Source: an optimization exercise on an open RTL-to-GDS flow (aim: small area). Production flows keep margins and buffers that such runs may drop.
Function was checked by simulation only, so behaviour that the tests miss may differ from the original.
The series may have gaps, and a smaller design here may also do less where the tests do not look.

`flow/design.v`:
```
`timescale 1ns / 1ps
module line_buffers #(
    parameter W = 5
)(
    input  wire clk,
    input  wire rst,
    input  wire [7:0] pixel_in,
    input  wire pixel_valid,
    output reg [7:0] row0,
    output reg [7:0] row1,
    output reg [7:0] row2
);
    reg [7:0] line1 [0:W-1];
    reg [7:0] line2 [0:W-1];
    integer i;
    always @(posedge clk) begin
        if (rst) begin
            for(i=0;i<W;i=i+1) begin
                line1[i] <= 0;
                line2[i] <= 0;
            end
            row0 <= 0;
            row1 <= 0;
            row2 <= 0;
        end 
        else if (pixel_valid) begin
            for(i=W-1;i>0;i=i-1)
                line2[i] <= line2[i-1];
            line2[0] <= line1[W-1];
            for(i=W-1;i>0;i=i-1)
                line1[i] <= line1[i-1];
            line1[0] <= pixel_in;
            row0 <= pixel_in;
            row1 <= line1[W-1];
            row2 <= line2[W-1];
        end
    end
endmodule
`timescale 1ns / 1ps
module window_3x3 (
    input wire clk,
    input wire rst,
    input wire pixel_valid,
    input wire [7:0] row0,
    input wire [7:0] row1,
    input wire [7:0] row2,
    output reg [7:0] w00, w01, w02,
    output reg [7:0] w10, w11, w12,
    output reg [7:0] w20, w21, w22
);
    reg [7:0] row0_s1, row0_s2;
    reg [7:0] row1_s1, row1_s2;
    reg [7:0] row2_s1, row2_s2;
    always @(posedge clk) begin
        if (rst) begin
            row0_s1 <= 0; row0_s2 <= 0;
            row1_s1 <= 0; row1_s2 <= 0;
            row2_s1 <= 0; row2_s2 <= 0;
            w00 <= 0; w01 <= 0; w02 <= 0;
            w10 <= 0; w11 <= 0; w12 <= 0;
            w20 <= 0; w21 <= 0; w22 <= 0;
        end
        else if (pixel_valid) begin
            row0_s2 <= row0_s1;
            row0_s1 <= row0;
            row1_s2 <= row1_s1;
            row1_s1 <= row1;
            row2_s2 <= row2_s1;
            row2_s1 <= row2;
            w22 <= row0;
            w21 <= row0_s1;
            w20 <= row0_s2;
            w12 <= row1;
            w11 <= row1_s1;
            w10 <= row1_s2;
            w02 <= row2;
            w01 <= row2_s1;
            w00 <= row2_s2;
        end
    end
endmodule
`timescale 1ns / 1ps
module conv_mac_3x3 (
    input wire clk,
    input wire rst,
    input wire pixel_valid,
    input wire [7:0] w00, w01, w02,
    input wire [7:0] w10, w11, w12,
    input wire [7:0] w20, w21, w22,
    input wire signed [7:0] k00, k01, k02,
    input wire signed [7:0] k10, k11, k12,
    input wire signed [7:0] k20, k21, k22,
    output reg signed [19:0] conv_out,
    output reg conv_valid
);
    reg signed [15:0] p00,p01,p02,p10,p11,p12,p20,p21,p22;
    reg signed [19:0] sum;
    always @(posedge clk) begin
        if (rst) begin
            conv_out <= 0;
            conv_valid <= 0;
        end
        else if (pixel_valid) begin
            p00 <= $signed({1'b0,w00}) * k00;
            p01 <= $signed({1'b0,w01}) * k01;
            p02 <= $signed({1'b0,w02}) * k02;
            p10 <= $signed({1'b0,w10}) * k10;
            p11 <= $signed({1'b0,w11}) * k11;
            p12 <= $signed({1'b0,w12}) * k12;
            p20 <= $signed({1'b0,w20}) * k20;
            p21 <= $signed({1'b0,w21}) * k21;
            p22 <= $signed({1'b0,w22}) * k22;
            sum <= p00 + p01 + p02 + p10 + p11 + p12 + p20 + p21 + p22;
            conv_out <= sum;
            conv_valid <= 1'b1;
        end
        else begin
            conv_valid <= 1'b0;
        end
    end
endmodule
`timescale 1ns / 1ps
module cnn_top #(
    parameter W = 128
)(
    input wire clk,
    input wire rst,
    input wire [7:0] pixel_in,
    input wire pixel_valid,
    output reg [7:0] pixel_out,
    output reg pixel_out_valid
);
    wire [7:0] row0,row1,row2;
    wire [7:0] w00,w01,w02,w10,w11,w12,w20,w21,w22;
    wire signed [19:0] conv_out;
    wire conv_valid;
    wire signed [7:0] k00 = 0, k01 = -1, k02 = 0;
    wire signed [7:0] k10 = -1,k11 = 4, k12 = -1;
    wire signed [7:0] k20 = 0, k21 = -1, k22 = 0;
    reg [15:0] col_cnt;
    reg [1:0]  row_cnt;    
    reg [4:0] win_ok;
    line_buffers #(.W(W)) LB (
        .clk(clk), .rst(rst),
        .pixel_in(pixel_in),
        .pixel_valid(pixel_valid),
        .row0(row0), .row1(row1), .row2(row2)
    );
    window_3x3 WG (
        .clk(clk), .rst(rst),
        .pixel_valid(pixel_valid),
        .row0(row0), .row1(row1), .row2(row2),
        .w00(w00), .w01(w01), .w02(w02),
        .w10(w10), .w11(w11), .w12(w12),
        .w20(w20), .w21(w21), .w22(w22)
    );
    conv_mac_3x3 MAC (
        .clk(clk), .rst(rst),
        .pixel_valid(pixel_valid),
        .w00(w00), .w01(w01), .w02(w02),
        .w10(w10), .w11(w11), .w12(w12),
        .w20(w20), .w21(w21), .w22(w22),
        .k00(k00), .k01(k01), .k02(k02),
        .k10(k10), .k11(k11), .k12(k12),
        .k20(k20), .k21(k21), .k22(k22),
        .conv_out(conv_out),
        .conv_valid(conv_valid)
    );
    always @(posedge clk) begin
        if (rst) begin
            col_cnt <= 0;
            row_cnt <= 0;
            win_ok  <= 0;
        end
        else if (pixel_valid) begin
            if (col_cnt == W-1) begin
                col_cnt <= 0;
                if (row_cnt != 2'd2)
                    row_cnt <= row_cnt + 1;
            end
            else
                col_cnt <= col_cnt + 1;
            win_ok <= {win_ok[3:0], (row_cnt == 2'd2 && col_cnt >= 2)};
        end
    end
    always @(posedge clk) begin
        if (rst) begin
            pixel_out <= 0;
            pixel_out_valid <= 0;
        end
        else if (conv_valid) begin
            if (win_ok[4]) begin
                if (conv_out < 0)
                    pixel_out <= 0;
                else if (conv_out > 255)
                    pixel_out <= 8'hFF;
                else
                    pixel_out <= conv_out[7:0];
                pixel_out_valid <= 1'b1;
            end
            else begin
                pixel_out_valid <= 1'b0;
            end
        end
        else begin
            pixel_out_valid <= 1'b0;
        end
    end
endmodule
```
`flow/run.sh`:
```
#!/bin/bash
# synth_recipe.tcl (not shown) runs the flow's synth.tcl, then flattens the netlist and writes it again
# the make line also repeats each setting of config.mk as NAME=value (left out here)
make -C /OpenROAD-flow-scripts/flow DESIGN_CONFIG=/design/flow/config.mk WORK_HOME=/design/flow/orfs CLKGATE_MAP_FILE= SYNTH_SCRIPT=/design/flow/synth_recipe.tcl finish
```
`flow/config.mk`:
```
export PLATFORM = sky130hd
export DESIGN_NAME = cnn_top
export DESIGN_NICKNAME = cnn_top
export VERILOG_FILES = /design/flow/design.v
export SDC_FILE = /design/flow/constraint.sdc
export NUM_CORES = 4
export LEC_CHECK = 0
export CAP_MARGIN = 20
export CORE_MARGIN = 2
export CORE_UTILIZATION = 45
export SLEW_MARGIN = 20
```
`flow/constraint.sdc`:
```
create_clock -name core_clock -period 6.0 [get_ports {clk}]
set_input_delay 1.2000 -clock core_clock [delete_from_list [all_inputs] [get_ports {clk}]]
set_output_delay 1.2000 -clock core_clock [all_outputs]
set_load 0.01 [all_outputs]
```
==> flow_summary.json, run 1 <==
{
  "status": "no timing/DRC/antenna violations",
  "initial_core_util": 0.4524,
  "use_met3": 0.02704,
  "postSynthNetCount": 7476,
  "top_usage_layer": "met2",
  "syn_area_per_cell_sq_um": 10.79,
  "grt_start_max_net_pins": 248,
  "finalSetupViolations": 0,
  "crit_type": "register to register",
  "multi_input_area_sq_um": 32200,
  "drive_gt1_frac": 0.05462,
  "cts.sinks": 2213,
  "finalCritPeriodShare": 0.7964,
  "yosys.area_share.simple": 0.1114,
  "wire_per_inst_um": 11.89,
  "wl_met3_um": 3920,
  "final_antenna_net_count": 0,
  "hold_class": "register to register",
  "startpoint_type": "register",
  "cts_hold_buf": 0,
  "instances_no_fill": 9719,
  "postCtsSetupBuffers": 0,
  "routed_wl_um": 115600,
  "synth-compound-area-share": 0.007758,
  "fin_tns_setup_ps": 0,
  "rows": 154,
  "largestClassByArea": "flip-flops and latches",
  "synth_edf_count": 88,
  "relSlewSlack": 0.2667,
  "cts_resized": 0,
  "synthCells": 7387,
  "cts_max_level": 4,
  "die_area_sq_um": 180400,
  "num-multi-input-gates": 4632,
  "grt.met2_usage": 0.2130,
  "hold_violations": 0,
  "die_h_um": 424.8,
  "required_ps": 6560,
  "n_clock_buffer": 339,
  "cts_tree": "built",
  "dp_cells": 9319,
  "grtUsageMet1": 0.1637,
  "syn_area_sq_um": 79670,
  "synth_top_area_cell": "dfxtp_1",
  "final_common_cell": "nor2_1",
  "rsz0062_at_grt": "no",
  "wl_met1_um": 57540
}
==> run 1: worst max-delay path: stages (launching register included) <==
cell      delay (ps)
edfxtp_1         330
ha_1             190
inv_1             80
fa_1             450
nand2b_1         180
a21oi_1          150
o21ai_1          100
nand2b_1         200
xor2_1           130
fa_1             540
inv_1             50
fa_1             520
inv_1             40
ha_1             360
nand4_1          140
nand3_1          120
a31oi_1          560
o211ai_1         210
xnor2_1          160
==> run 1: final timing paths <==
check / startpoint / end / slack, ps / cells past startpoint
max: MAC.p01[0] / MAC.sum[18] / 1220 / 18
min: LB.line2[2][6] / MAC.p11[8] / 460 / 0
max reg2reg: MAC.p01[0] / MAC.sum[18] / 1220 / 18
min reg2reg: LB.line2[2][6] / MAC.p11[8] / 460 / 0
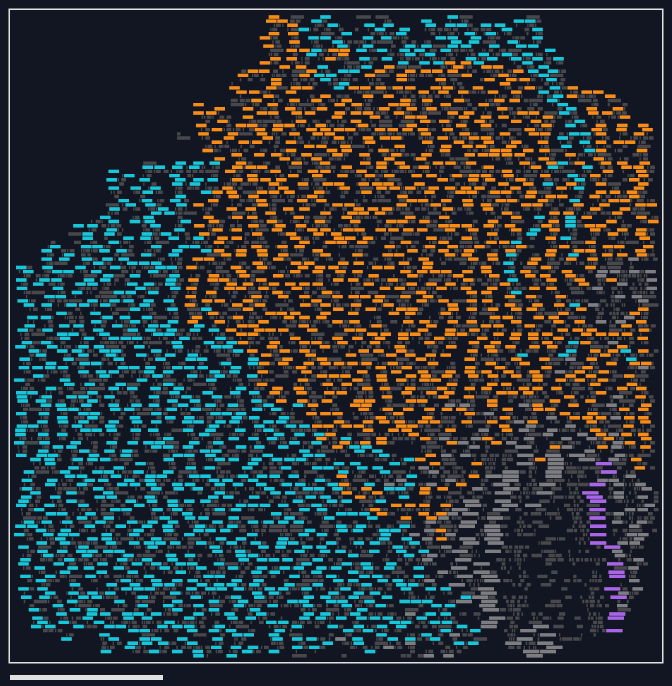
**Above:** run 1 (register map, names as in the netlist).
Bar = 100 um. Other sequential cells in the stronger gray, the rest of the logic in the fainter gray.
legend:
  LB.line2:
    color: orange
    flops: 1000
  LB.line1:
    color: cyan
    flops: 1016
  MAC.sum:
    color: purple
    flops: 20
    where: lower right
not colored: 177

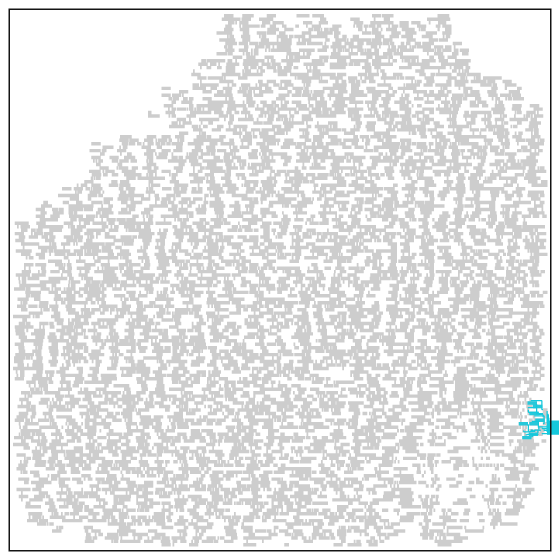
**Above:** run 1 (I/O nets highlighted).
legend:
  pixel_out:
    color: cyan
    direction: output
    edge: right
    end_cells: 8
    buffers: 8
    wire: 179 um
port buffer count: 19
# IOs: 20

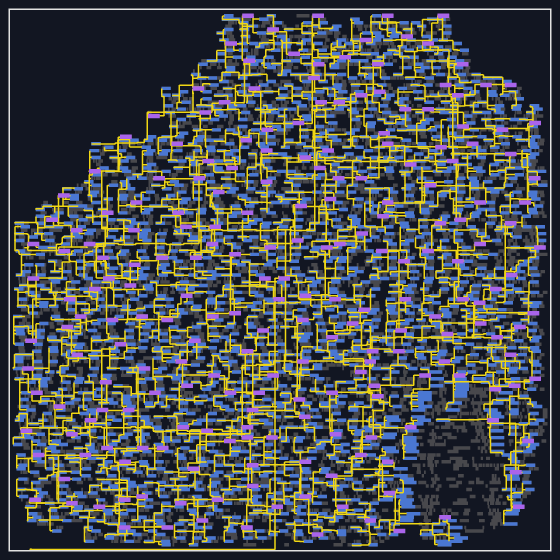
**Above:** run 1 (routed clock nets over the placement).
legend:
  cells driving clock nets:
    color: purple
    count: 221
  clock wires:
    color: yellow
    length: 25.1 mm
  flip-flops:
    color: blue
    count: 2213
flops lie: spread over the die
Clk Latency, worst-skew pair: 830 ps
clock skew: 27.69 ps

**Run 1: met3 routing**

Bar = 100 um. Cells faint in the background.
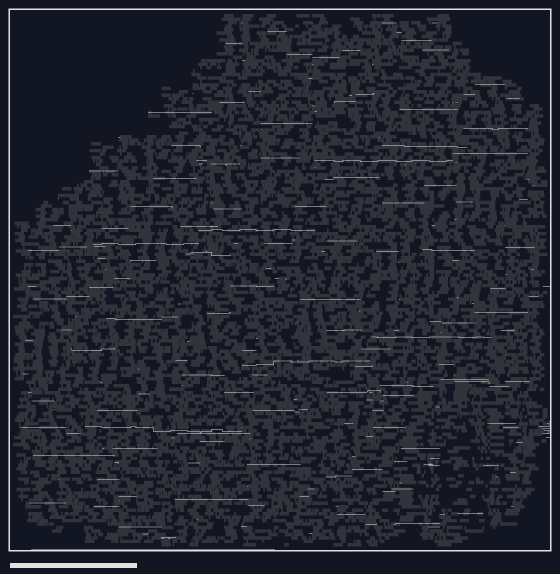

==> run 2: changes to the inputs <==
==> flow/design.v (replaced) <==
`timescale 1ns / 1ps
module line_buffers #(
    parameter W = 128
)(
    input  wire clk,
    input  wire [7:0] pixel_in,
    input  wire pixel_valid,
    output wire [7:0] top,      
    output wire [7:0] left,     
    output wire [7:0] center,   
    output wire [7:0] right,    
    output wire [7:0] bottom    
);
    localparam N = 2*W + 1;
    reg [8*N-1:0] taps;
    always @(posedge clk) begin
        if (pixel_valid)
            taps <= {taps[8*(N-1)-1:0], pixel_in};
    end
    assign bottom = taps[7:0];
    assign right  = taps[8*(W-1) +: 8];
    assign center = taps[8*W +: 8];
    assign left   = taps[8*(W+1) +: 8];
    assign top    = taps[8*(2*W) +: 8];
endmodule
`timescale 1ns / 1ps
module window_3x3 #(
    parameter W = 128
)(
    input  wire clk,
    input  wire rst,
    input  wire pixel_valid,
    output wire win_ok
);
    reg [6:0] col_cnt;      
    reg [1:0] row_cnt;    
    always @(posedge clk) begin
        if (rst) begin
            col_cnt <= 0;
            row_cnt <= 0;
        end
        else if (pixel_valid) begin
            if (col_cnt == W-1) begin
                col_cnt <= 0;
                if (row_cnt != 2'd2)
                    row_cnt <= row_cnt + 1'b1;
            end
            else
                col_cnt <= col_cnt + 1'b1;
        end
    end
    assign win_ok = (row_cnt == 2'd2) && (col_cnt >= 2);
endmodule
`timescale 1ns / 1ps
module conv_mac_3x3 (
    input  wire [7:0] top,
    input  wire [7:0] left,
    input  wire [7:0] center,
    input  wire [7:0] right,
    input  wire [7:0] bottom,
    output wire [7:0] result
);
    wire [9:0]  ring = top + left + right + bottom;
    wire [10:0] diff = {1'b0, center, 2'b00} - {1'b0, ring};
    assign result = diff[10] ? 8'd0 : (|diff[9:8]) ? 8'hFF : diff[7:0];
endmodule
`timescale 1ns / 1ps
module cnn_top #(
    parameter W = 128
)(
    input wire clk,
    input wire rst,
    input wire [7:0] pixel_in,
    input wire pixel_valid,
    output reg [7:0] pixel_out,
    output reg pixel_out_valid
);
    wire [7:0] top, left, center, right, bottom;
    wire [7:0] result;
    wire win_ok;
    line_buffers #(.W(W)) LB (
        .clk(clk),
        .pixel_in(pixel_in),
        .pixel_valid(pixel_valid),
        .top(top), .left(left), .center(center), .right(right), .bottom(bottom)
    );
    window_3x3 #(.W(W)) WG (
        .clk(clk), .rst(rst),
        .pixel_valid(pixel_valid),
        .win_ok(win_ok)
    );
    conv_mac_3x3 MAC (
        .top(top), .left(left), .center(center), .right(right), .bottom(bottom),
        .result(result)
    );
    always @(posedge clk) begin
        pixel_out <= result;
        pixel_out_valid <= !rst && pixel_valid && win_ok;
    end
endmodule
--- a/flow/config.mk
+++ b/flow/config.mk
@@ -8,4 +8,7 @@
 export CAP_MARGIN = 20
 export CORE_MARGIN = 2
 export CORE_UTILIZATION = 45
+export CTS_BUF_LIST = sky130_fd_sc_hd__clkbuf_16
+export CTS_CLUSTER_DIAMETER = 100
+export CTS_CLUSTER_SIZE = 30
 export SLEW_MARGIN = 20
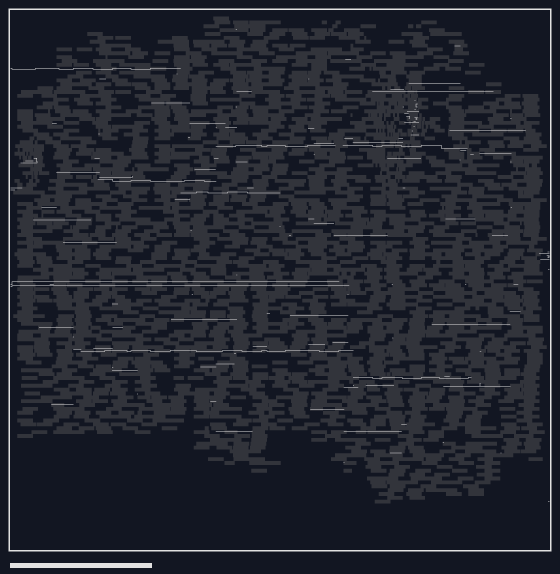
**Above:** run 2 (met3 routing).
Bar = 100 um. Cells faint in the background.
nets with wire on the layer: 45
longest straight run: 237 um

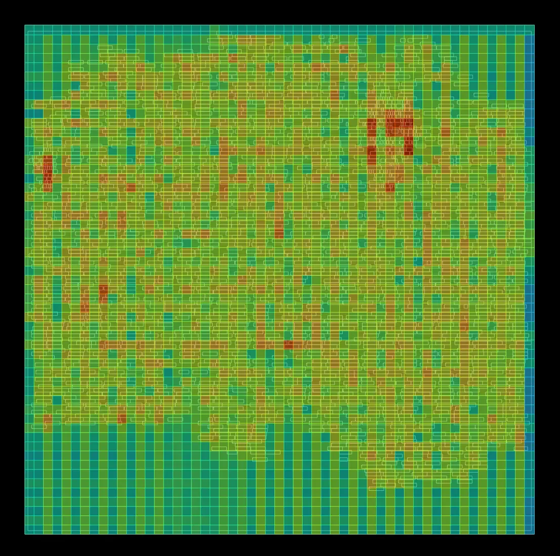
**Above:** run 2 (routing congestion map).
fin util: 0.4911
met3 GRT Util: 0.02145
Most Crowded Layer GR: met1
Total GRT Usage: 0.09868
met2 GRT Util: 0.1313

==> run 2 against run 1 <==
Against the previous run:
- final area shrank 23%
- count of clock-buffer cells in the layout shrank 256
- largest cell class unchanged
- critical endpoint is now pixel_out[6]
- final cell count shrank 56%
- sequential share of layout area grew 39 points
- highest routed layer unchanged
==> flow_summary.json, run 2 <==
{
  "wl_met1_um": 38030,
  "finalSetupViolations": 0,
  "status": "no timing/DRC/antenna violations",
  "syn_area_per_cell_sq_um": 27.91,
  "wire_per_inst_um": 16.74,
  "max_stage_delay_ps": 500,
  "postCtsSetupBuffers": 0,
  "synthCells": 2279,
  "rsz0062_at_grt": "no",
  "dp_cells": 4194,
  "relSlewSlack": 0.3129,
  "initial_core_util": 0.4548,
  "final_common_cell": "edfxtp_1",
  "n_clock_buffer": 83,
  "cts.sinks": 2074,
  "cts_max_level": 3,
  "cts_tree": "built",
  "num-multi-input-gates": 160,
  "hold_class": "register to register",
  "critPathTopFamily": "adder cells",
  "synth_top_area_cell": "edfxtp_1",
  "startpoint_type": "register",
  "syn_area_sq_um": 63620,
  "instances_no_fill": 4300,
  "hold_violations": 0,
  "grtUsageMet1": 0.1626,
  "postSynthNetCount": 2328,
  "largestClassByArea": "flip-flops and latches",
  "cts_hold_buf": 0,
  "io_pins": 20,
  "rows": 137,
  "synth_edf_count": 2056,
  "crit_chain": "ha_1, inv_1, fa_1, fa_1, inv_1, ha_1, fa_1, a21o_1, a21oi_1, o21bai_1, a21oi_1, xor2_1, ha_1, o21ai_0, nor2_1, a2bb2oi_1, mux2_4, o311ai_4, a21oi_1",
  "crit_slowest_cell": "fa_1",
  "finalCritPeriodShare": 0.8809,
  "cts_resized": 0
}
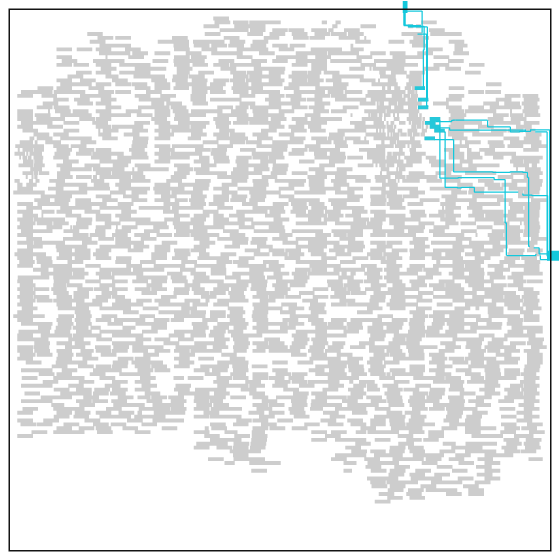
**Above:** run 2 (I/O nets highlighted).

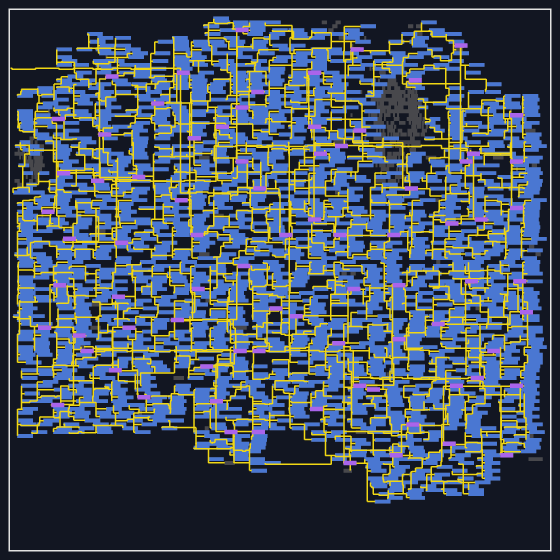
**Above:** run 2 (routed clock nets over the placement).
clock skew: 19.89 ps
Clk Latency, worst-skew pair: 700 ps

## run 2: cell types whose count changed after synthesis, moves of 39 or more
cell,previous run,this run
clkbuf_1,259,2
buf_2,212,0
mux2i_1,2099,0
nand2_1,47,8
edfxtp_1,88,2056
dfxtp_1,2125,18
nor2_1,2157,22
## run 2: kinds of logic after synthesis
| family | Yosys count | share of synthesized area |
|---|---|---|
| DFF | 2074 | 0.9761 |
| AOI/OAI and AO/OA | 48 | 0.005369 |
| and+or+nand+nor | 48 | 0.003501 |
| buffers and inverters | 45 | 0.002655 |
| adders and majority gates | 38 | 0.008654 |
| xor gates and xnor gates | 25 | 0.003442 |
| muxes | 1 | 0.0002359 |
## run 2: path summary, 6_finish.rpt
path	from	to	slack [ps]	cells after the start
setup / recovery	LB.taps[1032]	pixel_out[6]	710	19
hold / removal	LB.taps[912]	LB.taps[920]	410	0
setup reg to reg	LB.taps[1032]	pixel_out[6]	710	19
hold reg to reg	LB.taps[912]	LB.taps[920]	410	0
## run 2: metrics by stage
step                      hold slack (ps)  utilization
after floorplan                     400.3            -
after global placement              402.3       0.4752
after detailed placement            404.5       0.4752
after CTS                           413.6       0.4911
after global routing                417.6       0.4911
final                               413.0       0.4911
**Run 2: register map, names as in the netlist**

Bar = 100 um. Other sequential cells in the stronger gray, the rest of the logic in the fainter gray.
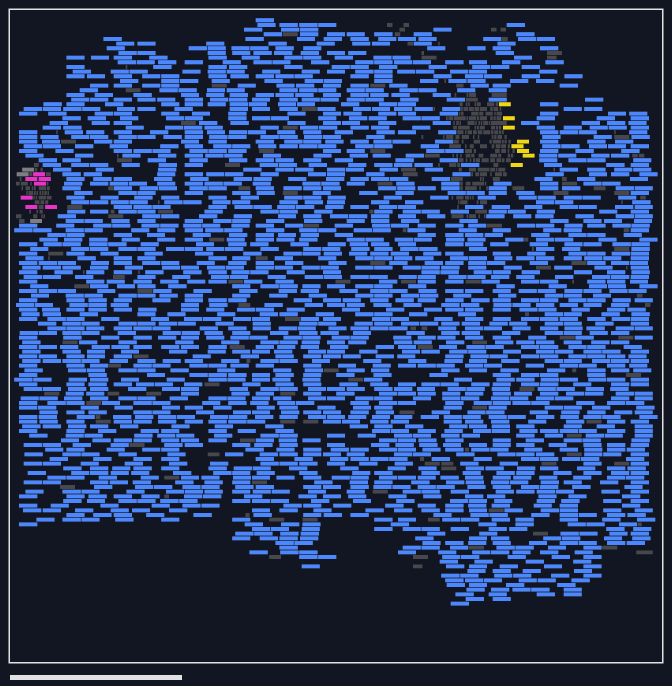

==> run 3: changes to the inputs <==
--- a/flow/config.mk
+++ b/flow/config.mk
@@ -9,6 +9,6 @@
 export CORE_MARGIN = 2
 export CORE_UTILIZATION = 45
 export CTS_BUF_LIST = sky130_fd_sc_hd__clkbuf_16
-export CTS_CLUSTER_DIAMETER = 100
-export CTS_CLUSTER_SIZE = 30
+export CTS_CLUSTER_DIAMETER = 60
+export CTS_CLUSTER_SIZE = 40
 export SLEW_MARGIN = 20
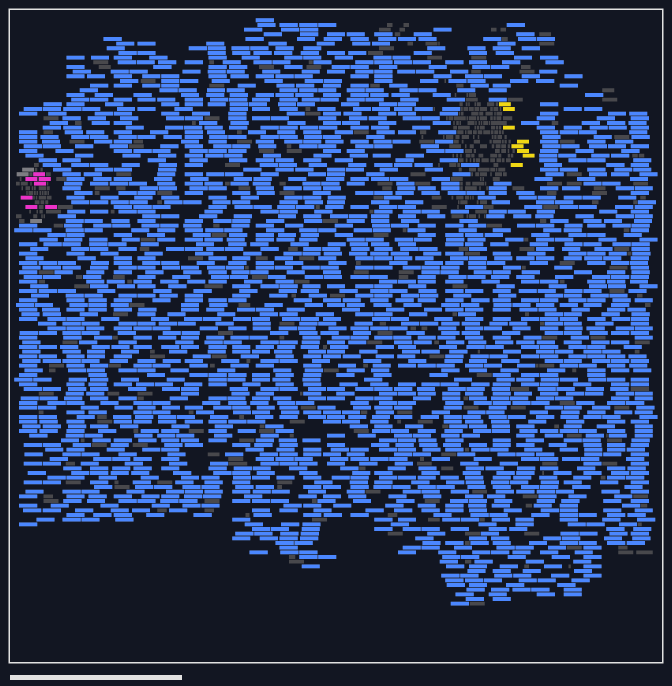
**Above:** run 3 (register map, names as in the netlist).
Bar = 100 um. Other sequential cells in the stronger gray, the rest of the logic in the fainter gray.
legend:
  WG.col_cnt:
    color: magenta
    flops: 7
    where: upper left
  pixel_out:
    color: yellow
    flops: 8
    where: upper right
  LB.taps:
    color: blue
    flops: 2056
    where: spread over the die

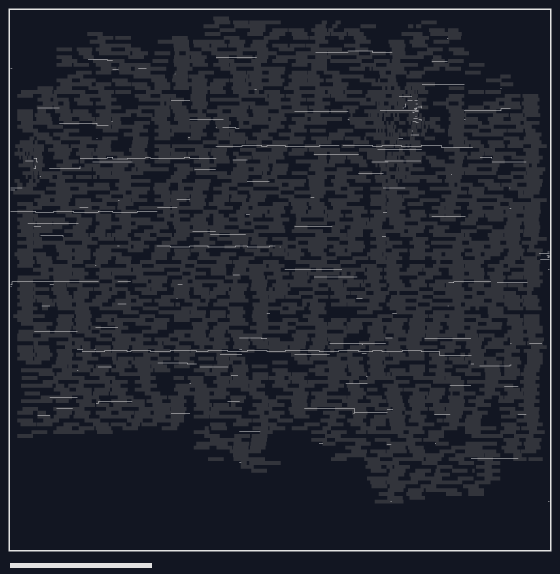
**Above:** run 3 (met3 routing).
Bar = 100 um. Cells faint in the background.
wire length on this layer: 2440 um
main direction: horizontal
share of all routed wire: 3.4%
longest straight run: 60.7 um

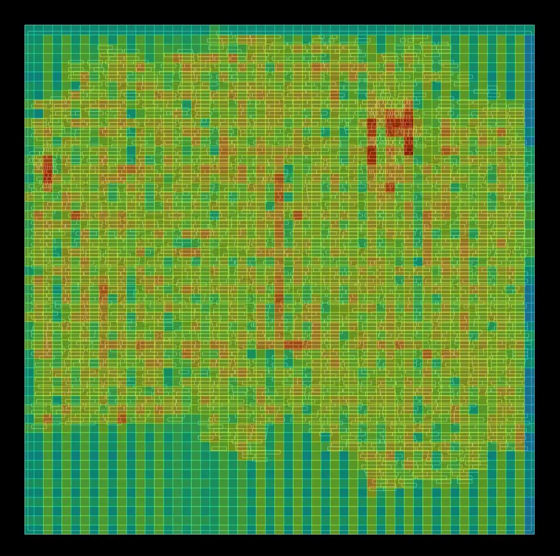
**Above:** run 3 (routing congestion map).
Total GRT Usage: 0.1005
met1 Use GR: 0.1656

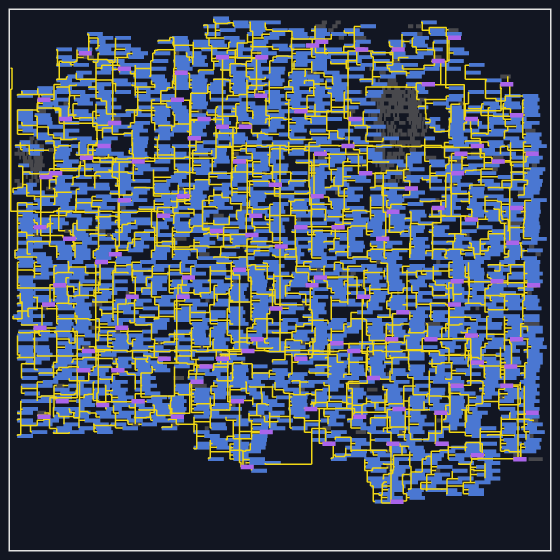
**Above:** run 3 (routed clock nets over the placement).
legend:
  clock wires:
    color: yellow
    length: 20.0 mm
  flip-flops:
    color: blue
    count: 2074
  cells driving clock nets:
    color: purple
    count: 119
routed clock nets: 120
flops lie: spread over the die

==> run 3 against run 2 <==
Against the previous run:
- maximum frequency grew 0.55%
- final cell count increased by 2.8%
- worst hold slack lost 5.5 ps
- critical path depth stayed put
- largest cell class unchanged
==> flow_summary.json, run 3 <==
{
  "status": "no timing/DRC/antenna violations",
  "syn_area_sq_um": 63620,
  "required_ps": 6580,
  "die_area_sq_um": 144400,
  "fin_hold_ws_ps": 407.5,
  "hold_class": "register to register",
  "relSlewSlack": 0.3046,
  "hp-start": "LB.taps[1616]",
  "dp_cells": 4194,
  "syn_area_per_cell_sq_um": 27.91,
  "hold_depth": 0,
  "worstSkewPairLatency_ps": 740,
  "drive_gt1_frac": 0.09980,
  "rsz0062_at_grt": "no",
  "finalCritPeriodShare": 0.8760,
  "initial_core_util": 0.4548,
  "final_antenna_net_count": 0,
  "cts_resized": 0,
  "wl_met3_um": 2441,
  "critPathTopFamily": "adder cells",
  "cts_max_level": 3,
  "final_core_util": 0.5061,
  "rr_worst_depth": 19,
  "crit_path_end": "pixel_out[6]",
  "hold_violations": 0,
  "fin_skew_ps": 24.69
}
==> run 3: changes by cell type in the layout (fill, tap and decap cells not counted), moves of 12 or more <==
| cell | previous run | this run |
|---|---|---|
| clkbuf_16 | 83 | 122 |
| inv_8 | 0 | 19 |
| inv_6 | 3 | 20 |
| clkinvlp_4 | 0 | 13 |
| inv_12 | 2 | 14 |
==> run 3: final cells by class <==
type,count,area share
clock inverter,105,0.01803
timing repair buffer,41,0.007211
sequential,2074,0.8772
multi-input combinational,160,0.01905
clock buffer,122,0.04312
inverter,43,0.002280
tap,1876,0.03315
==> run 3: kinds of logic (layout without fill, tap and decap cells) <==
| logic type | Yosys count | after routing | synth area share |
|---|---|---|---|
| AND/OR/NAND/NOR | 48 | 48 | 0.003501 |
| XOR/XNOR | 25 | 25 | 0.003442 |
| multiplexers | 1 | 1 | 0.0002359 |
| AO/OA/AOI/OAI | 48 | 48 | 0.005369 |
| flip-flops | 2074 | 2074 | 0.9761 |
| buffers and inverters | 45 | 311 | 0.002655 |
| adder cells (fa/ha/maj) | 38 | 38 | 0.008654 |
**Run 3: I/O nets highlighted**

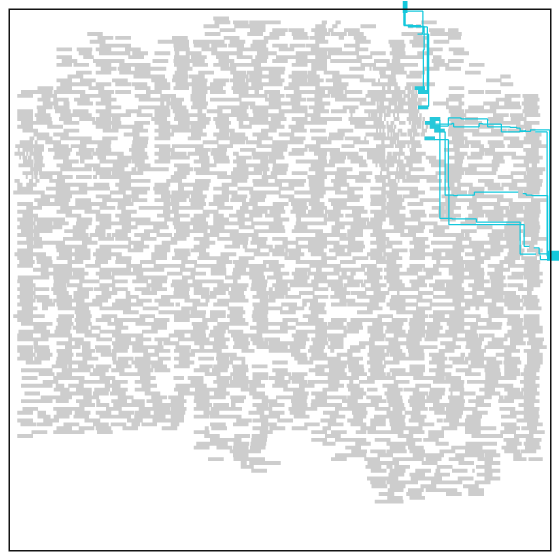

==> run 4: changes to the inputs <==
--- a/flow/config.mk
+++ b/flow/config.mk
@@ -8,7 +8,7 @@
 export CAP_MARGIN = 20
 export CORE_MARGIN = 2
 export CORE_UTILIZATION = 45
-export CTS_BUF_LIST = sky130_fd_sc_hd__clkbuf_16
+export CTS_BUF_LIST = sky130_fd_sc_hd__clkbuf_8
 export CTS_CLUSTER_DIAMETER = 60
-export CTS_CLUSTER_SIZE = 40
+export CTS_CLUSTER_SIZE = 20
 export SLEW_MARGIN = 20
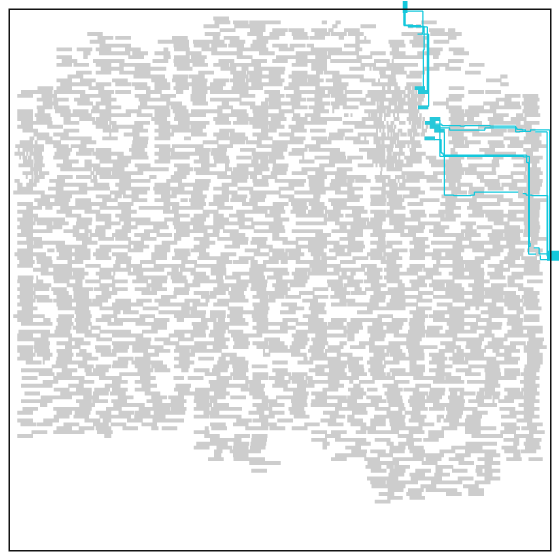
**Above:** run 4 (I/O nets highlighted).
legend:
  pixel_out:
    color: cyan
    direction: output
    edge: 5 right, 3 top
    end_cells: 8
    buffers: 8
    wire: 1070 um

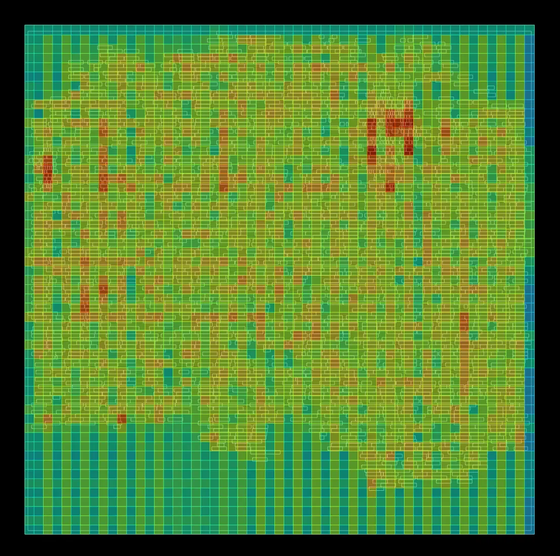
**Above:** run 4 (routing congestion map).
Total GRT Usage: 0.1017
met2 GRT Util: 0.1322
wire per inst: 16.71 um

==> run 4 against run 3 <==
Against the previous run:
- final area decreased by 2.8%
- core utilization is 1.4 points lower
- final cell count down 0.97%
- non-clock buffer count is the same
- synthesized cell count is the same
- count of clock-buffer cells in the layout is 11 higher
- critical endpoint is now pixel_out[5]
- highest routed layer unchanged
==> flow_summary.json, run 4 <==
{
  "cts_max_level": 4,
  "initial_core_util": 0.4548,
  "synth-xor-area-share": 0.003442,
  "grtUsageMet1": 0.1644,
  "syn_area_sq_um": 63620,
  "hold_violations": 0,
  "instances_no_fill": 4378,
  "max_stage_delay_ps": 500,
  "final_antenna_net_count": 0,
  "yosys.area_share.simple": 0.003501,
  "status": "no timing/DRC/antenna violations",
  "syn_area_per_cell_sq_um": 27.91,
  "crit_slowest_cell": "fa_1",
  "cts.sinks": 2074,
  "r2r_setup_slack_ps": 710,
  "cts_resized": 0,
  "critPathTopFamily": "adder cells",
  "cts_tree": "built",
  "routed_wl_um": 73140,
  "r2r-start": "LB.taps[1032]",
  "die_area_sq_um": 144400,
  "finalCritPeriodShare": 0.8814,
  "use_met3": 0.02607,
  "relSlewSlack": 0.3122,
  "final_common_cell": "edfxtp_1",
  "crit_type": "register to register",
  "synthMuxAreaShare": 0.0002360
}
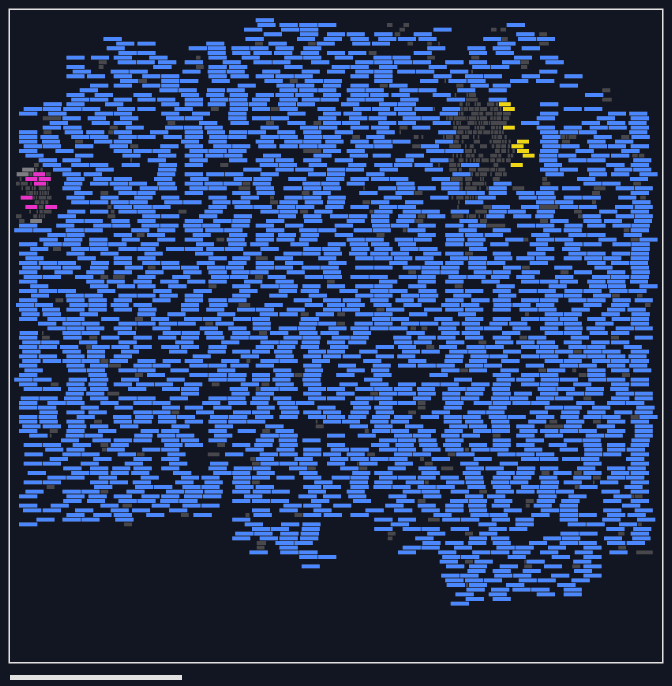
**Above:** run 4 (register map, names as in the netlist).
Bar = 100 um. Other sequential cells in the stronger gray, the rest of the logic in the fainter gray.
fin util: 0.4917
Seq/total area: 0.9028
FF/Latch Area: 62100 sq um

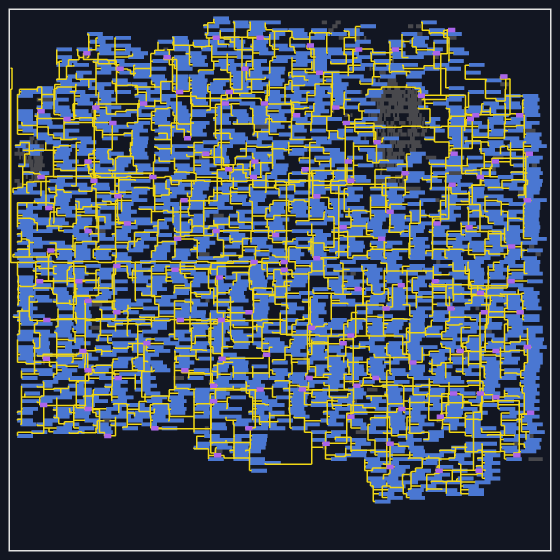
**Above:** run 4 (routed clock nets over the placement).
Clk Latency, worst-skew pair: 870 ps
clock skew: 28.54 ps

run 4: worst min path at each step:
stage | to | slack, ps
floorplan | LB.taps[1000] | 400
global placement | LB.taps[905] | 400
detailed placement | LB.taps[1092] | 400
CTS | LB.taps[1461] | 410
global route | LB.taps[1461] | 420
finish | LB.taps[1461] | 410
run 4: cell type report:
class | instances | area (sq um) | area share
diodes | 3 | 7.507 | 0.0001091
inverters | 43 | 161.4 | 0.002347
flip-flops and latches | 2074 | 62100 | 0.9028
multi-input cells | 160 | 1349 | 0.01961
repair buffers | 41 | 510.5 | 0.007422
clock buffers | 133 | 1831 | 0.02661
well taps | 1876 | 2347 | 0.03413
clock inverters | 48 | 476.7 | 0.006931
run 4: cells by family after synthesis:
group / count (synthesis)
compound gates: 48
xor+xnor: 25
fa+ha+maj: 38
buf+inv: 45
flops: 2074
mux: 1
simple gates: 48
**Run 4: met3 routing**

Bar = 100 um. Cells faint in the background.
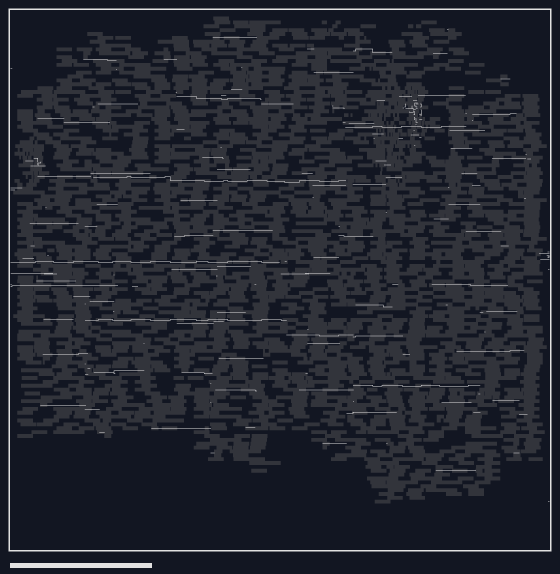

==> run 5: changes to the inputs <==
--- a/flow/config.mk
+++ b/flow/config.mk
@@ -9,6 +9,6 @@
 export CORE_MARGIN = 2
 export CORE_UTILIZATION = 45
 export CTS_BUF_LIST = sky130_fd_sc_hd__clkbuf_8
-export CTS_CLUSTER_DIAMETER = 60
-export CTS_CLUSTER_SIZE = 20
+export CTS_CLUSTER_DIAMETER = 40
+export CTS_CLUSTER_SIZE = 24
 export SLEW_MARGIN = 20
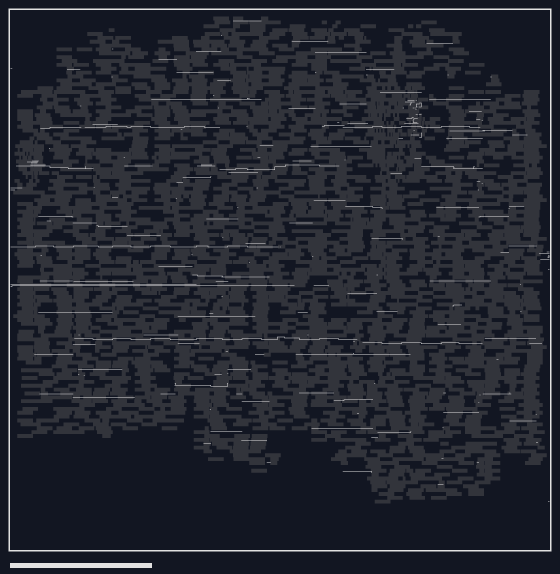
**Above:** run 5 (met3 routing).
Bar = 100 um. Cells faint in the background.
longest straight run: 199 um
nets with wire on the layer: 57
main direction: horizontal

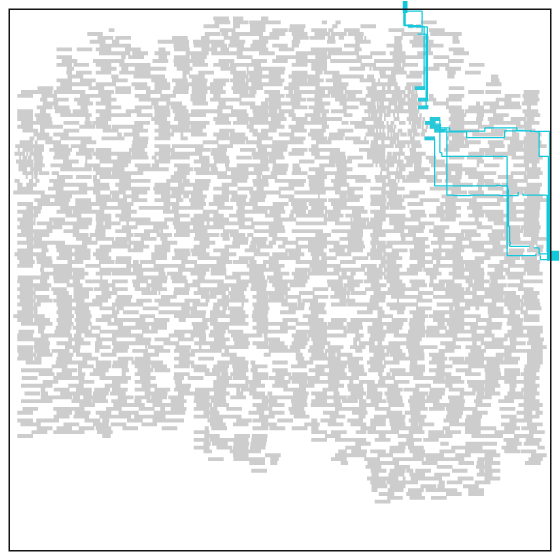
**Above:** run 5 (I/O nets highlighted).
legend:
  pixel_out:
    color: cyan
    direction: output
    edge: 5 right, 3 top
    end_cells: 8
    buffers: 8
    wire: 1080 um

==> run 5 against run 4 <==
Against the previous run:
- worst hold slack worse by 18 ps
- critical endpoint is now pixel_out[6]
- count of clock-buffer cells in the layout increased by 55
- still clean on timing, DRC and antenna
- sequential share of layout area decreased by 2.6 points
- highest routed layer unchanged
==> flow_summary.json, run 5 <==
{
  "status": "no timing/DRC/antenna violations",
  "hold_class": "register to register",
  "syn_area_sq_um": 63620,
  "relSlewSlack": 0.3043,
  "cts_hold_buf": 0,
  "r2r_end": "pixel_out[6]",
  "cts.sinks": 2074,
  "postCtsSetupBuffers": 0,
  "r2r_setup_slack_ps": 720,
  "rsz0062_at_grt": "no",
  "grt_start_max_net_pins": 198,
  "finalCritPeriodShare": 0.8807,
  "crit_slowest_cell": "fa_1",
  "final_antenna_net_count": 0,
  "crit_chain": "ha_1, inv_1, fa_1, fa_1, inv_1, ha_1, fa_1, a21o_1, a21oi_1, o21bai_1, a21oi_1, xor2_1, ha_1, o21ai_0, nor2_1, a2bb2oi_1, mux2_4, o311ai_4, a21oi_1",
  "cts_tree": "built",
  "finalSetupViolations": 0,
  "final_common_cell": "edfxtp_1",
  "postSynthNetCount": 2328,
  "crit_buf_inv": 2,
  "wire_per_inst_um": 16.40,
  "hold_path_end": "LB.taps[675]",
  "fin_skew_ps": 32.43,
  "port_buffers": 19,
  "grtUsageTotal": 0.1036,
  "synthMuxAreaShare": 0.0002360,
  "instances_no_fill": 4543,
  "die_h_um": 380.0,
  "die_area_sq_um": 144400,
  "cp.depth": 19,
  "hp-start": "LB.taps[667]",
  "cts_resized": 0,
  "initial_core_util": 0.4548,
  "critPathTopFamily": "adder cells",
  "max_stage_delay_ps": 500,
  "r2r-start": "LB.taps[1032]",
  "worstSkewPairLatency_ps": 880,
  "dp_cells": 4194,
  "synth_top_area_cell": "edfxtp_1",
  "post_synth_fa_ha_maj_area_fraction": 0.008654,
  "syn_area_per_cell_sq_um": 27.91,
  "fin_tns_setup_ps": 0,
  "synth_top_family_by_area": "adder cells",
  "yosys.area_share.simple": 0.003501,
  "synth-xor-area-share": 0.003442
}
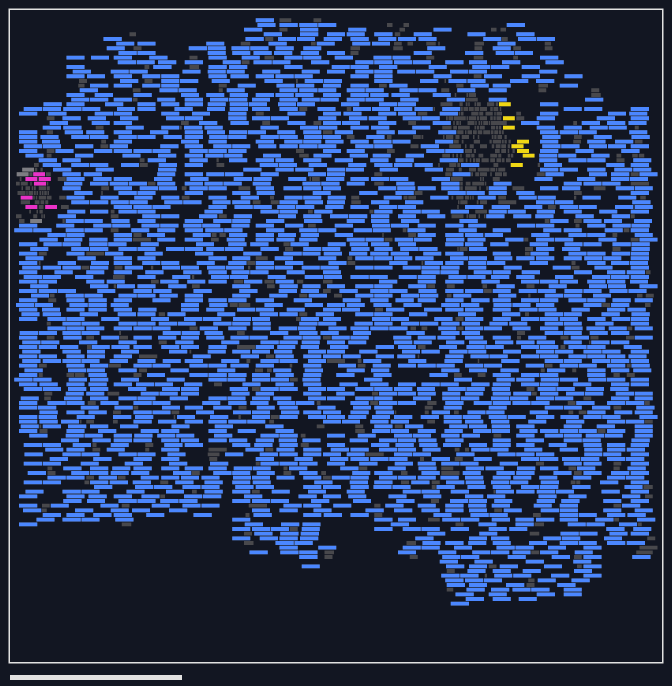
**Above:** run 5 (register map, names as in the netlist).
Bar = 100 um. Other sequential cells in the stronger gray, the rest of the logic in the fainter gray.
legend:
  pixel_out:
    color: yellow
    flops: 8
    where: upper right
  WG.col_cnt:
    color: magenta
    flops: 7
    where: upper left
  LB.taps:
    color: blue
    flops: 2056
    where: spread over the die
not colored: 3
fin util: 0.5065
Seq/total area: 0.8766

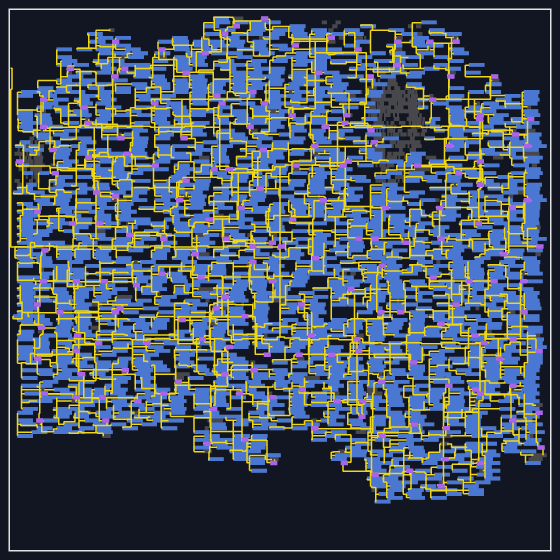
**Above:** run 5 (routed clock nets over the placement).
legend:
  flip-flops:
    color: blue
    count: 2074
  cells driving clock nets:
    color: purple
    count: 183
  clock wires:
    color: yellow
    length: 21.4 mm
flops lie: spread over the die

-- run 5: area by class of cell --
class	instances	area, sq um
clock inverters	160	1787
flip-flops and latches	2074	62100
clock buffers	188	2587
multi-input cells	160	1349
inverters	43	161.4
diodes	1	2.502
repair buffers	41	510.5
well taps	1876	2347
fillers	10750	69030
-- run 5: kinds of logic (layout without fill, tap and decap cells) --
group                    count (synthesis)  count (layout)
other                                    0               1
flip-flops                            2074            2074
XOR/XNOR                                25              25
AND/OR/NAND/NOR                         48              48
adder cells (fa/ha/maj)                 38              38
multiplexers                             1               1
AO/OA/AOI/OAI                           48              48
buffers and inverters                   45             432
-- run 5: routing by layer --
| layer | track usage | wire [um] | vias up |
|---|---|---|---|
| met1 | 0.1642 | 38250 | 10840 |
| met4 | 0.03924 | 1865 | 4 |
| met5 | 0 | 27 | - |
| met2 | 0.1344 | 30900 | 287 |
| met3 | 0.03051 | 3438 | 180 |
| li1 | - | - | 9645 |
**Run 5: routing congestion map**

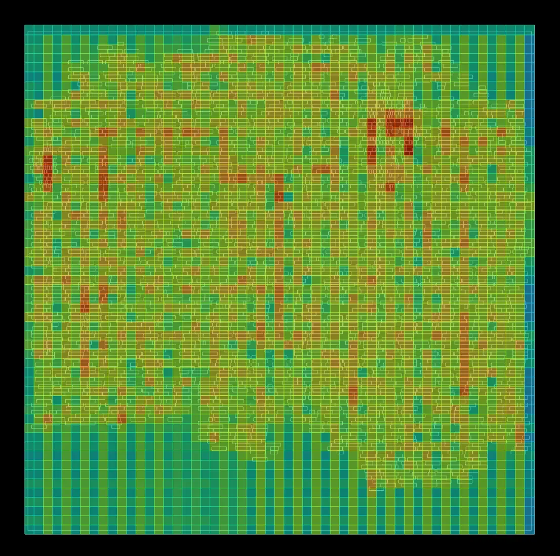

==> run 6: changes to the inputs <==
--- a/flow/config.mk
+++ b/flow/config.mk
@@ -8,7 +8,4 @@
 export CAP_MARGIN = 20
 export CORE_MARGIN = 2
 export CORE_UTILIZATION = 45
-export CTS_BUF_LIST = sky130_fd_sc_hd__clkbuf_8
-export CTS_CLUSTER_DIAMETER = 40
-export CTS_CLUSTER_SIZE = 24
 export SLEW_MARGIN = 20
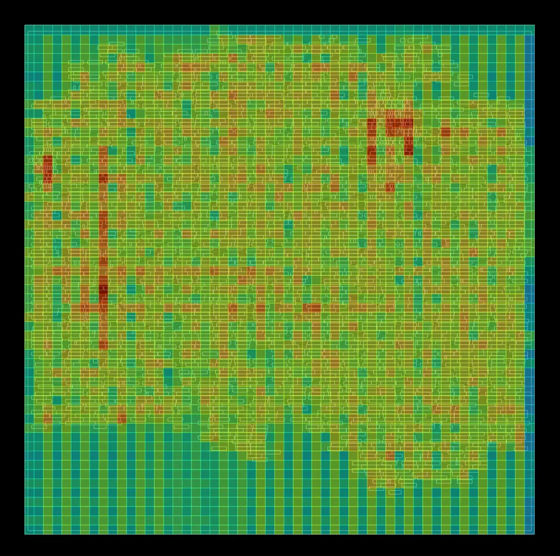
**Above:** run 6 (routing congestion map).
met1 Use GR: 0.1677
fin util: 0.5179
Total GRT Usage: 0.1048
met2 GRT Util: 0.1349
wire per inst: 16.56 um

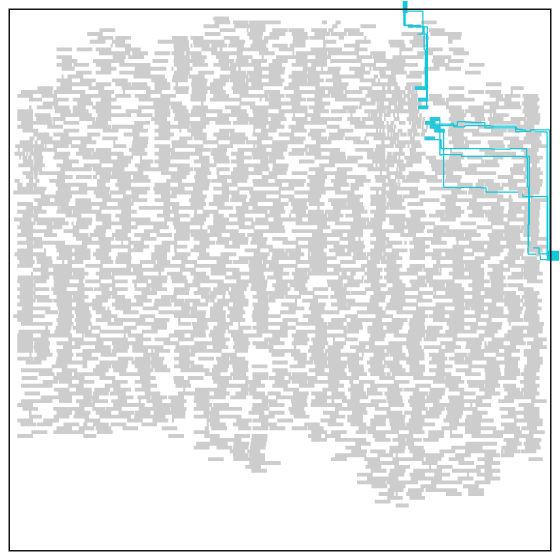
**Above:** run 6 (I/O nets highlighted).
legend:
  pixel_out:
    color: cyan
    direction: output
    edge: 5 right, 3 top
    end_cells: 8
    buffers: 8
    wire: 1080 um

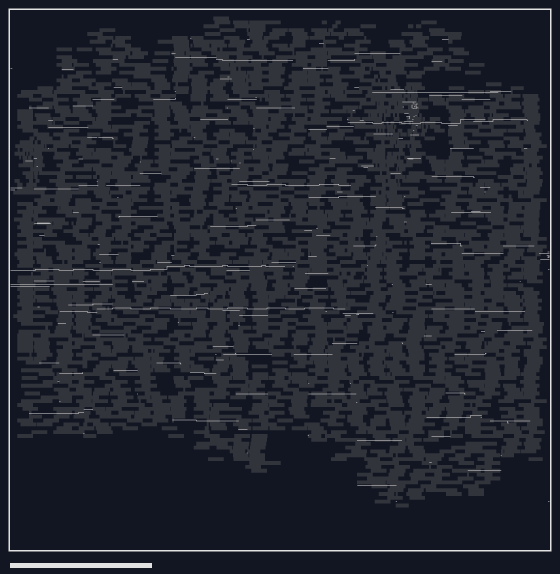
**Above:** run 6 (met3 routing).
Bar = 100 um. Cells faint in the background.
share of all routed wire: 3.9%
wire length on this layer: 2910 um
longest straight run: 88.3 um
main direction: horizontal
nets with wire on the layer: 59
via count: 21050
met3 GRT Util: 0.02549
final wirelength: 75330 um

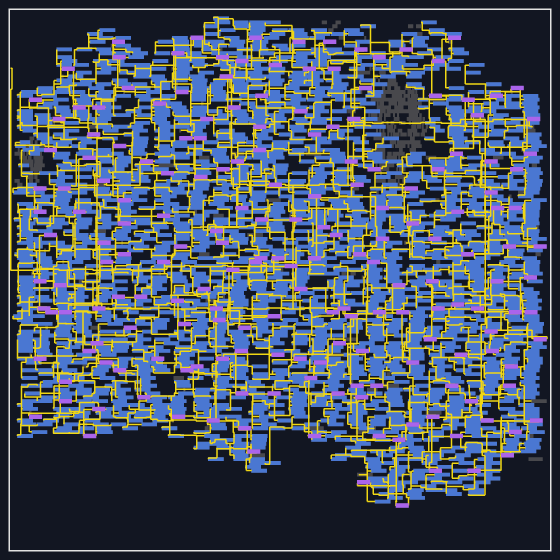
**Above:** run 6 (routed clock nets over the placement).
clock skew: 19.28 ps
Clk Latency, worst-skew pair: 790 ps

==> run 6 against run 5 <==
Against the previous run:
- still clean on timing, DRC and antenna
- sequential share of layout area shrank 1.9 points
- setup slack gained 5.9 ps
- synthesized cell count is the same
- critical path type unchanged
- critical endpoint unchanged
==> flow_summary.json, run 6 <==
{
  "sh_seq_area": 0.8573,
  "n_clock_buffer": 247,
  "grt_start_max_net_pins": 198,
  "hold_violations": 0,
  "r2r_end": "pixel_out[6]",
  "yosys.area_share.simple": 0.003501,
  "synthMuxAreaShare": 0.0002360,
  "crit_path_start": "LB.taps[1032]",
  "die_h_um": 380.0,
  "buf_share": 0.007047,
  "wl_met3_um": 2912,
  "initial_core_util": 0.4548,
  "final_antenna_net_count": 0,
  "crit_path_end": "pixel_out[6]",
  "synth-xor-area-share": 0.003442,
  "required_ps": 6630,
  "hp-start": "LB.taps[22]",
  "num-multi-input-gates": 160,
  "rr_worst_depth": 19,
  "max_stage_delay_ps": 500,
  "status": "no timing/DRC/antenna violations",
  "die_area_sq_um": 144400,
  "r2r-start": "LB.taps[1032]",
  "inverters_excl_clock": 43,
  "rsz0062_at_grt": "no",
  "io_pins": 20,
  "synth_top_family_by_area": "adder cells",
  "finalCritPeriodShare": 0.8797,
  "crit_chain": "ha_1, inv_1, fa_1, fa_1, inv_1, ha_1, fa_1, a21o_1, a21oi_1, o21bai_1, a21oi_1, xor2_1, ha_1, o21ai_0, nor2_1, a2bb2oi_1, mux2_4, o311ai_4, a21oi_1",
  "multi_input_area_sq_um": 1349,
  "crit_type": "register to register",
  "dp_cells": 4194,
  "synth_top_area_cell": "edfxtp_1",
  "seq_area_sq_um": 62100,
  "diodes": 0,
  "cts_max_level": 4,
  "fin_hold_ws_ps": 407.1,
  "rows": 137,
  "finalSetupViolations": 0,
  "instances_no_fill": 4548,
  "crit_slowest_cell": "fa_1",
  "synth-compound-area-share": 0.005369,
  "drive_gt1_frac": 0.1085,
  "dr.max_layer_used": "met5",
  "nFlopsAndLatches": 2074,
  "port_buffers": 19,
  "synth_edf_count": 2056,
  "cts_tree": "built"
}
==> run 6: changes by cell type in the layout (fill, tap and decap cells not counted), sizes merged <==
cell      delta
bufinv       +2
clkinvlp    -21
diode        -1
clkbuf      +59
clkinv      +31
inv         -65
==> run 6: routing by layer <==
layer | vias to the layer above | GRT usage
li1 | 9668 | -
met1 | 10910 | 0.1677
met2 | 302 | 0.1349
met3 | 174 | 0.02549
met4 | 2 | 0.04755
met5 | - | 0
==> run 6: critical path, delay by kind of cell, from the launching register on <==
family / cells / cell delay [ps]
adder cells (fa/ha/maj): 6 / 2200
AO/OA/AOI/OAI: 8 / 1760
AND/OR/NAND/NOR: 1 / 150
buffers and inverters: 2 / 130
flip-flops: 1 / 410
multiplexers: 1 / 360
XOR/XNOR: 1 / 110
**Run 6: register map, names as in the netlist**

Bar = 100 um. Other sequential cells in the stronger gray, the rest of the logic in the fainter gray.
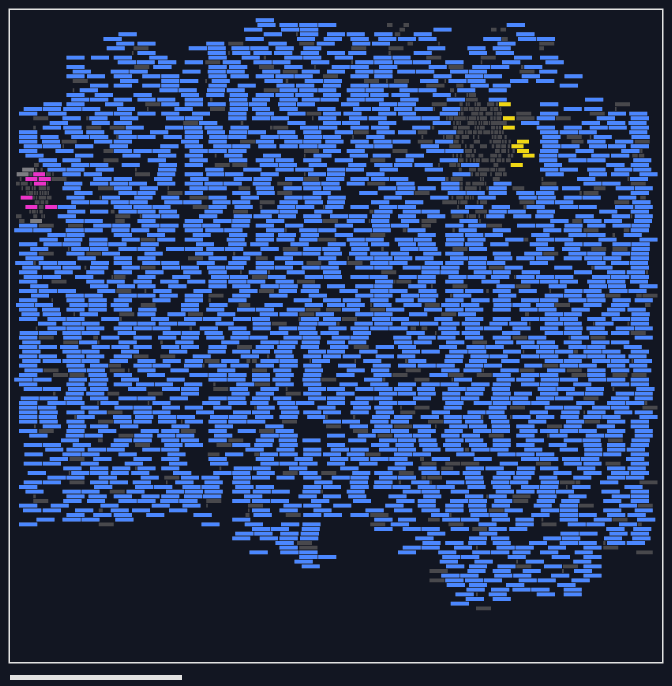

==> run 7: changes to the inputs <==
==> flow/flow/run.sh (new file) <==
#!/bin/bash
# Standard ORFS layout with a leaner clock tree: no dummy loads for balancing, and
# larger sink clusters driven by clkbuf_8.
set -euo pipefail
export CTS_ARGS="-sink_clustering_enable -repair_clock_nets -dont_use_dummy_load -buf_list sky130_fd_sc_hd__clkbuf_8 -sink_clustering_size 20 -sink_clustering_max_diameter 100"
bash standard.sh > standard.log 2>&1
==> flow/standard.sh (new file) <==
#!/bin/bash
# synth_recipe.tcl (not shown) runs the flow's synth.tcl, then flattens the netlist and writes it again
# the make line also repeats each setting of config.mk as NAME=value (left out here)
make -C /OpenROAD-flow-scripts/flow DESIGN_CONFIG=/design/flow/config.mk WORK_HOME=/design/flow/orfs CLKGATE_MAP_FILE= SYNTH_SCRIPT=/design/flow/synth_recipe.tcl "${@:-finish}"
removed: flow/run.sh
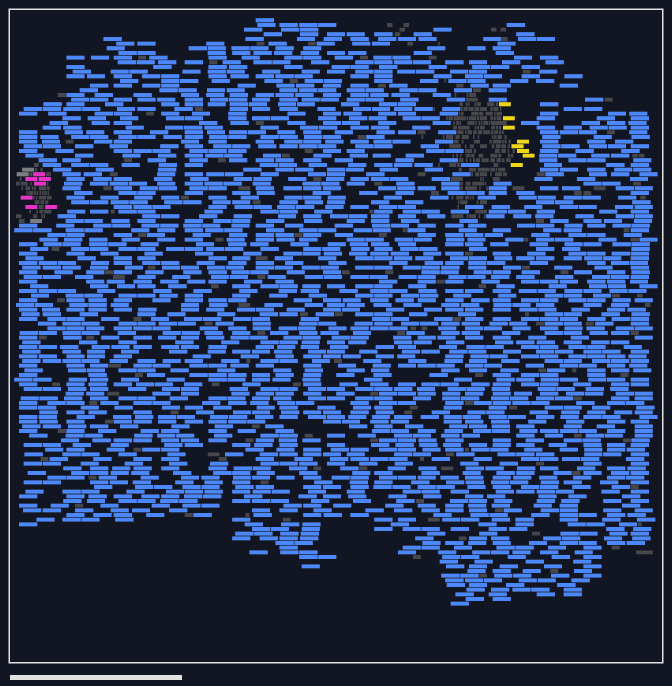
**Above:** run 7 (register map, names as in the netlist).
Bar = 100 um. Other sequential cells in the stronger gray, the rest of the logic in the fainter gray.
fin util: 0.4865
Seq/total area: 0.9126

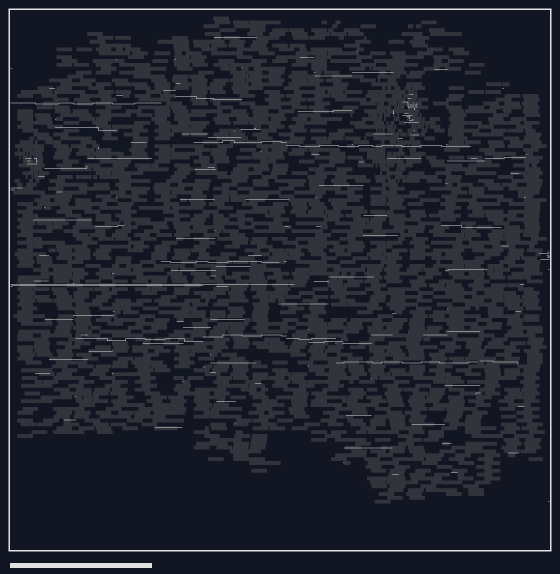
**Above:** run 7 (met3 routing).
Bar = 100 um. Cells faint in the background.
main direction: horizontal
share of all routed wire: 3.7%
nets with wire on the layer: 46
wire length on this layer: 2710 um

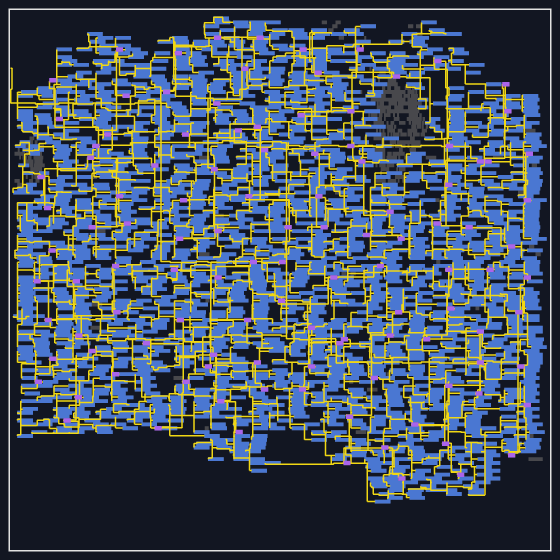
**Above:** run 7 (routed clock nets over the placement).
legend:
  cells driving clock nets:
    color: purple
    count: 114
  flip-flops:
    color: blue
    count: 2074
  clock wires:
    color: yellow
    length: 20.0 mm
flops lie: spread over the die

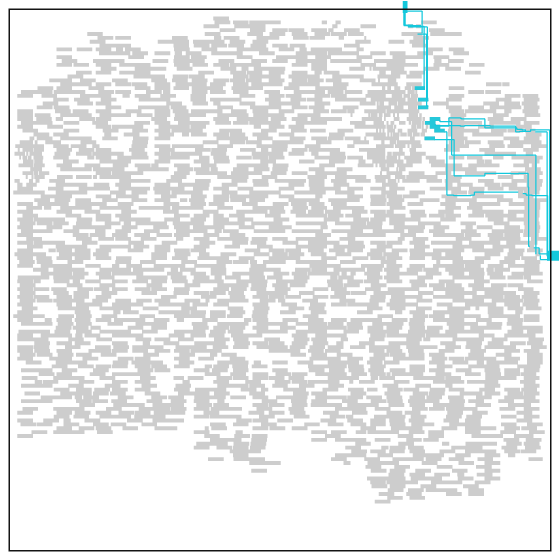
**Above:** run 7 (I/O nets highlighted).

==> run 7 against run 6 <==
Against the previous run:
- sequential cell count stayed put
- non-clock buffer count stayed put
- still clean
- register-to-register slack got worse by 50 ps
- count of clock-buffer cells in the layout fell by 133
- area after synthesis unchanged
- critical path depth did not move
- setup slack worse by 54 ps
- synthesized cell count stayed put
- maximum frequency down 1.0%
==> flow_summary.json, run 7 <==
{
  "crit_slowest_cell": "fa_1",
  "post_synth_fa_ha_maj_area_fraction": 0.008654,
  "hold_depth": 0,
  "synth_top_area_cell": "edfxtp_1",
  "synth-xor-area-share": 0.003442,
  "dp_cells": 4194,
  "crit_type": "register to register",
  "fin_tns_setup_ps": 0,
  "rr_worst_depth": 19,
  "required_ps": 6650,
  "final_common_cell": "edfxtp_1",
  "cts_tree": "built",
  "die_area_sq_um": 144400,
  "finalSetupViolations": 0,
  "crit_buf_inv": 2,
  "final_antenna_net_count": 0,
  "finalCritPeriodShare": 0.8887,
  "synthMuxAreaShare": 0.0002360,
  "critPathTopFamily": "adder cells",
  "yosys.area_share.simple": 0.003501,
  "vias": 20270,
  "status": "no timing/DRC/antenna violations",
  "drive_gt1_frac": 0.05880,
  "instances_no_fill": 4313,
  "cts_max_level": 3,
  "synthCells": 2279,
  "relSlewSlack": 0.3215,
  "routed_wl_um": 72740,
  "grt_start_max_net_pins": 198,
  "io_pins": 20,
  "use_met3": 0.02518,
  "hold_path_end": "LB.taps[328]",
  "port_buffers": 19,
  "syn_area_per_cell_sq_um": 27.91
}
-- run 7: cell type report --
cell class / instances / area, sq um
inverter: 43 / 161.4
timing repair buffer: 41 / 510.5
fill: 10940 / 71830
antenna: 5 / 12.51
sequential: 2074 / 62100
tap: 1876 / 2347
clock buffer: 114 / 1569
multi-input combinational: 160 / 1349
-- run 7: metrics by stage --
step,setup slack (ps),utilization
floorplan,1362,-
global placement,1043,0.4752
detailed placement,819.6,0.4752
CTS,768.7,0.4864
global route,416.2,0.4865
finish,668.1,0.4865
-- run 7: how the worst max path moves through the flow --
stage                              from      endpoint  slack, ps  cells after the start
after floorplan           LB.taps[1032]  pixel_out[0]       1360                     19
after global placement    LB.taps[1032]  pixel_out[0]       1040                     19
after detailed placement  LB.taps[1032]  pixel_out[5]        820                     19
after CTS                 LB.taps[1032]  pixel_out[2]        770                     19
after global routing      LB.taps[1032]  pixel_out[2]        420                     19
final                     LB.taps[1032]  pixel_out[2]        670                     19
-- run 7: per-layer routing --
metal	vias to the layer above	share of wire
li1	9292	-
met1	10610	0.53
met2	202	0.41
met3	164	0.037
met4	4	0.027
met5	-	0.00032
**Run 7: routing congestion map**

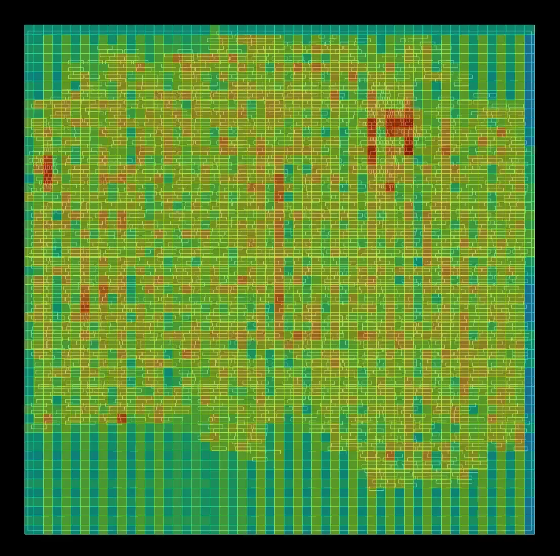

==> run 8: changes to the inputs <==
--- a/flow/design.v
+++ b/flow/design.v
@@ -60,8 +60,7 @@
     input  wire [7:0] bottom,
     output wire [7:0] result
 );
-    wire [9:0]  ring = top + left + right + bottom;
-    wire [10:0] diff = {1'b0, center, 2'b00} - {1'b0, ring};
+    wire [10:0] diff = {1'b0, center, 2'b00} + {3'b111, ~top} + {3'b111, ~left} + {3'b111, ~right} + {3'b111, ~bottom} + 11'd4;
     assign result = diff[10] ? 8'd0 : (|diff[9:8]) ? 8'hFF : diff[7:0];
 endmodule
 `timescale 1ns / 1ps
==> flow/flow/run.sh (replaced) <==
#!/bin/bash
# Standard ORFS layout with a leaner clock tree (no dummy loads for balancing, sink
# clusters of up to 20 flip-flops driven by clkbuf_8) and plain buf_1 cells as port buffers.
set -euo pipefail
export CTS_ARGS="-sink_clustering_enable -repair_clock_nets -dont_use_dummy_load -buf_list sky130_fd_sc_hd__clkbuf_8 -sink_clustering_size 20 -sink_clustering_max_diameter 100"
export BUFFER_PORTS_ARGS="-buffer_cell sky130_fd_sc_hd__buf_1"
bash standard.sh > standard.log 2>&1
--- a/flow/config.mk
+++ b/flow/config.mk
@@ -7,5 +7,5 @@
 export LEC_CHECK = 0
 export CAP_MARGIN = 20
 export CORE_MARGIN = 2
-export CORE_UTILIZATION = 45
+export CORE_UTILIZATION = 70
 export SLEW_MARGIN = 20
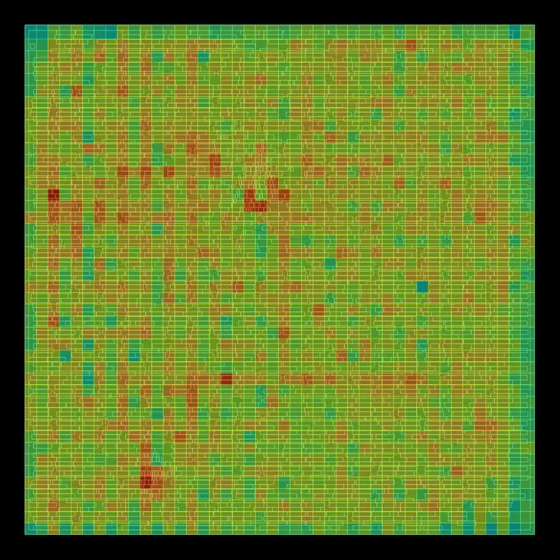
**Above:** run 8 (routing congestion map).
fin util: 0.7454
wire per inst: 19.38 um
met3 GRT Util: 0.03002
met2 GRT Util: 0.1975

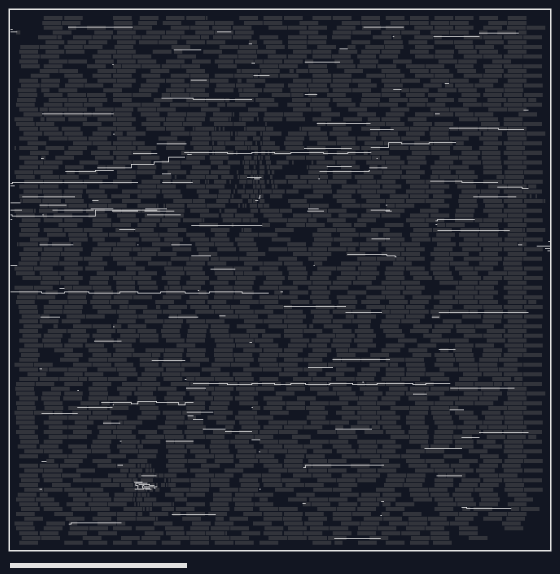
**Above:** run 8 (met3 routing).
Bar = 100 um. Cells faint in the background.
share of all routed wire: 3.6%
main direction: horizontal
longest straight run: 70.8 um
via count: 19840
final wirelength: 69460 um

==> run 8 against run 7 <==
Against the previous run:
- still clean on timing, DRC and antenna
- highest routed layer unchanged
- synthesized cell count shrank 1.6%
- area after synthesis shrank 0.22%
- largest cell class unchanged
- final area shrank 1.5%
==> flow_summary.json, run 8 <==
{
  "die_area_sq_um": 93110,
  "final_antenna_net_count": 0,
  "crit_type": "register to register",
  "synthMuxAreaShare": 0.0003154,
  "yosys.area_share.simple": 0.002898,
  "final_common_cell": "edfxtp_1",
  "cts_tree": "built",
  "postSynthNetCount": 2294,
  "grt_start_max_net_pins": 168,
  "rr_worst_depth": 12,
  "die_h_um": 305.1,
  "startpoint_type": "register",
  "status": "no timing/DRC/antenna violations",
  "postCtsSetupBuffers": 0,
  "instances_no_fill": 3585,
  "r2r_end": "pixel_out[6]",
  "synthCells": 2242,
  "r2r-start": "LB.taps[6]",
  "r2r_setup_slack_ps": 2080,
  "cts.sinks": 2074,
  "syn_area_sq_um": 63480,
  "synth_top_family_by_area": "adder cells",
  "required_ps": 6690,
  "rsz0062_at_grt": "no",
  "synth-compound-area-share": 0.003745,
  "finalSetupViolations": 0,
  "crit_chain": "fa_1, fa_1, fa_1, inv_1, ha_1, a21o_1, a21oi_2, a21boi_0, a22oi_1, a32oi_1, nand3_2, a21oi_1",
  "hold_class": "register to register",
  "cts_resized": 0,
  "io_pins": 20,
  "grtUsageTotal": 0.1527
}
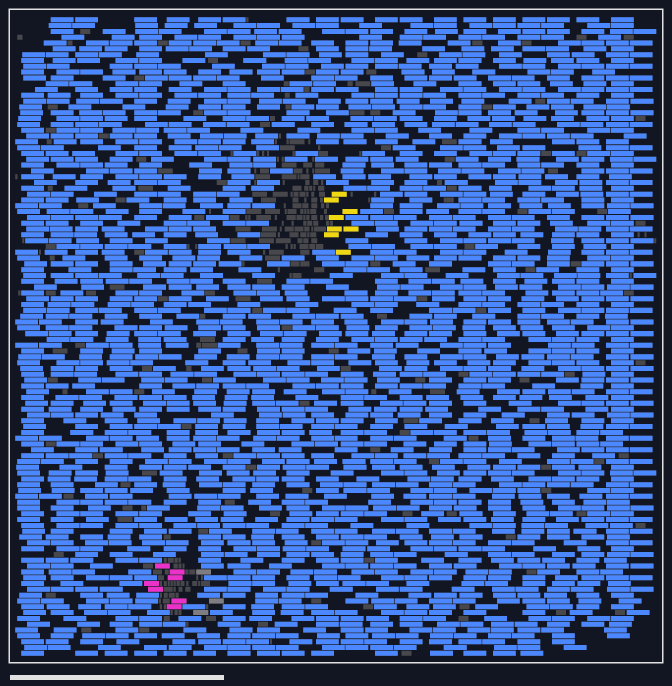
**Above:** run 8 (register map, names as in the netlist).
Bar = 100 um. Other sequential cells in the stronger gray, the rest of the logic in the fainter gray.
legend:
  LB.taps:
    color: blue
    flops: 2056
    where: spread over the die
  pixel_out:
    color: yellow
    flops: 8
  WG.col_cnt:
    color: magenta
    flops: 7
    where: lower left
not colored: 3
Seq/total area: 0.9269

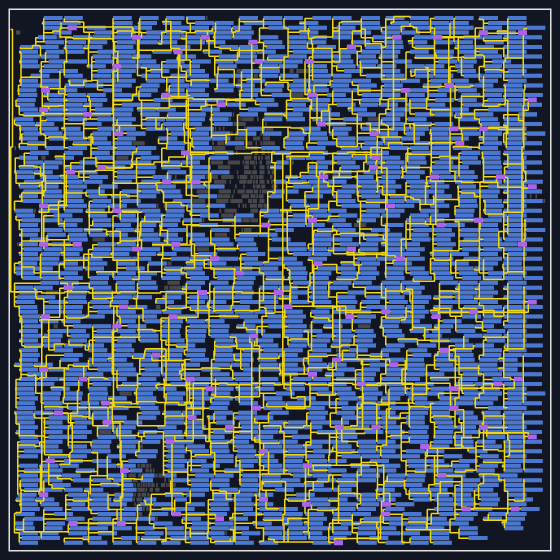
**Above:** run 8 (routed clock nets over the placement).
legend:
  cells driving clock nets:
    color: purple
    count: 113
  clock wires:
    color: yellow
    length: 17900 um
  flip-flops:
    color: blue
    count: 2074
routed clock nets: 114
flops lie: spread over the die
Clk Latency, worst-skew pair: 770 ps
clock skew: 27.16 ps

## run 8: changes by cell type in the layout (fill, tap and decap cells not counted), moves of 5 or more
cell / previous run / this run
buf_1: 0 / 18
clkdlybuf4s50_1: 18 / 0
fa_1: 10 / 22
ha_1: 28 / 19
nor2_1: 22 / 13
xnor2_1: 12 / 3
buf_4: 11 / 17
xor2_1: 13 / 7
o21ai_0: 5 / 0
## run 8: cell type report
type | instances | area [sq um]
multi-input cells | 127 | 1224
clock buffers | 113 | 1555
well taps | 1176 | 1471
inverters | 39 | 146.4
fillers | 4628 | 22880
flip-flops and latches | 2074 | 62100
diodes | 6 | 15.01
repair buffers | 50 | 483.0
## run 8: per-layer routing
| metal | up-vias | routed length, um | track usage | share of wire |
|---|---|---|---|---|
| met1 | 10290 | 36450 | 0.2726 | 0.52 |
| li1 | 9181 | - | - | - |
| met3 | 124 | 2513 | 0.03002 | 0.036 |
| met5 | - | 13 | 0 | 0.00019 |
| met4 | 2 | 1614 | 0.04170 | 0.023 |
| met2 | 243 | 28870 | 0.1975 | 0.42 |
**Run 8: I/O nets highlighted**

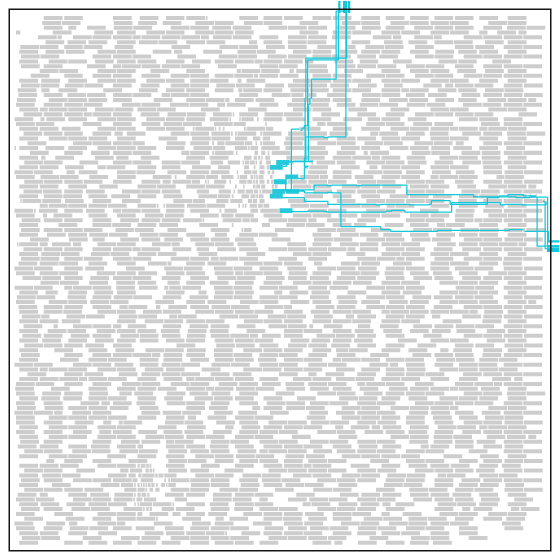

==> run 9: changes to the inputs <==
==> flow/flow/run.sh (replaced) <==
#!/bin/bash
# Standard ORFS layout with a leaner clock tree (no dummy loads for balancing, sink
# clusters of up to 18 flip-flops driven by clkbuf_8) and plain buf_1 cells as port buffers.
set -euo pipefail
export CTS_ARGS="-sink_clustering_enable -repair_clock_nets -dont_use_dummy_load -buf_list sky130_fd_sc_hd__clkbuf_8 -sink_clustering_size 18 -sink_clustering_max_diameter 100"
export BUFFER_PORTS_ARGS="-buffer_cell sky130_fd_sc_hd__buf_1"
bash standard.sh > standard.log 2>&1
==> flow/config.mk (replaced) <==
export PLATFORM = sky130hd
export DESIGN_NAME = cnn_top
export DESIGN_NICKNAME = cnn_top
export VERILOG_FILES = /design/flow/design.v
export SDC_FILE = /design/flow/constraint.sdc
export NUM_CORES = 4
export LEC_CHECK = 0
export CAP_MARGIN = 10
export CORE_MARGIN = 2
export CORE_UTILIZATION = 45
export SLEW_MARGIN = 10
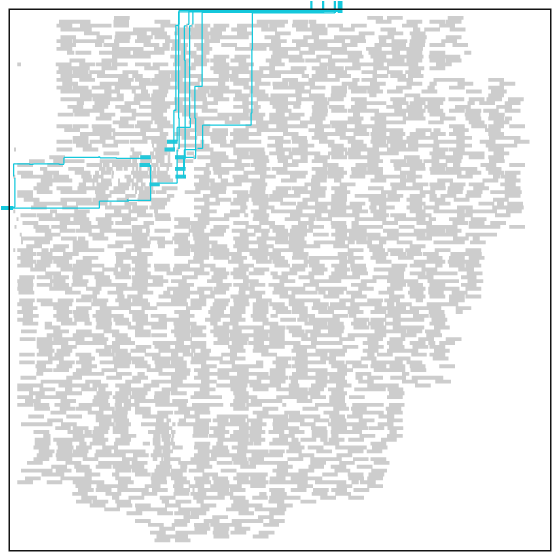
**Above:** run 9 (I/O nets highlighted).
legend:
  pixel_out:
    color: cyan
    direction: output
    edge: 6 top, 2 left
    end_cells: 8
    buffers: 8
    wire: 1560 um

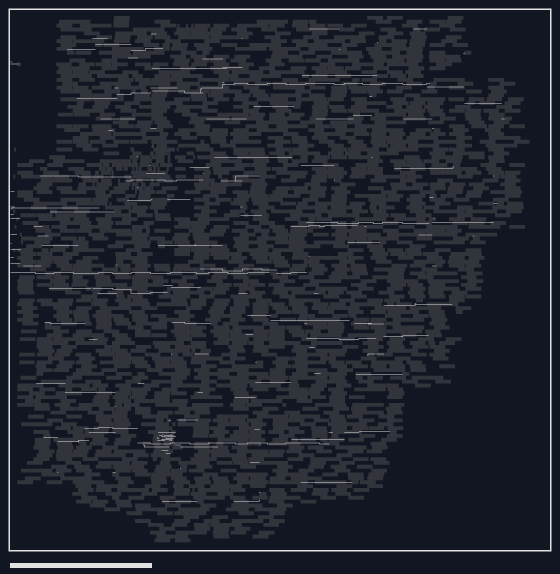
**Above:** run 9 (met3 routing).
Bar = 100 um. Cells faint in the background.
wire length on this layer: 2960 um
share of all routed wire: 4.0%
nets with wire on the layer: 57
longest straight run: 61.4 um
main direction: horizontal
via count: 20080
met3 GRT Util: 0.02792
final wirelength: 73220 um

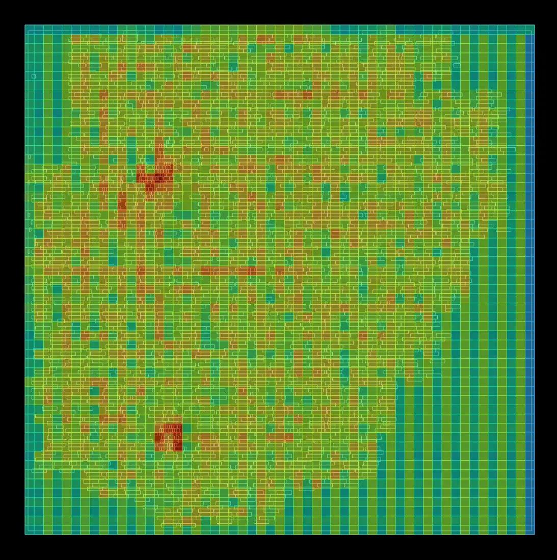
**Above:** run 9 (routing congestion map).
wire per inst: 17.02 um
met1 Use GR: 0.1672
Total GRT Usage: 0.1011

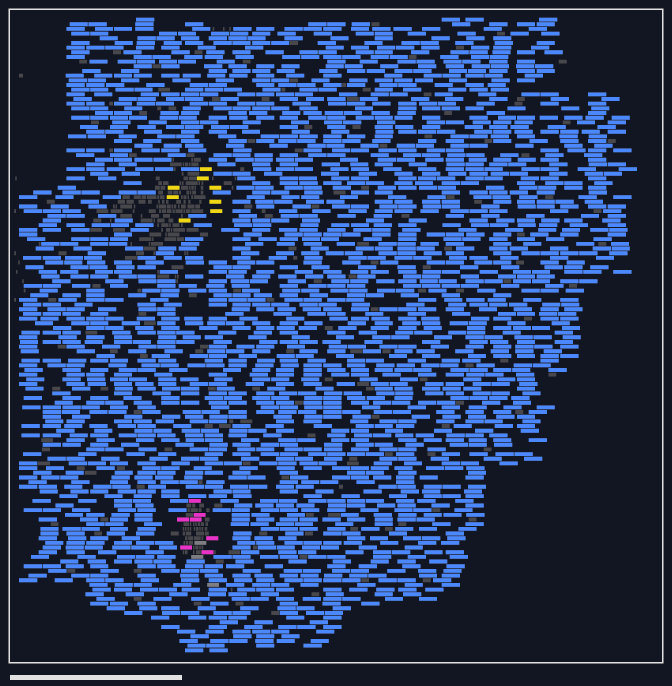
**Above:** run 9 (register map, names as in the netlist).
Bar = 100 um. Other sequential cells in the stronger gray, the rest of the logic in the fainter gray.
legend:
  WG.col_cnt:
    color: magenta
    flops: 7
  pixel_out:
    color: yellow
    flops: 8
  LB.taps:
    color: blue
    flops: 2056
    where: spread over the die
not colored: 3

==> run 9 against run 8 <==
Against the previous run:
- die area increased by 55%
- area after synthesis unchanged
- core utilization decreased by 26 points
- sequential cell count unchanged
- non-clock buffer count decreased by 1
- via count increased by 1.2%
- final cell count increased by 20%
- critical endpoint is now pixel_out[0]
- global-route usage decreased by 5.2 points
- critical path depth unchanged
- routed wire length increased by 5.4%
- largest cell class unchanged
- worst hold slack got worse by 5.0 ps
==> flow_summary.json, run 9 <==
{
  "status": "no timing/DRC/antenna violations",
  "grt_start_max_net_pins": 169,
  "fin_tns_setup_ps": 0,
  "io_pins": 20,
  "wl_met2_um": 29480,
  "relSlewSlack": 0.2501,
  "cts_resized": 0,
  "hold_violations": 0,
  "dr.max_layer_used": "met4",
  "initial_core_util": 0.4544,
  "crit_chain": "fa_1, fa_1, fa_1, inv_1, ha_1, a21o_1, a21oi_2, a21boi_0, a22oi_1, a32oi_1, nand3_2, a21oi_1",
  "rows": 137,
  "post_synth_fa_ha_maj_area_fraction": 0.01068,
  "setup_ws_ps": 2108,
  "syn_area_sq_um": 63480,
  "hold_class": "register to register",
  "fin_skew_ps": 44.99,
  "startpoint_type": "register",
  "max_stage_delay_ps": 580,
  "rsz0062_at_grt": "no",
  "synth_top_area_cell": "edfxtp_1",
  "cts_hold_buf": 0,
  "crit_type": "register to register",
  "die_h_um": 379.6,
  "synthCells": 2242,
  "crit_path_frequent_cell": "fa_1",
  "critPathTopFamily": "adder cells",
  "required_ps": 6750,
  "postSynthNetCount": 2294,
  "port_buffers": 19,
  "synth-xor-area-share": 0.001636
}
-- run 9: logic make-up after synthesis --
group	Yosys count
muxes	2
and+or+nand+nor	37
xor gates and xnor gates	11
AOI/OAI and AO/OA	36
buffers and inverters	41
DFF	2074
adders and majority gates	41
-- run 9: path summary, 6_finish.rpt --
path,from,to,cells past startpoint
worst max register to register,LB.taps[6],pixel_out[0],12
worst min register to register,LB.taps[2024],LB.taps[2032],0
worst max-delay path,LB.taps[6],pixel_out[0],12
worst min-delay path,LB.taps[2024],LB.taps[2032],0
-- run 9: metrics by stage --
stage / std cells / hold slack [ps]
6_report: 4301 / 388.0
3_3_place_gp: 4165 / 400.9
5_1_grt: 4300 / 391.9
3_5_place_dp: 4165 / 404.5
4_1_cts: 4298 / 386.5
2_1_floorplan: 2242 / 400.3
-- run 9: layout make-up --
type                    count  area, sq um
flip-flops and latches   2074        62100
well taps                1876         2347
diodes                      3        7.507
fillers                 10750        71530
clock buffers             133         1831
inverters                  39        146.4
multi-input cells         127         1224
repair buffers             49        513.0
**Run 9: routed clock nets over the placement**

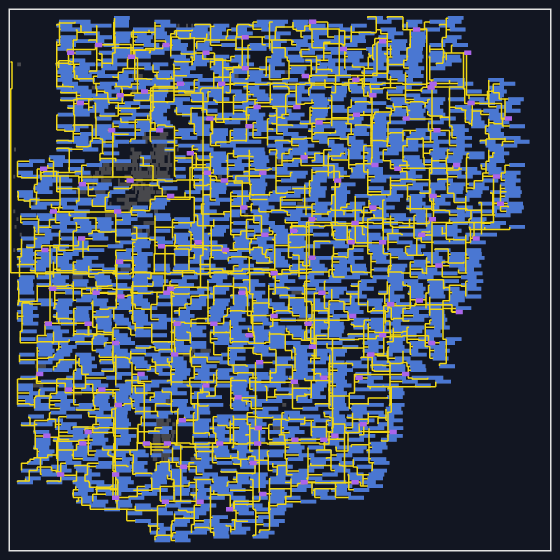

==> run 10: changes to the inputs <==
==> flow/run.sh (new file) <==
#!/bin/bash
# synth_recipe.tcl (not shown) runs the flow's synth.tcl, then flattens the netlist and writes it again
# the make line also repeats each setting of config.mk as NAME=value (left out here)
make -C /OpenROAD-flow-scripts/flow DESIGN_CONFIG=/design/flow/config.mk WORK_HOME=/design/flow/orfs CLKGATE_MAP_FILE= SYNTH_SCRIPT=/design/flow/synth_recipe.tcl finish
--- a/flow/config.mk
+++ b/flow/config.mk
@@ -5,7 +5,10 @@
 export SDC_FILE = /design/flow/constraint.sdc
 export NUM_CORES = 4
 export LEC_CHECK = 0
-export CAP_MARGIN = 10
+export CAP_MARGIN = 20
 export CORE_MARGIN = 2
 export CORE_UTILIZATION = 45
-export SLEW_MARGIN = 10
+export CTS_BUF_LIST = sky130_fd_sc_hd__clkbuf_16
+export CTS_CLUSTER_DIAMETER = 100
+export CTS_CLUSTER_SIZE = 30
+export SLEW_MARGIN = 20
removed: flow/flow/run.sh
removed: flow/standard.sh
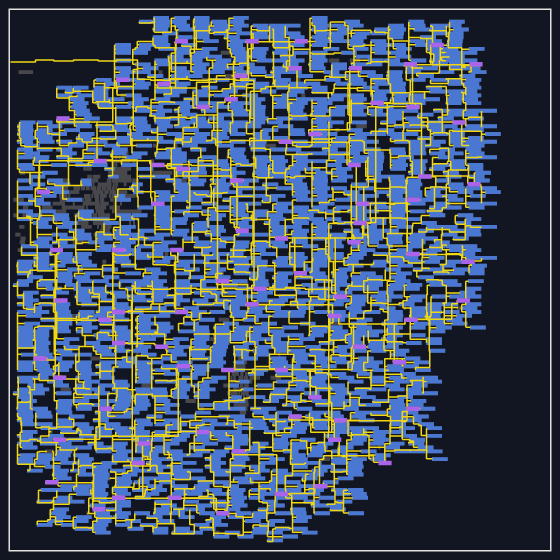
**Above:** run 10 (routed clock nets over the placement).
legend:
  flip-flops:
    color: blue
    count: 2074
  cells driving clock nets:
    color: purple
    count: 79
  clock wires:
    color: yellow
    length: 19200 um
routed clock nets: 80

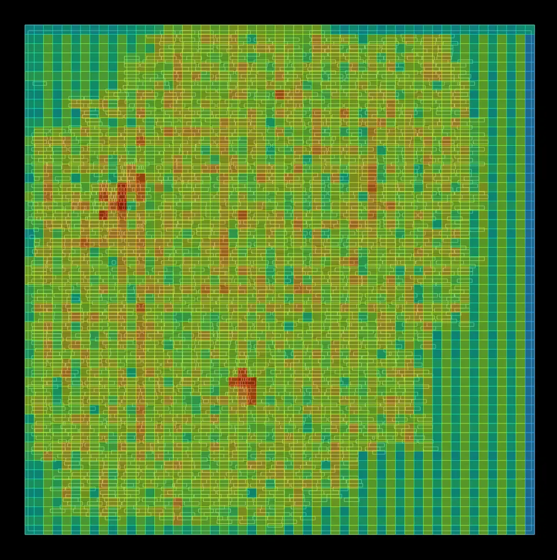
**Above:** run 10 (routing congestion map).
met2 GRT Util: 0.1297
wire per inst: 16.86 um
fin util: 0.4909
Total GRT Usage: 0.09907

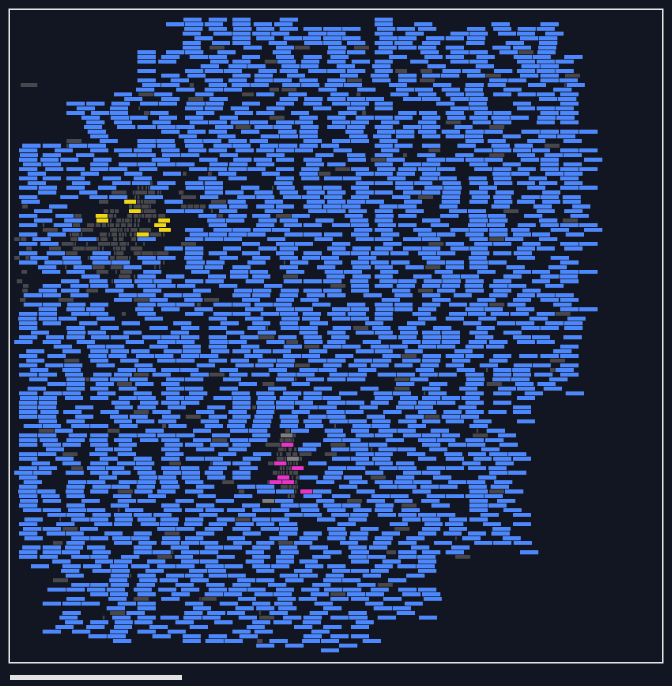
**Above:** run 10 (register map, names as in the netlist).
Bar = 100 um. Other sequential cells in the stronger gray, the rest of the logic in the fainter gray.
legend:
  LB.taps:
    color: blue
    flops: 2056
    where: spread over the die
  pixel_out:
    color: yellow
    flops: 8
  WG.col_cnt:
    color: magenta
    flops: 7
    where: bottom center
not colored: 3
Seq/total area: 0.9056

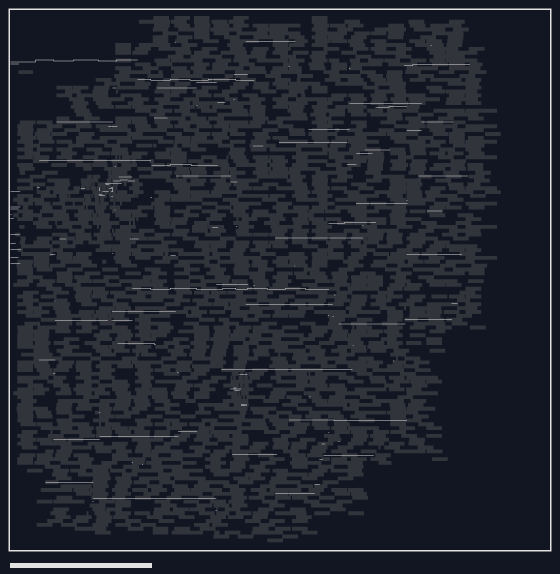
**Above:** run 10 (met3 routing).
Bar = 100 um. Cells faint in the background.
main direction: horizontal
wire length on this layer: 2100 um

==> run 10 against run 9 <==
Against the previous run:
- still clean
- sequential cell count unchanged
- register-to-register slack got worse by 30 ps
- global-route usage fell by 0.20 points
- setup slack worse by 30 ps
- non-clock buffer count shrank 4
- final cell count down 0.72%
- core utilization grew 0.29 points
- critical path type unchanged
- largest cell class unchanged
- highest routed layer unchanged
==> flow_summary.json, run 10 <==
{
  "required_ps": 6570,
  "hold_path_end": "LB.taps[337]",
  "finalCritPeriodShare": 0.6536,
  "r2r_setup_slack_ps": 2080,
  "dp_worst_setup_slack_ps": 2091,
  "io_pins": 20,
  "r2r_end": "pixel_out[2]",
  "max_stage_delay_ps": 520,
  "critPathTopFamily": "adder cells",
  "hold_depth": 0,
  "status": "no timing/DRC/antenna violations",
  "inverters_excl_clock": 39,
  "port_buffers": 19,
  "fin_hold_ws_ps": 403.7,
  "rsz0062_at_grt": "no",
  "clkCellAreaFrac": 0.03178,
  "routed_wl_um": 72010,
  "relSlewSlack": 0.3111,
  "hp-start": "LB.taps[329]",
  "n_clock_buffer": 81,
  "fin_tns_setup_ps": 0,
  "crit_chain": "inv_1, fa_1, fa_1, fa_1, inv_1, ha_1, a21oi_2, nor3b_2, a22oi_2, a21o_1, a21oi_2, xor2_2, a21oi_1",
  "synth_edf_count": 2056,
  "initial_core_util": 0.4544,
  "postCtsSetupBuffers": 0,
  "crit_buf_inv": 2,
  "synth_top_area_cell": "edfxtp_1",
  "dp_cells": 4161,
  "cts_hold_buf": 0,
  "buf_share": 0.008430,
  "startpoint_type": "register",
  "postSynthNetCount": 2294,
  "cts.sinks": 2074,
  "cts_max_level": 3,
  "crit_slowest_cell": "fa_1",
  "synthCells": 2242,
  "syn_area_per_cell_sq_um": 28.31,
  "setup_ws_ps": 2078,
  "crit_path_frequent_cell": "fa_1",
  "worstSkewPairLatency_ps": 700,
  "nFlopsAndLatches": 2074,
  "finalSetupViolations": 0,
  "multi_input_area_sq_um": 1224,
  "hold_violations": 0,
  "rr_worst_depth": 13,
  "seq_area_sq_um": 62100,
  "cts_resized": 0,
  "grt_start_max_net_pins": 177
}
-- run 10: cell counts after synthesis --
No cell type changed its count.
-- run 10: worst max-delay path by stage --
stage	from	endpoint	slack (ps)	depth (start not counted)
detailed placement	LB.taps[5]	pixel_out[2]	2090	12
CTS	LB.taps[1027]	pixel_out[2]	2060	13
finish	LB.taps[1027]	pixel_out[2]	2080	13
floorplan	LB.taps[5]	pixel_out[0]	2450	12
global placement	LB.taps[1]	pixel_out[2]	2280	15
global route	LB.taps[6]	pixel_out[0]	1800	12
-- run 10: logic make-up (layout without fill, tap and decap cells) --
family,after synthesis,after routing,synth area share
DFF,2074,2074,0.9783
and+or+nand+nor,37,37,0.002898
buffers and inverters,41,193,0.002424
AOI/OAI and AO/OA,36,36,0.003745
adders and majority gates,41,41,0.01068
xor gates and xnor gates,11,11,0.001636
muxes,2,2,0.0003154
-- run 10: layer usage --
metal	routed length [um]	up-vias	global-route usage
li1	-	9169	-
met1	38530	10430	0.1659
met2	29780	172	0.1297
met3	2097	104	0.01801
met4	1605	0	0.03291
met5	0	-	0
**Run 10: I/O nets highlighted**

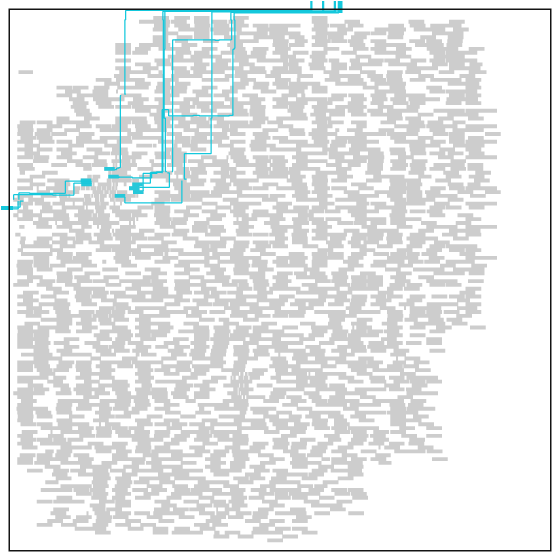

==> run 11: changes to the inputs <==
--- a/flow/design.v
+++ b/flow/design.v
@@ -3,8 +3,11 @@
     parameter W = 128
 )(
     input  wire clk,
+    input  wire rst,
     input  wire [7:0] pixel_in,
     input  wire pixel_valid,
+    output reg        shift_q,  
+    output reg        parity,   
     output wire [7:0] top,      
     output wire [7:0] left,     
     output wire [7:0] center,   
@@ -12,10 +15,16 @@
     output wire [7:0] bottom    
 );
     localparam N = 2*W + 1;
+    reg [7:0] pix_q;
+    reg       hold_q;           
     reg [8*N-1:0] taps;
+    wire [8*N-1:0] prev = {taps[8*(N-1)-1:0], pix_q ^ {8{parity}}};
     always @(posedge clk) begin
-        if (pixel_valid)
-            taps <= {taps[8*(N-1)-1:0], pixel_in};
+        pix_q   <= pixel_in;
+        shift_q <= pixel_valid && !rst;
+        hold_q  <= !(pixel_valid && !rst);
+        parity  <= !rst && !parity;
+        taps    <= ~((prev | {8*N{hold_q}}) & (taps | {8*N{shift_q}}));
     end
     assign bottom = taps[7:0];
     assign right  = taps[8*(W-1) +: 8];
@@ -53,6 +62,7 @@
 endmodule
 `timescale 1ns / 1ps
 module conv_mac_3x3 (
+    input  wire       inv,
     input  wire [7:0] top,
     input  wire [7:0] left,
     input  wire [7:0] center,
@@ -60,7 +70,8 @@
     input  wire [7:0] bottom,
     output wire [7:0] result
 );
-    wire [10:0] diff = {1'b0, center, 2'b00} + {3'b111, ~top} + {3'b111, ~left} + {3'b111, ~right} + {3'b111, ~bottom} + 11'd4;
+    wire [10:0] lap  = {1'b0, center, 2'b00} + {3'b111, ~top} + {3'b111, ~left} + {3'b111, ~right} + {3'b111, ~bottom} + 11'd4;
+    wire [10:0] diff = inv ? -lap : lap;
     assign result = diff[10] ? 8'd0 : (|diff[9:8]) ? 8'hFF : diff[7:0];
 endmodule
 `timescale 1ns / 1ps
@@ -77,23 +88,28 @@
     wire [7:0] top, left, center, right, bottom;
     wire [7:0] result;
     wire win_ok;
+    wire shift;
+    wire parity;
     line_buffers #(.W(W)) LB (
-        .clk(clk),
+        .clk(clk), .rst(rst),
         .pixel_in(pixel_in),
         .pixel_valid(pixel_valid),
+        .shift_q(shift),
+        .parity(parity),
         .top(top), .left(left), .center(center), .right(right), .bottom(bottom)
     );
     window_3x3 #(.W(W)) WG (
         .clk(clk), .rst(rst),
-        .pixel_valid(pixel_valid),
+        .pixel_valid(shift),
         .win_ok(win_ok)
     );
     conv_mac_3x3 MAC (
+        .inv(parity),
         .top(top), .left(left), .center(center), .right(right), .bottom(bottom),
         .result(result)
     );
     always @(posedge clk) begin
         pixel_out <= result;
-        pixel_out_valid <= !rst && pixel_valid && win_ok;
+        pixel_out_valid <= !rst && shift && win_ok;
     end
 endmodule
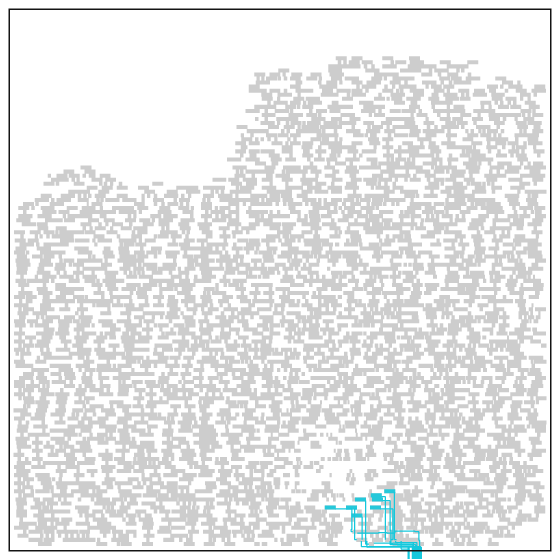
**Above:** run 11 (I/O nets highlighted).
legend:
  pixel_out:
    color: cyan
    direction: output
    edge: bottom
    end_cells: 8
    buffers: 8
    wire: 469 um

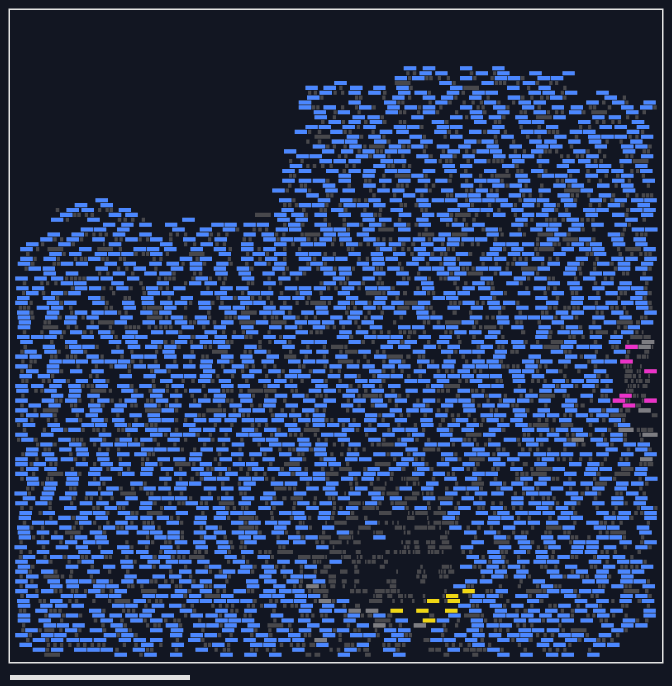
**Above:** run 11 (register map, names as in the netlist).
Bar = 100 um. Other sequential cells in the stronger gray, the rest of the logic in the fainter gray.
legend:
  pixel_out:
    color: yellow
    flops: 8
  WG.col_cnt:
    color: magenta
    flops: 7
    where: middle right
  LB.taps:
    color: blue
    flops: 2056
    where: spread over the die
not colored: 14

==> run 11 against run 10 <==
Against the previous run:
- still clean
- critical path depth up 2
- final area fell by 11%
- non-clock buffer count up 14
- critical endpoint is now pixel_out[6]
- largest cell class unchanged
- highest routed layer unchanged
==> flow_summary.json, run 11 <==
{
  "r2r_end": "pixel_out[6]",
  "r2r_setup_slack_ps": 1380,
  "n_clock_buffer": 83,
  "vias": 34480,
  "final_antenna_net_count": 0,
  "finalSetupViolations": 0,
  "inverters_excl_clock": 38,
  "crit_path_start": "LB.taps[1017]",
  "largestClassByArea": "flip-flops and latches",
  "wire_per_inst_um": 14.68,
  "cts.sinks": 2085,
  "postSynthNetCount": 4857,
  "fin_tns_setup_ps": 0,
  "rsz0062_at_grt": "no",
  "synth_top_area_cell": "dfxtp_1",
  "die_h_um": 362.9,
  "initial_core_util": 0.4541,
  "fill_cells": 11540,
  "rows": 131,
  "port_buffers": 19,
  "hold_class": "register to register",
  "grt_start_max_net_pins": 265,
  "io_pins": 20,
  "cts_resized": 0,
  "startpoint_type": "register",
  "r2r-start": "LB.taps[1017]",
  "clkCellAreaFrac": 0.03488,
  "final_common_cell": "dfxtp_1",
  "synth-xor-area-share": 0.004510,
  "diodes": 0,
  "multi_input_area_sq_um": 14360,
  "cts_hold_buf": 0,
  "status": "no timing/DRC/antenna violations",
  "synth_top_family_by_area": "compound AO/OA/AOI/OAI gates",
  "syn_area_sq_um": 57980,
  "fin_skew_ps": 24.23,
  "synth_edf_count": 0,
  "tapCellCount": 1662,
  "yosys.area_share.simple": 0.004446,
  "synth-compound-area-share": 0.2265,
  "buf_share": 0.01210,
  "drive_gt1_frac": 0.03051,
  "relSlewSlack": 0.2029,
  "hold_depth": 1,
  "crit_type": "register to register",
  "cts_max_level": 3,
  "hold_violations": 0,
  "routed_wl_um": 90290,
  "syn_area_per_cell_sq_um": 12.07,
  "synthMuxAreaShare": 0.0003453
}
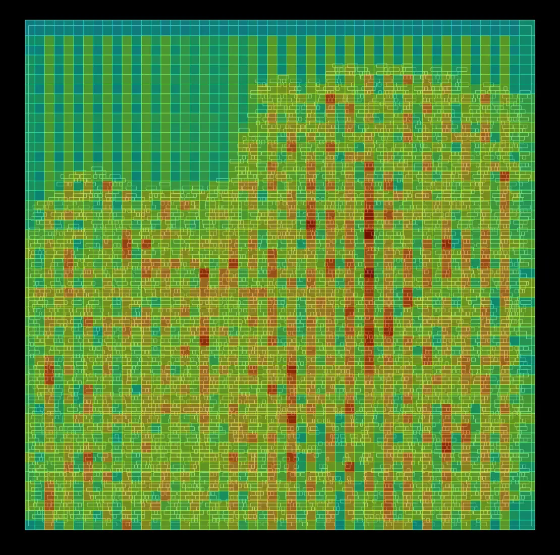
**Above:** run 11 (routing congestion map).
Total GRT Usage: 0.1328
met2 GRT Util: 0.2203
met3 GRT Util: 0.01843
Most Crowded Layer GR: met2
met1 Use GR: 0.1830

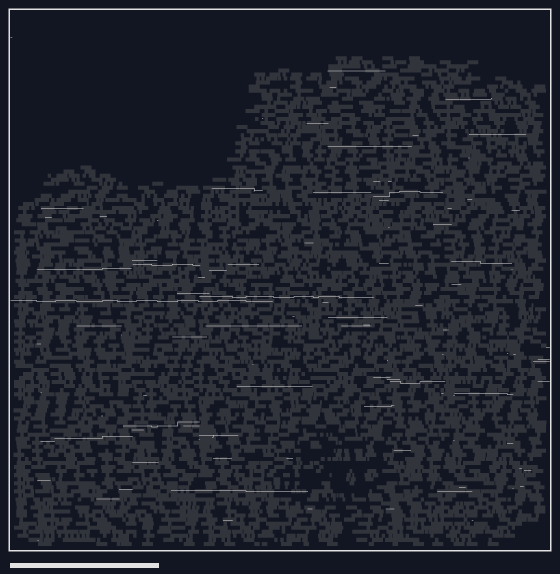
**Above:** run 11 (met3 routing).
Bar = 100 um. Cells faint in the background.
share of all routed wire: 1.9%
main direction: horizontal
longest straight run: 64.6 um
wire length on this layer: 1730 um

==> run 11: metrics by stage <==
| stage | util | instances | worst slack [ps] |
|---|---|---|---|
| global placement | 0.4626 | 6063 | 1460 |
| CTS | 0.4793 | 6152 | 1341 |
| floorplan | - | 4804 | 1737 |
| global route | 0.4793 | 6152 | 1063 |
| detailed placement | 0.4626 | 6063 | 1390 |
| finish | 0.4793 | 6152 | 1382 |
==> run 11: worst max-delay path, stage by stage (launching register included) <==
cell	delay, ps
dfxtp_1	370
inv_1	70
fa_1	530
inv_1	60
fa_1	390
fa_1	520
inv_1	40
ha_1	330
a21oi_1	220
nand2_1	110
xor2_1	190
or3_1	400
or4_4	540
o41ai_1	340
a32o_2	290
a21oi_1	110
==> run 11: routing by layer <==
metal | global-route usage | share of wire | up-vias
li1 | - | - | 17800
met1 | 0.1830 | 0.52 | 16460
met2 | 0.2203 | 0.45 | 134
met3 | 0.01843 | 0.019 | 94
met4 | 0.03287 | 0.019 | 0
met5 | 0 | 0 | -
**Run 11: routed clock nets over the placement**

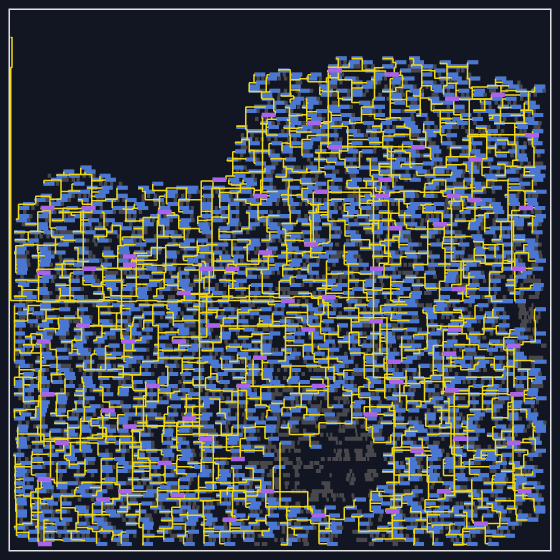

==> run 12: changes to the inputs <==
--- a/flow/design.v
+++ b/flow/design.v
@@ -70,8 +70,8 @@
     input  wire [7:0] bottom,
     output wire [7:0] result
 );
-    wire [10:0] lap  = {1'b0, center, 2'b00} + {3'b111, ~top} + {3'b111, ~left} + {3'b111, ~right} + {3'b111, ~bottom} + 11'd4;
-    wire [10:0] diff = inv ? -lap : lap;
+    wire [10:0] lap  = {1'b0, center, 2'b00} + {3'b111, ~top} + {3'b111, ~left} + {3'b111, ~right} + {3'b111, ~bottom} + 11'd3 + {10'd0, !inv};
+    wire [10:0] diff = lap ^ {11{inv}};
     assign result = diff[10] ? 8'd0 : (|diff[9:8]) ? 8'hFF : diff[7:0];
 endmodule
 `timescale 1ns / 1ps
==> flow/flow/run.sh (new file) <==
#!/bin/bash
# Standard ORFS layout with a leaner clock tree (no dummy loads for balancing, sink
# clusters of up to 20 flip-flops driven by clkbuf_8) and plain buf_1 cells as port buffers.
set -euo pipefail
export CTS_ARGS="-sink_clustering_enable -repair_clock_nets -dont_use_dummy_load -buf_list sky130_fd_sc_hd__clkbuf_8 -sink_clustering_size 20 -sink_clustering_max_diameter 100"
export BUFFER_PORTS_ARGS="-buffer_cell sky130_fd_sc_hd__buf_1"
bash standard.sh > standard.log 2>&1
==> flow/standard.sh (new file) <==
#!/bin/bash
# synth_recipe.tcl (not shown) runs the flow's synth.tcl, then flattens the netlist and writes it again
# the make line also repeats each setting of config.mk as NAME=value (left out here)
make -C /OpenROAD-flow-scripts/flow DESIGN_CONFIG=/design/flow/config.mk WORK_HOME=/design/flow/orfs CLKGATE_MAP_FILE= SYNTH_SCRIPT=/design/flow/synth_recipe.tcl "${@:-finish}"
==> flow/config.mk (replaced) <==
export PLATFORM = sky130hd
export DESIGN_NAME = cnn_top
export DESIGN_NICKNAME = cnn_top
export VERILOG_FILES = /design/flow/design.v
export SDC_FILE = /design/flow/constraint.sdc
export NUM_CORES = 4
export LEC_CHECK = 0
export CAP_MARGIN = 20
export CORE_MARGIN = 2
export CORE_UTILIZATION = 65
export SLEW_MARGIN = 20
removed: flow/run.sh
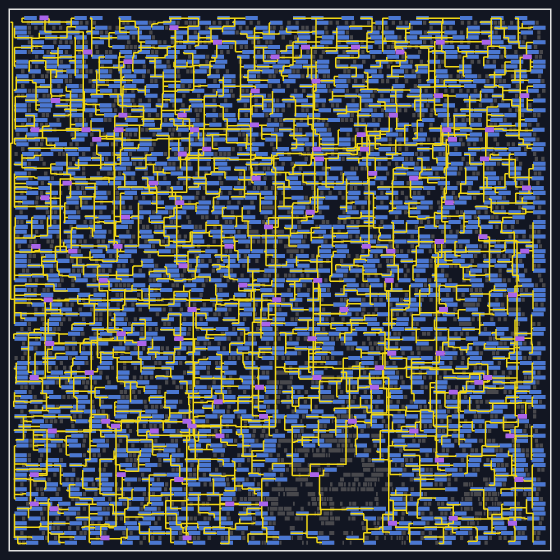
**Above:** run 12 (routed clock nets over the placement).
legend:
  clock wires:
    color: yellow
    length: 18000 um
  cells driving clock nets:
    color: purple
    count: 114
  flip-flops:
    color: blue
    count: 2085
routed clock nets: 115

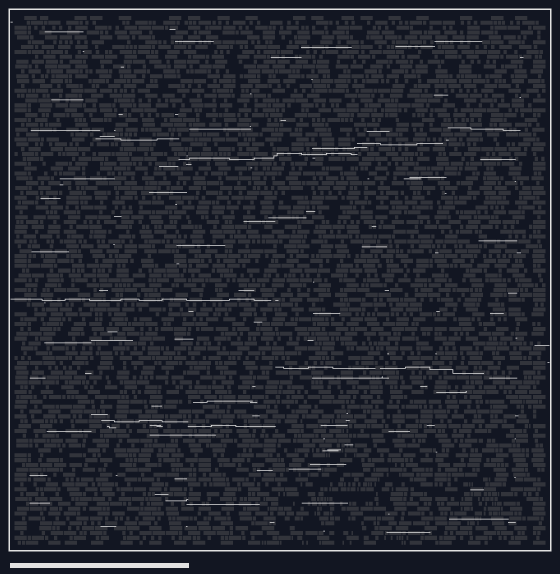
**Above:** run 12 (met3 routing).
Bar = 100 um. Cells faint in the background.
via count: 34240
met3 GRT Util: 0.02851
final wirelength: 85350 um

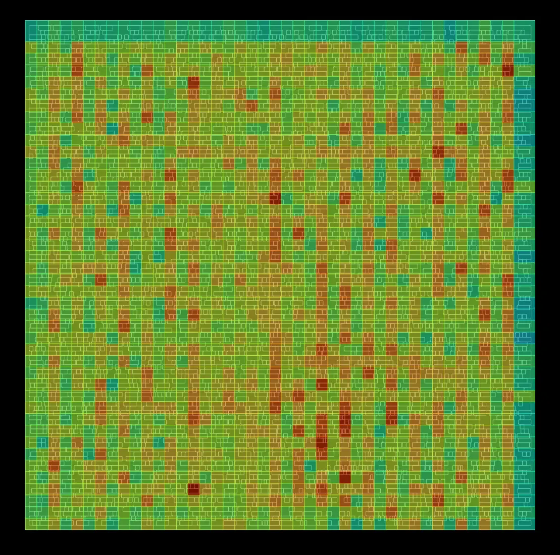
**Above:** run 12 (routing congestion map).
wire per inst: 15.09 um
fin util: 0.6767
met2 GRT Util: 0.3059

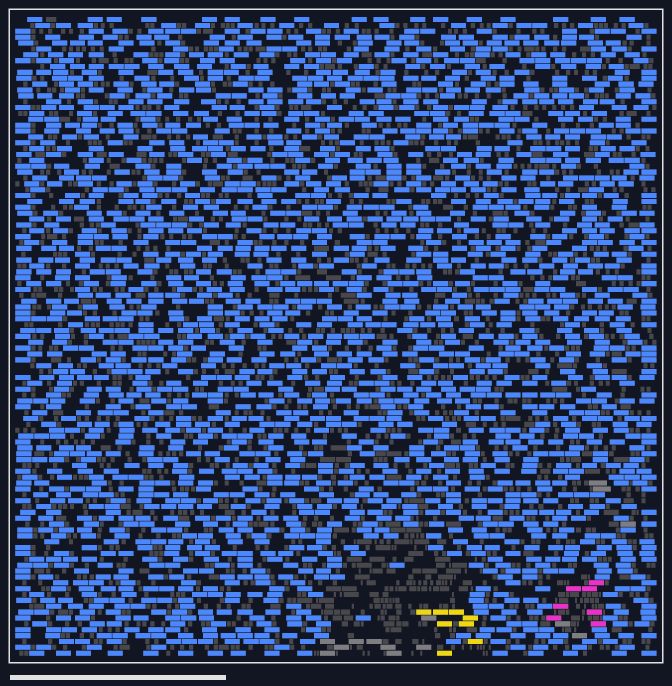
**Above:** run 12 (register map, names as in the netlist).
Bar = 100 um. Other sequential cells in the stronger gray, the rest of the logic in the fainter gray.
legend:
  WG.col_cnt:
    color: magenta
    flops: 7
    where: lower right
  LB.taps:
    color: blue
    flops: 2056
    where: spread over the die
  pixel_out:
    color: yellow
    flops: 8
not colored: 14
FF/Latch Area: 41750 sq um
Seq/total area: 0.6992

==> run 12 against run 11 <==
Against the previous run:
- critical path type unchanged
- global-route usage increased by 5.2 points
- highest routed layer unchanged
- largest cell class unchanged
- die area fell by 31%
- area after synthesis shrank 0.25%
- first-iteration DRC count is 3.7% higher
- synthesized cell count decreased by 0.42%
- register-to-register slack improved by 530 ps
==> flow_summary.json, run 12 <==
{
  "status": "no timing/DRC/antenna violations",
  "die_h_um": 302.3,
  "rr_worst_depth": 13,
  "crit_slowest_cell": "xnor2_1",
  "r2r_end": "pixel_out[0]",
  "worstSkewPairLatency_ps": 800,
  "hold_path_end": "LB.taps[278]",
  "rsz0062_at_grt": "no",
  "crit_buf_inv": 2,
  "postCtsSetupBuffers": 0,
  "fill_cells": 6728,
  "io_pins": 20,
  "fin_tns_setup_ps": 0,
  "synthMuxAreaShare": 0.0003461,
  "critPathTopFamily": "adder cells",
  "instances_no_fill": 5655,
  "grt_start_max_net_pins": 258,
  "startpoint_type": "register",
  "finalSetupViolations": 0,
  "fin_skew_ps": 70.60,
  "synth-compound-area-share": 0.2269,
  "synth_top_area_cell": "dfxtp_1",
  "r2r_setup_slack_ps": 1910,
  "syn_area_per_cell_sq_um": 12.09,
  "dp_cells": 5540,
  "relSlewSlack": 0.2253,
  "top_usage_layer": "met2",
  "crit_type": "register to register",
  "synth-xor-area-share": 0.003180,
  "yosys.area_share.simple": 0.003851,
  "crit_path_frequent_cell": "fa_1",
  "synth_edf_count": 0,
  "final_antenna_net_count": 0,
  "post_synth_fa_ha_maj_area_fraction": 0.01151,
  "setup_ws_ps": 1913,
  "dp_worst_setup_slack_ps": 1910,
  "hold_class": "register to register",
  "cts_hold_buf": 0,
  "cts_max_level": 3,
  "fin_hold_ws_ps": 372.3,
  "crit_chain": "ha_1, fa_1, inv_1, fa_1, ha_1, inv_1, fa_1, nor2b_1, o31a_1, o2bb2ai_2, xnor2_1, nor3_1, a211oi_1",
  "grtUsageTotal": 0.1843,
  "port_buffers": 19,
  "synth_top_family_by_area": "compound AO/OA/AOI/OAI gates",
  "finalCritPeriodShare": 0.6812
}
==> run 12: how the worst max path moves through the flow <==
stage | start | endpoint
2_1_floorplan | LB.taps[1024] | pixel_out[3]
3_3_place_gp | LB.parity | pixel_out[7]
3_5_place_dp | LB.parity | pixel_out[2]
4_1_cts | LB.parity | pixel_out[2]
5_1_grt | LB.parity | pixel_out[2]
6_report | LB.parity | pixel_out[0]
==> run 12: final cells by class <==
cell class,instances,area (sq um),share of cell area
sequential,2085,41750,0.6992
antenna,1,2.502,0.00004191
tap,1165,1458,0.02441
multi-input combinational,2199,14220,0.2381
timing repair buffer,52,569.3,0.009534
clock buffer,114,1569,0.02628
inverter,39,146.4,0.002452
==> run 12: routing by layer <==
metal | up-vias | routed length [um]
li1 | 17770 | -
met1 | 16160 | 44230
met2 | 196 | 37400
met3 | 116 | 1843
met4 | 0 | 1887
met5 | - | 0
**Run 12: I/O nets highlighted**

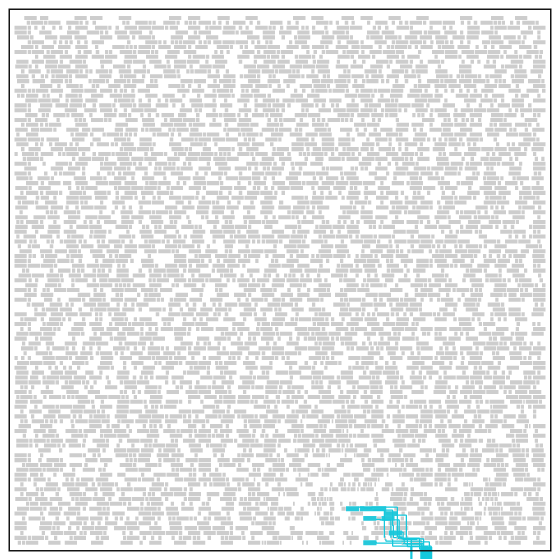

==> run 13: changes to the inputs <==
==> flow/flow/run.sh (replaced) <==
#!/bin/bash
# Standard ORFS layout with a leaner clock tree (no dummy loads for balancing, sink
# clusters of up to 20 flip-flops driven by clkbuf_4 sky130_fd_sc_hd__clkbuf_8) and plain buf_1 cells as port buffers.
set -euo pipefail
export CTS_ARGS="-sink_clustering_enable -repair_clock_nets -dont_use_dummy_load -buf_list {sky130_fd_sc_hd__clkbuf_4 sky130_fd_sc_hd__clkbuf_8} -sink_clustering_size 20 -sink_clustering_max_diameter 100"
export BUFFER_PORTS_ARGS="-buffer_cell sky130_fd_sc_hd__buf_1"
bash standard.sh > standard.log 2>&1
--- a/flow/config.mk
+++ b/flow/config.mk
@@ -7,5 +7,5 @@
 export LEC_CHECK = 0
 export CAP_MARGIN = 20
 export CORE_MARGIN = 2
-export CORE_UTILIZATION = 65
+export CORE_UTILIZATION = 60
 export SLEW_MARGIN = 20
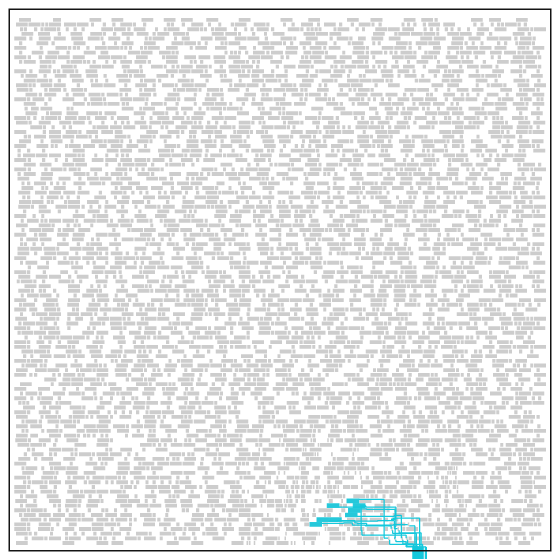
**Above:** run 13 (I/O nets highlighted).
legend:
  pixel_out:
    color: cyan
    direction: output
    edge: bottom
    end_cells: 8
    buffers: 8
    wire: 510 um

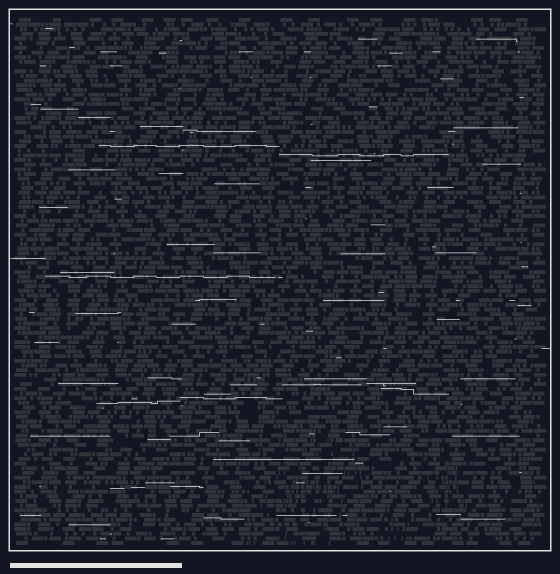
**Above:** run 13 (met3 routing).
Bar = 100 um. Cells faint in the background.
longest straight run: 81.9 um
nets with wire on the layer: 25
main direction: horizontal
final wirelength: 84070 um
met3 GRT Util: 0.02931
via count: 34340

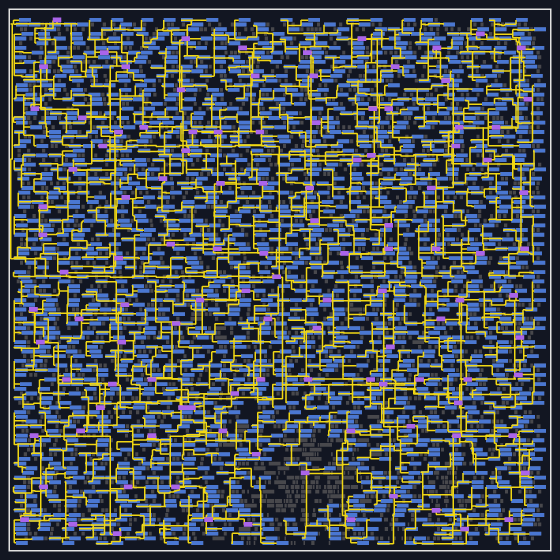
**Above:** run 13 (routed clock nets over the placement).
clock skew: 59.53 ps

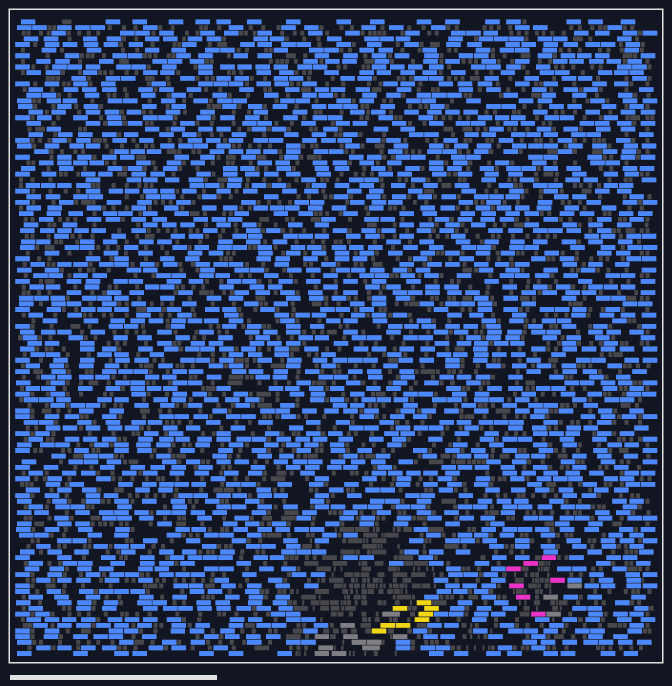
**Above:** run 13 (register map, names as in the netlist).
Bar = 100 um. Other sequential cells in the stronger gray, the rest of the logic in the fainter gray.
legend:
  LB.taps:
    color: blue
    flops: 2056
    where: spread over the die
  WG.col_cnt:
    color: magenta
    flops: 7
    where: lower right
  pixel_out:
    color: yellow
    flops: 8
not colored: 14

==> run 13 against run 12 <==
Against the previous run:
- still clean
- worst hold slack better by 2.0 ps
- register-to-register slack about the same
- non-clock buffer count down 7
- sequential share of layout area down 0.061 points
- first-iteration DRC count up 3.4%
- final area about the same
- routed wire length down 1.5%
- final cell count up 1.7%
- critical path type unchanged
==> flow_summary.json, run 13 <==
{
  "synth-xor-area-share": 0.003180,
  "synth_top_area_cell": "dfxtp_1",
  "postSynthNetCount": 4835,
  "fin_hold_ws_ps": 374.3,
  "r2r_setup_slack_ps": 1900,
  "dp_worst_setup_slack_ps": 1933,
  "grt_start_max_net_pins": 232,
  "startpoint_type": "register",
  "grtUsageTotal": 0.1679,
  "r2r-start": "LB.parity",
  "wl_met2_um": 36140,
  "cts.sinks": 2085,
  "fill_cells": 7740,
  "top_usage_layer": "met2",
  "crit_type": "register to register",
  "grt.met2_usage": 0.2772,
  "synthMuxAreaShare": 0.0003461,
  "fin_tns_setup_ps": 0,
  "crit_path_start": "LB.parity",
  "synthCells": 4784,
  "cts_hold_buf": 0,
  "setup_ws_ps": 1901,
  "required_ps": 6690,
  "grtUsageMet1": 0.2290,
  "status": "no timing/DRC/antenna violations",
  "wl_met1_um": 43920,
  "initial_core_util": 0.6069,
  "die_area_sq_um": 98890,
  "yosys.area_share.simple": 0.003851,
  "rsz0062_at_grt": "no",
  "final_antenna_net_count": 0,
  "final_core_util": 0.6271,
  "post_synth_fa_ha_maj_area_fraction": 0.01151,
  "postCtsSetupBuffers": 0,
  "wire_per_inst_um": 14.62,
  "final_common_cell": "dfxtp_1",
  "syn_area_sq_um": 57830,
  "synth_edf_count": 0
}
-- run 13: cell counts after synthesis --
No cell type changed its count.
-- run 13: worst max-delay path, cell delays in order (launching register included) --
cell       delay, ps
dfxtp_1          540
ha_1             310
fa_1             510
inv_1             50
fa_1             480
ha_1             190
inv_1             70
fa_1             450
nor2b_1          160
o31a_1           240
o2bb2ai_2         90
xnor2_1          560
nor3_1           120
a211oi_1         240
-- run 13: final timing paths --
kind                                     end
worst min register to register  LB.taps[310]
worst max-delay path            pixel_out[3]
worst max register to register  pixel_out[3]
worst min-delay path            LB.taps[310]
-- run 13: cell type report --
cell class                      instances  area, sq um  share of cell area
Inverter                               39        146.4            0.002450
Multi-Input combinational cell       2199        14220              0.2379
Antenna cell                            3        7.507           0.0001256
Tap cell                             1265         1583             0.02648
Timing Repair Buffer                   45        491.7            0.008228
Clock buffer                          114         1569             0.02625
Sequential cell                      2085        41750              0.6986

static timing again, ports no longer ideal:
No port has a modelled driver above. Below, the same layouts with a new extraction and two added sets of constraints.
Step 1, drivers: a clkbuf_16 drives clk and a buf_2 each remaining input, both assumed.
Step 2 also shifts input and output timing later by t, the mid clock arrival at the registers, as if the neighbouring blocks saw the same clock.
Three values: no drivers, after step 1, after step 2; two values: the first two.
run | t, ns | setup WS [ns] | hold slack, ns | worst setup path at the end
run 1 | 0.884 | 1.221 / 1.221 / 1.221 | 0.461 / 0.461 / 0.461 | register to register
run 2 | 0.753 | 0.715 / 0.715 / 0.715 | 0.413 / 0.413 / 0.413 | register to register
run 3 | 0.788 | 0.744 / 0.744 / 0.744 | 0.407 / 0.407 / 0.407 | register to register
run 4 | 0.915 | 0.712 / 0.712 / 0.712 | 0.411 / 0.411 / 0.411 | register to register
run 5 | 0.931 | 0.716 / 0.716 / 0.716 | 0.393 / 0.393 / 0.393 | register to register
run 6 | 0.841 | 0.722 / 0.722 / 0.722 | 0.407 / 0.407 / 0.407 | register to register
run 7 | 0.856 | 0.668 / 0.668 / 0.668 | 0.364 / 0.364 / 0.364 | register to register
run 8 | 0.822 | 2.083 / 2.083 / 2.083 | 0.393 / 0.393 / 0.393 | register to register
run 9 | 0.897 | 2.108 / 2.108 / 2.108 | 0.388 / 0.388 / 0.388 | register to register
run 10 | 0.755 | 2.078 / 2.078 / 2.078 | 0.404 / 0.404 / 0.404 | register to register
run 11 | 0.740 | 1.382 / 1.382 / 1.382 | 0.431 / 0.431 / 0.431 | register to register
run 12 | 0.827 | 1.913 / 1.913 / 1.913 | 0.372 / 0.372 / 0.372 | register to register
run 13 | 0.825 | 1.901 / 1.901 / 1.901 | 0.374 / 0.374 / 0.374 | register to register
After both steps setup and hold are still met in every run listed.
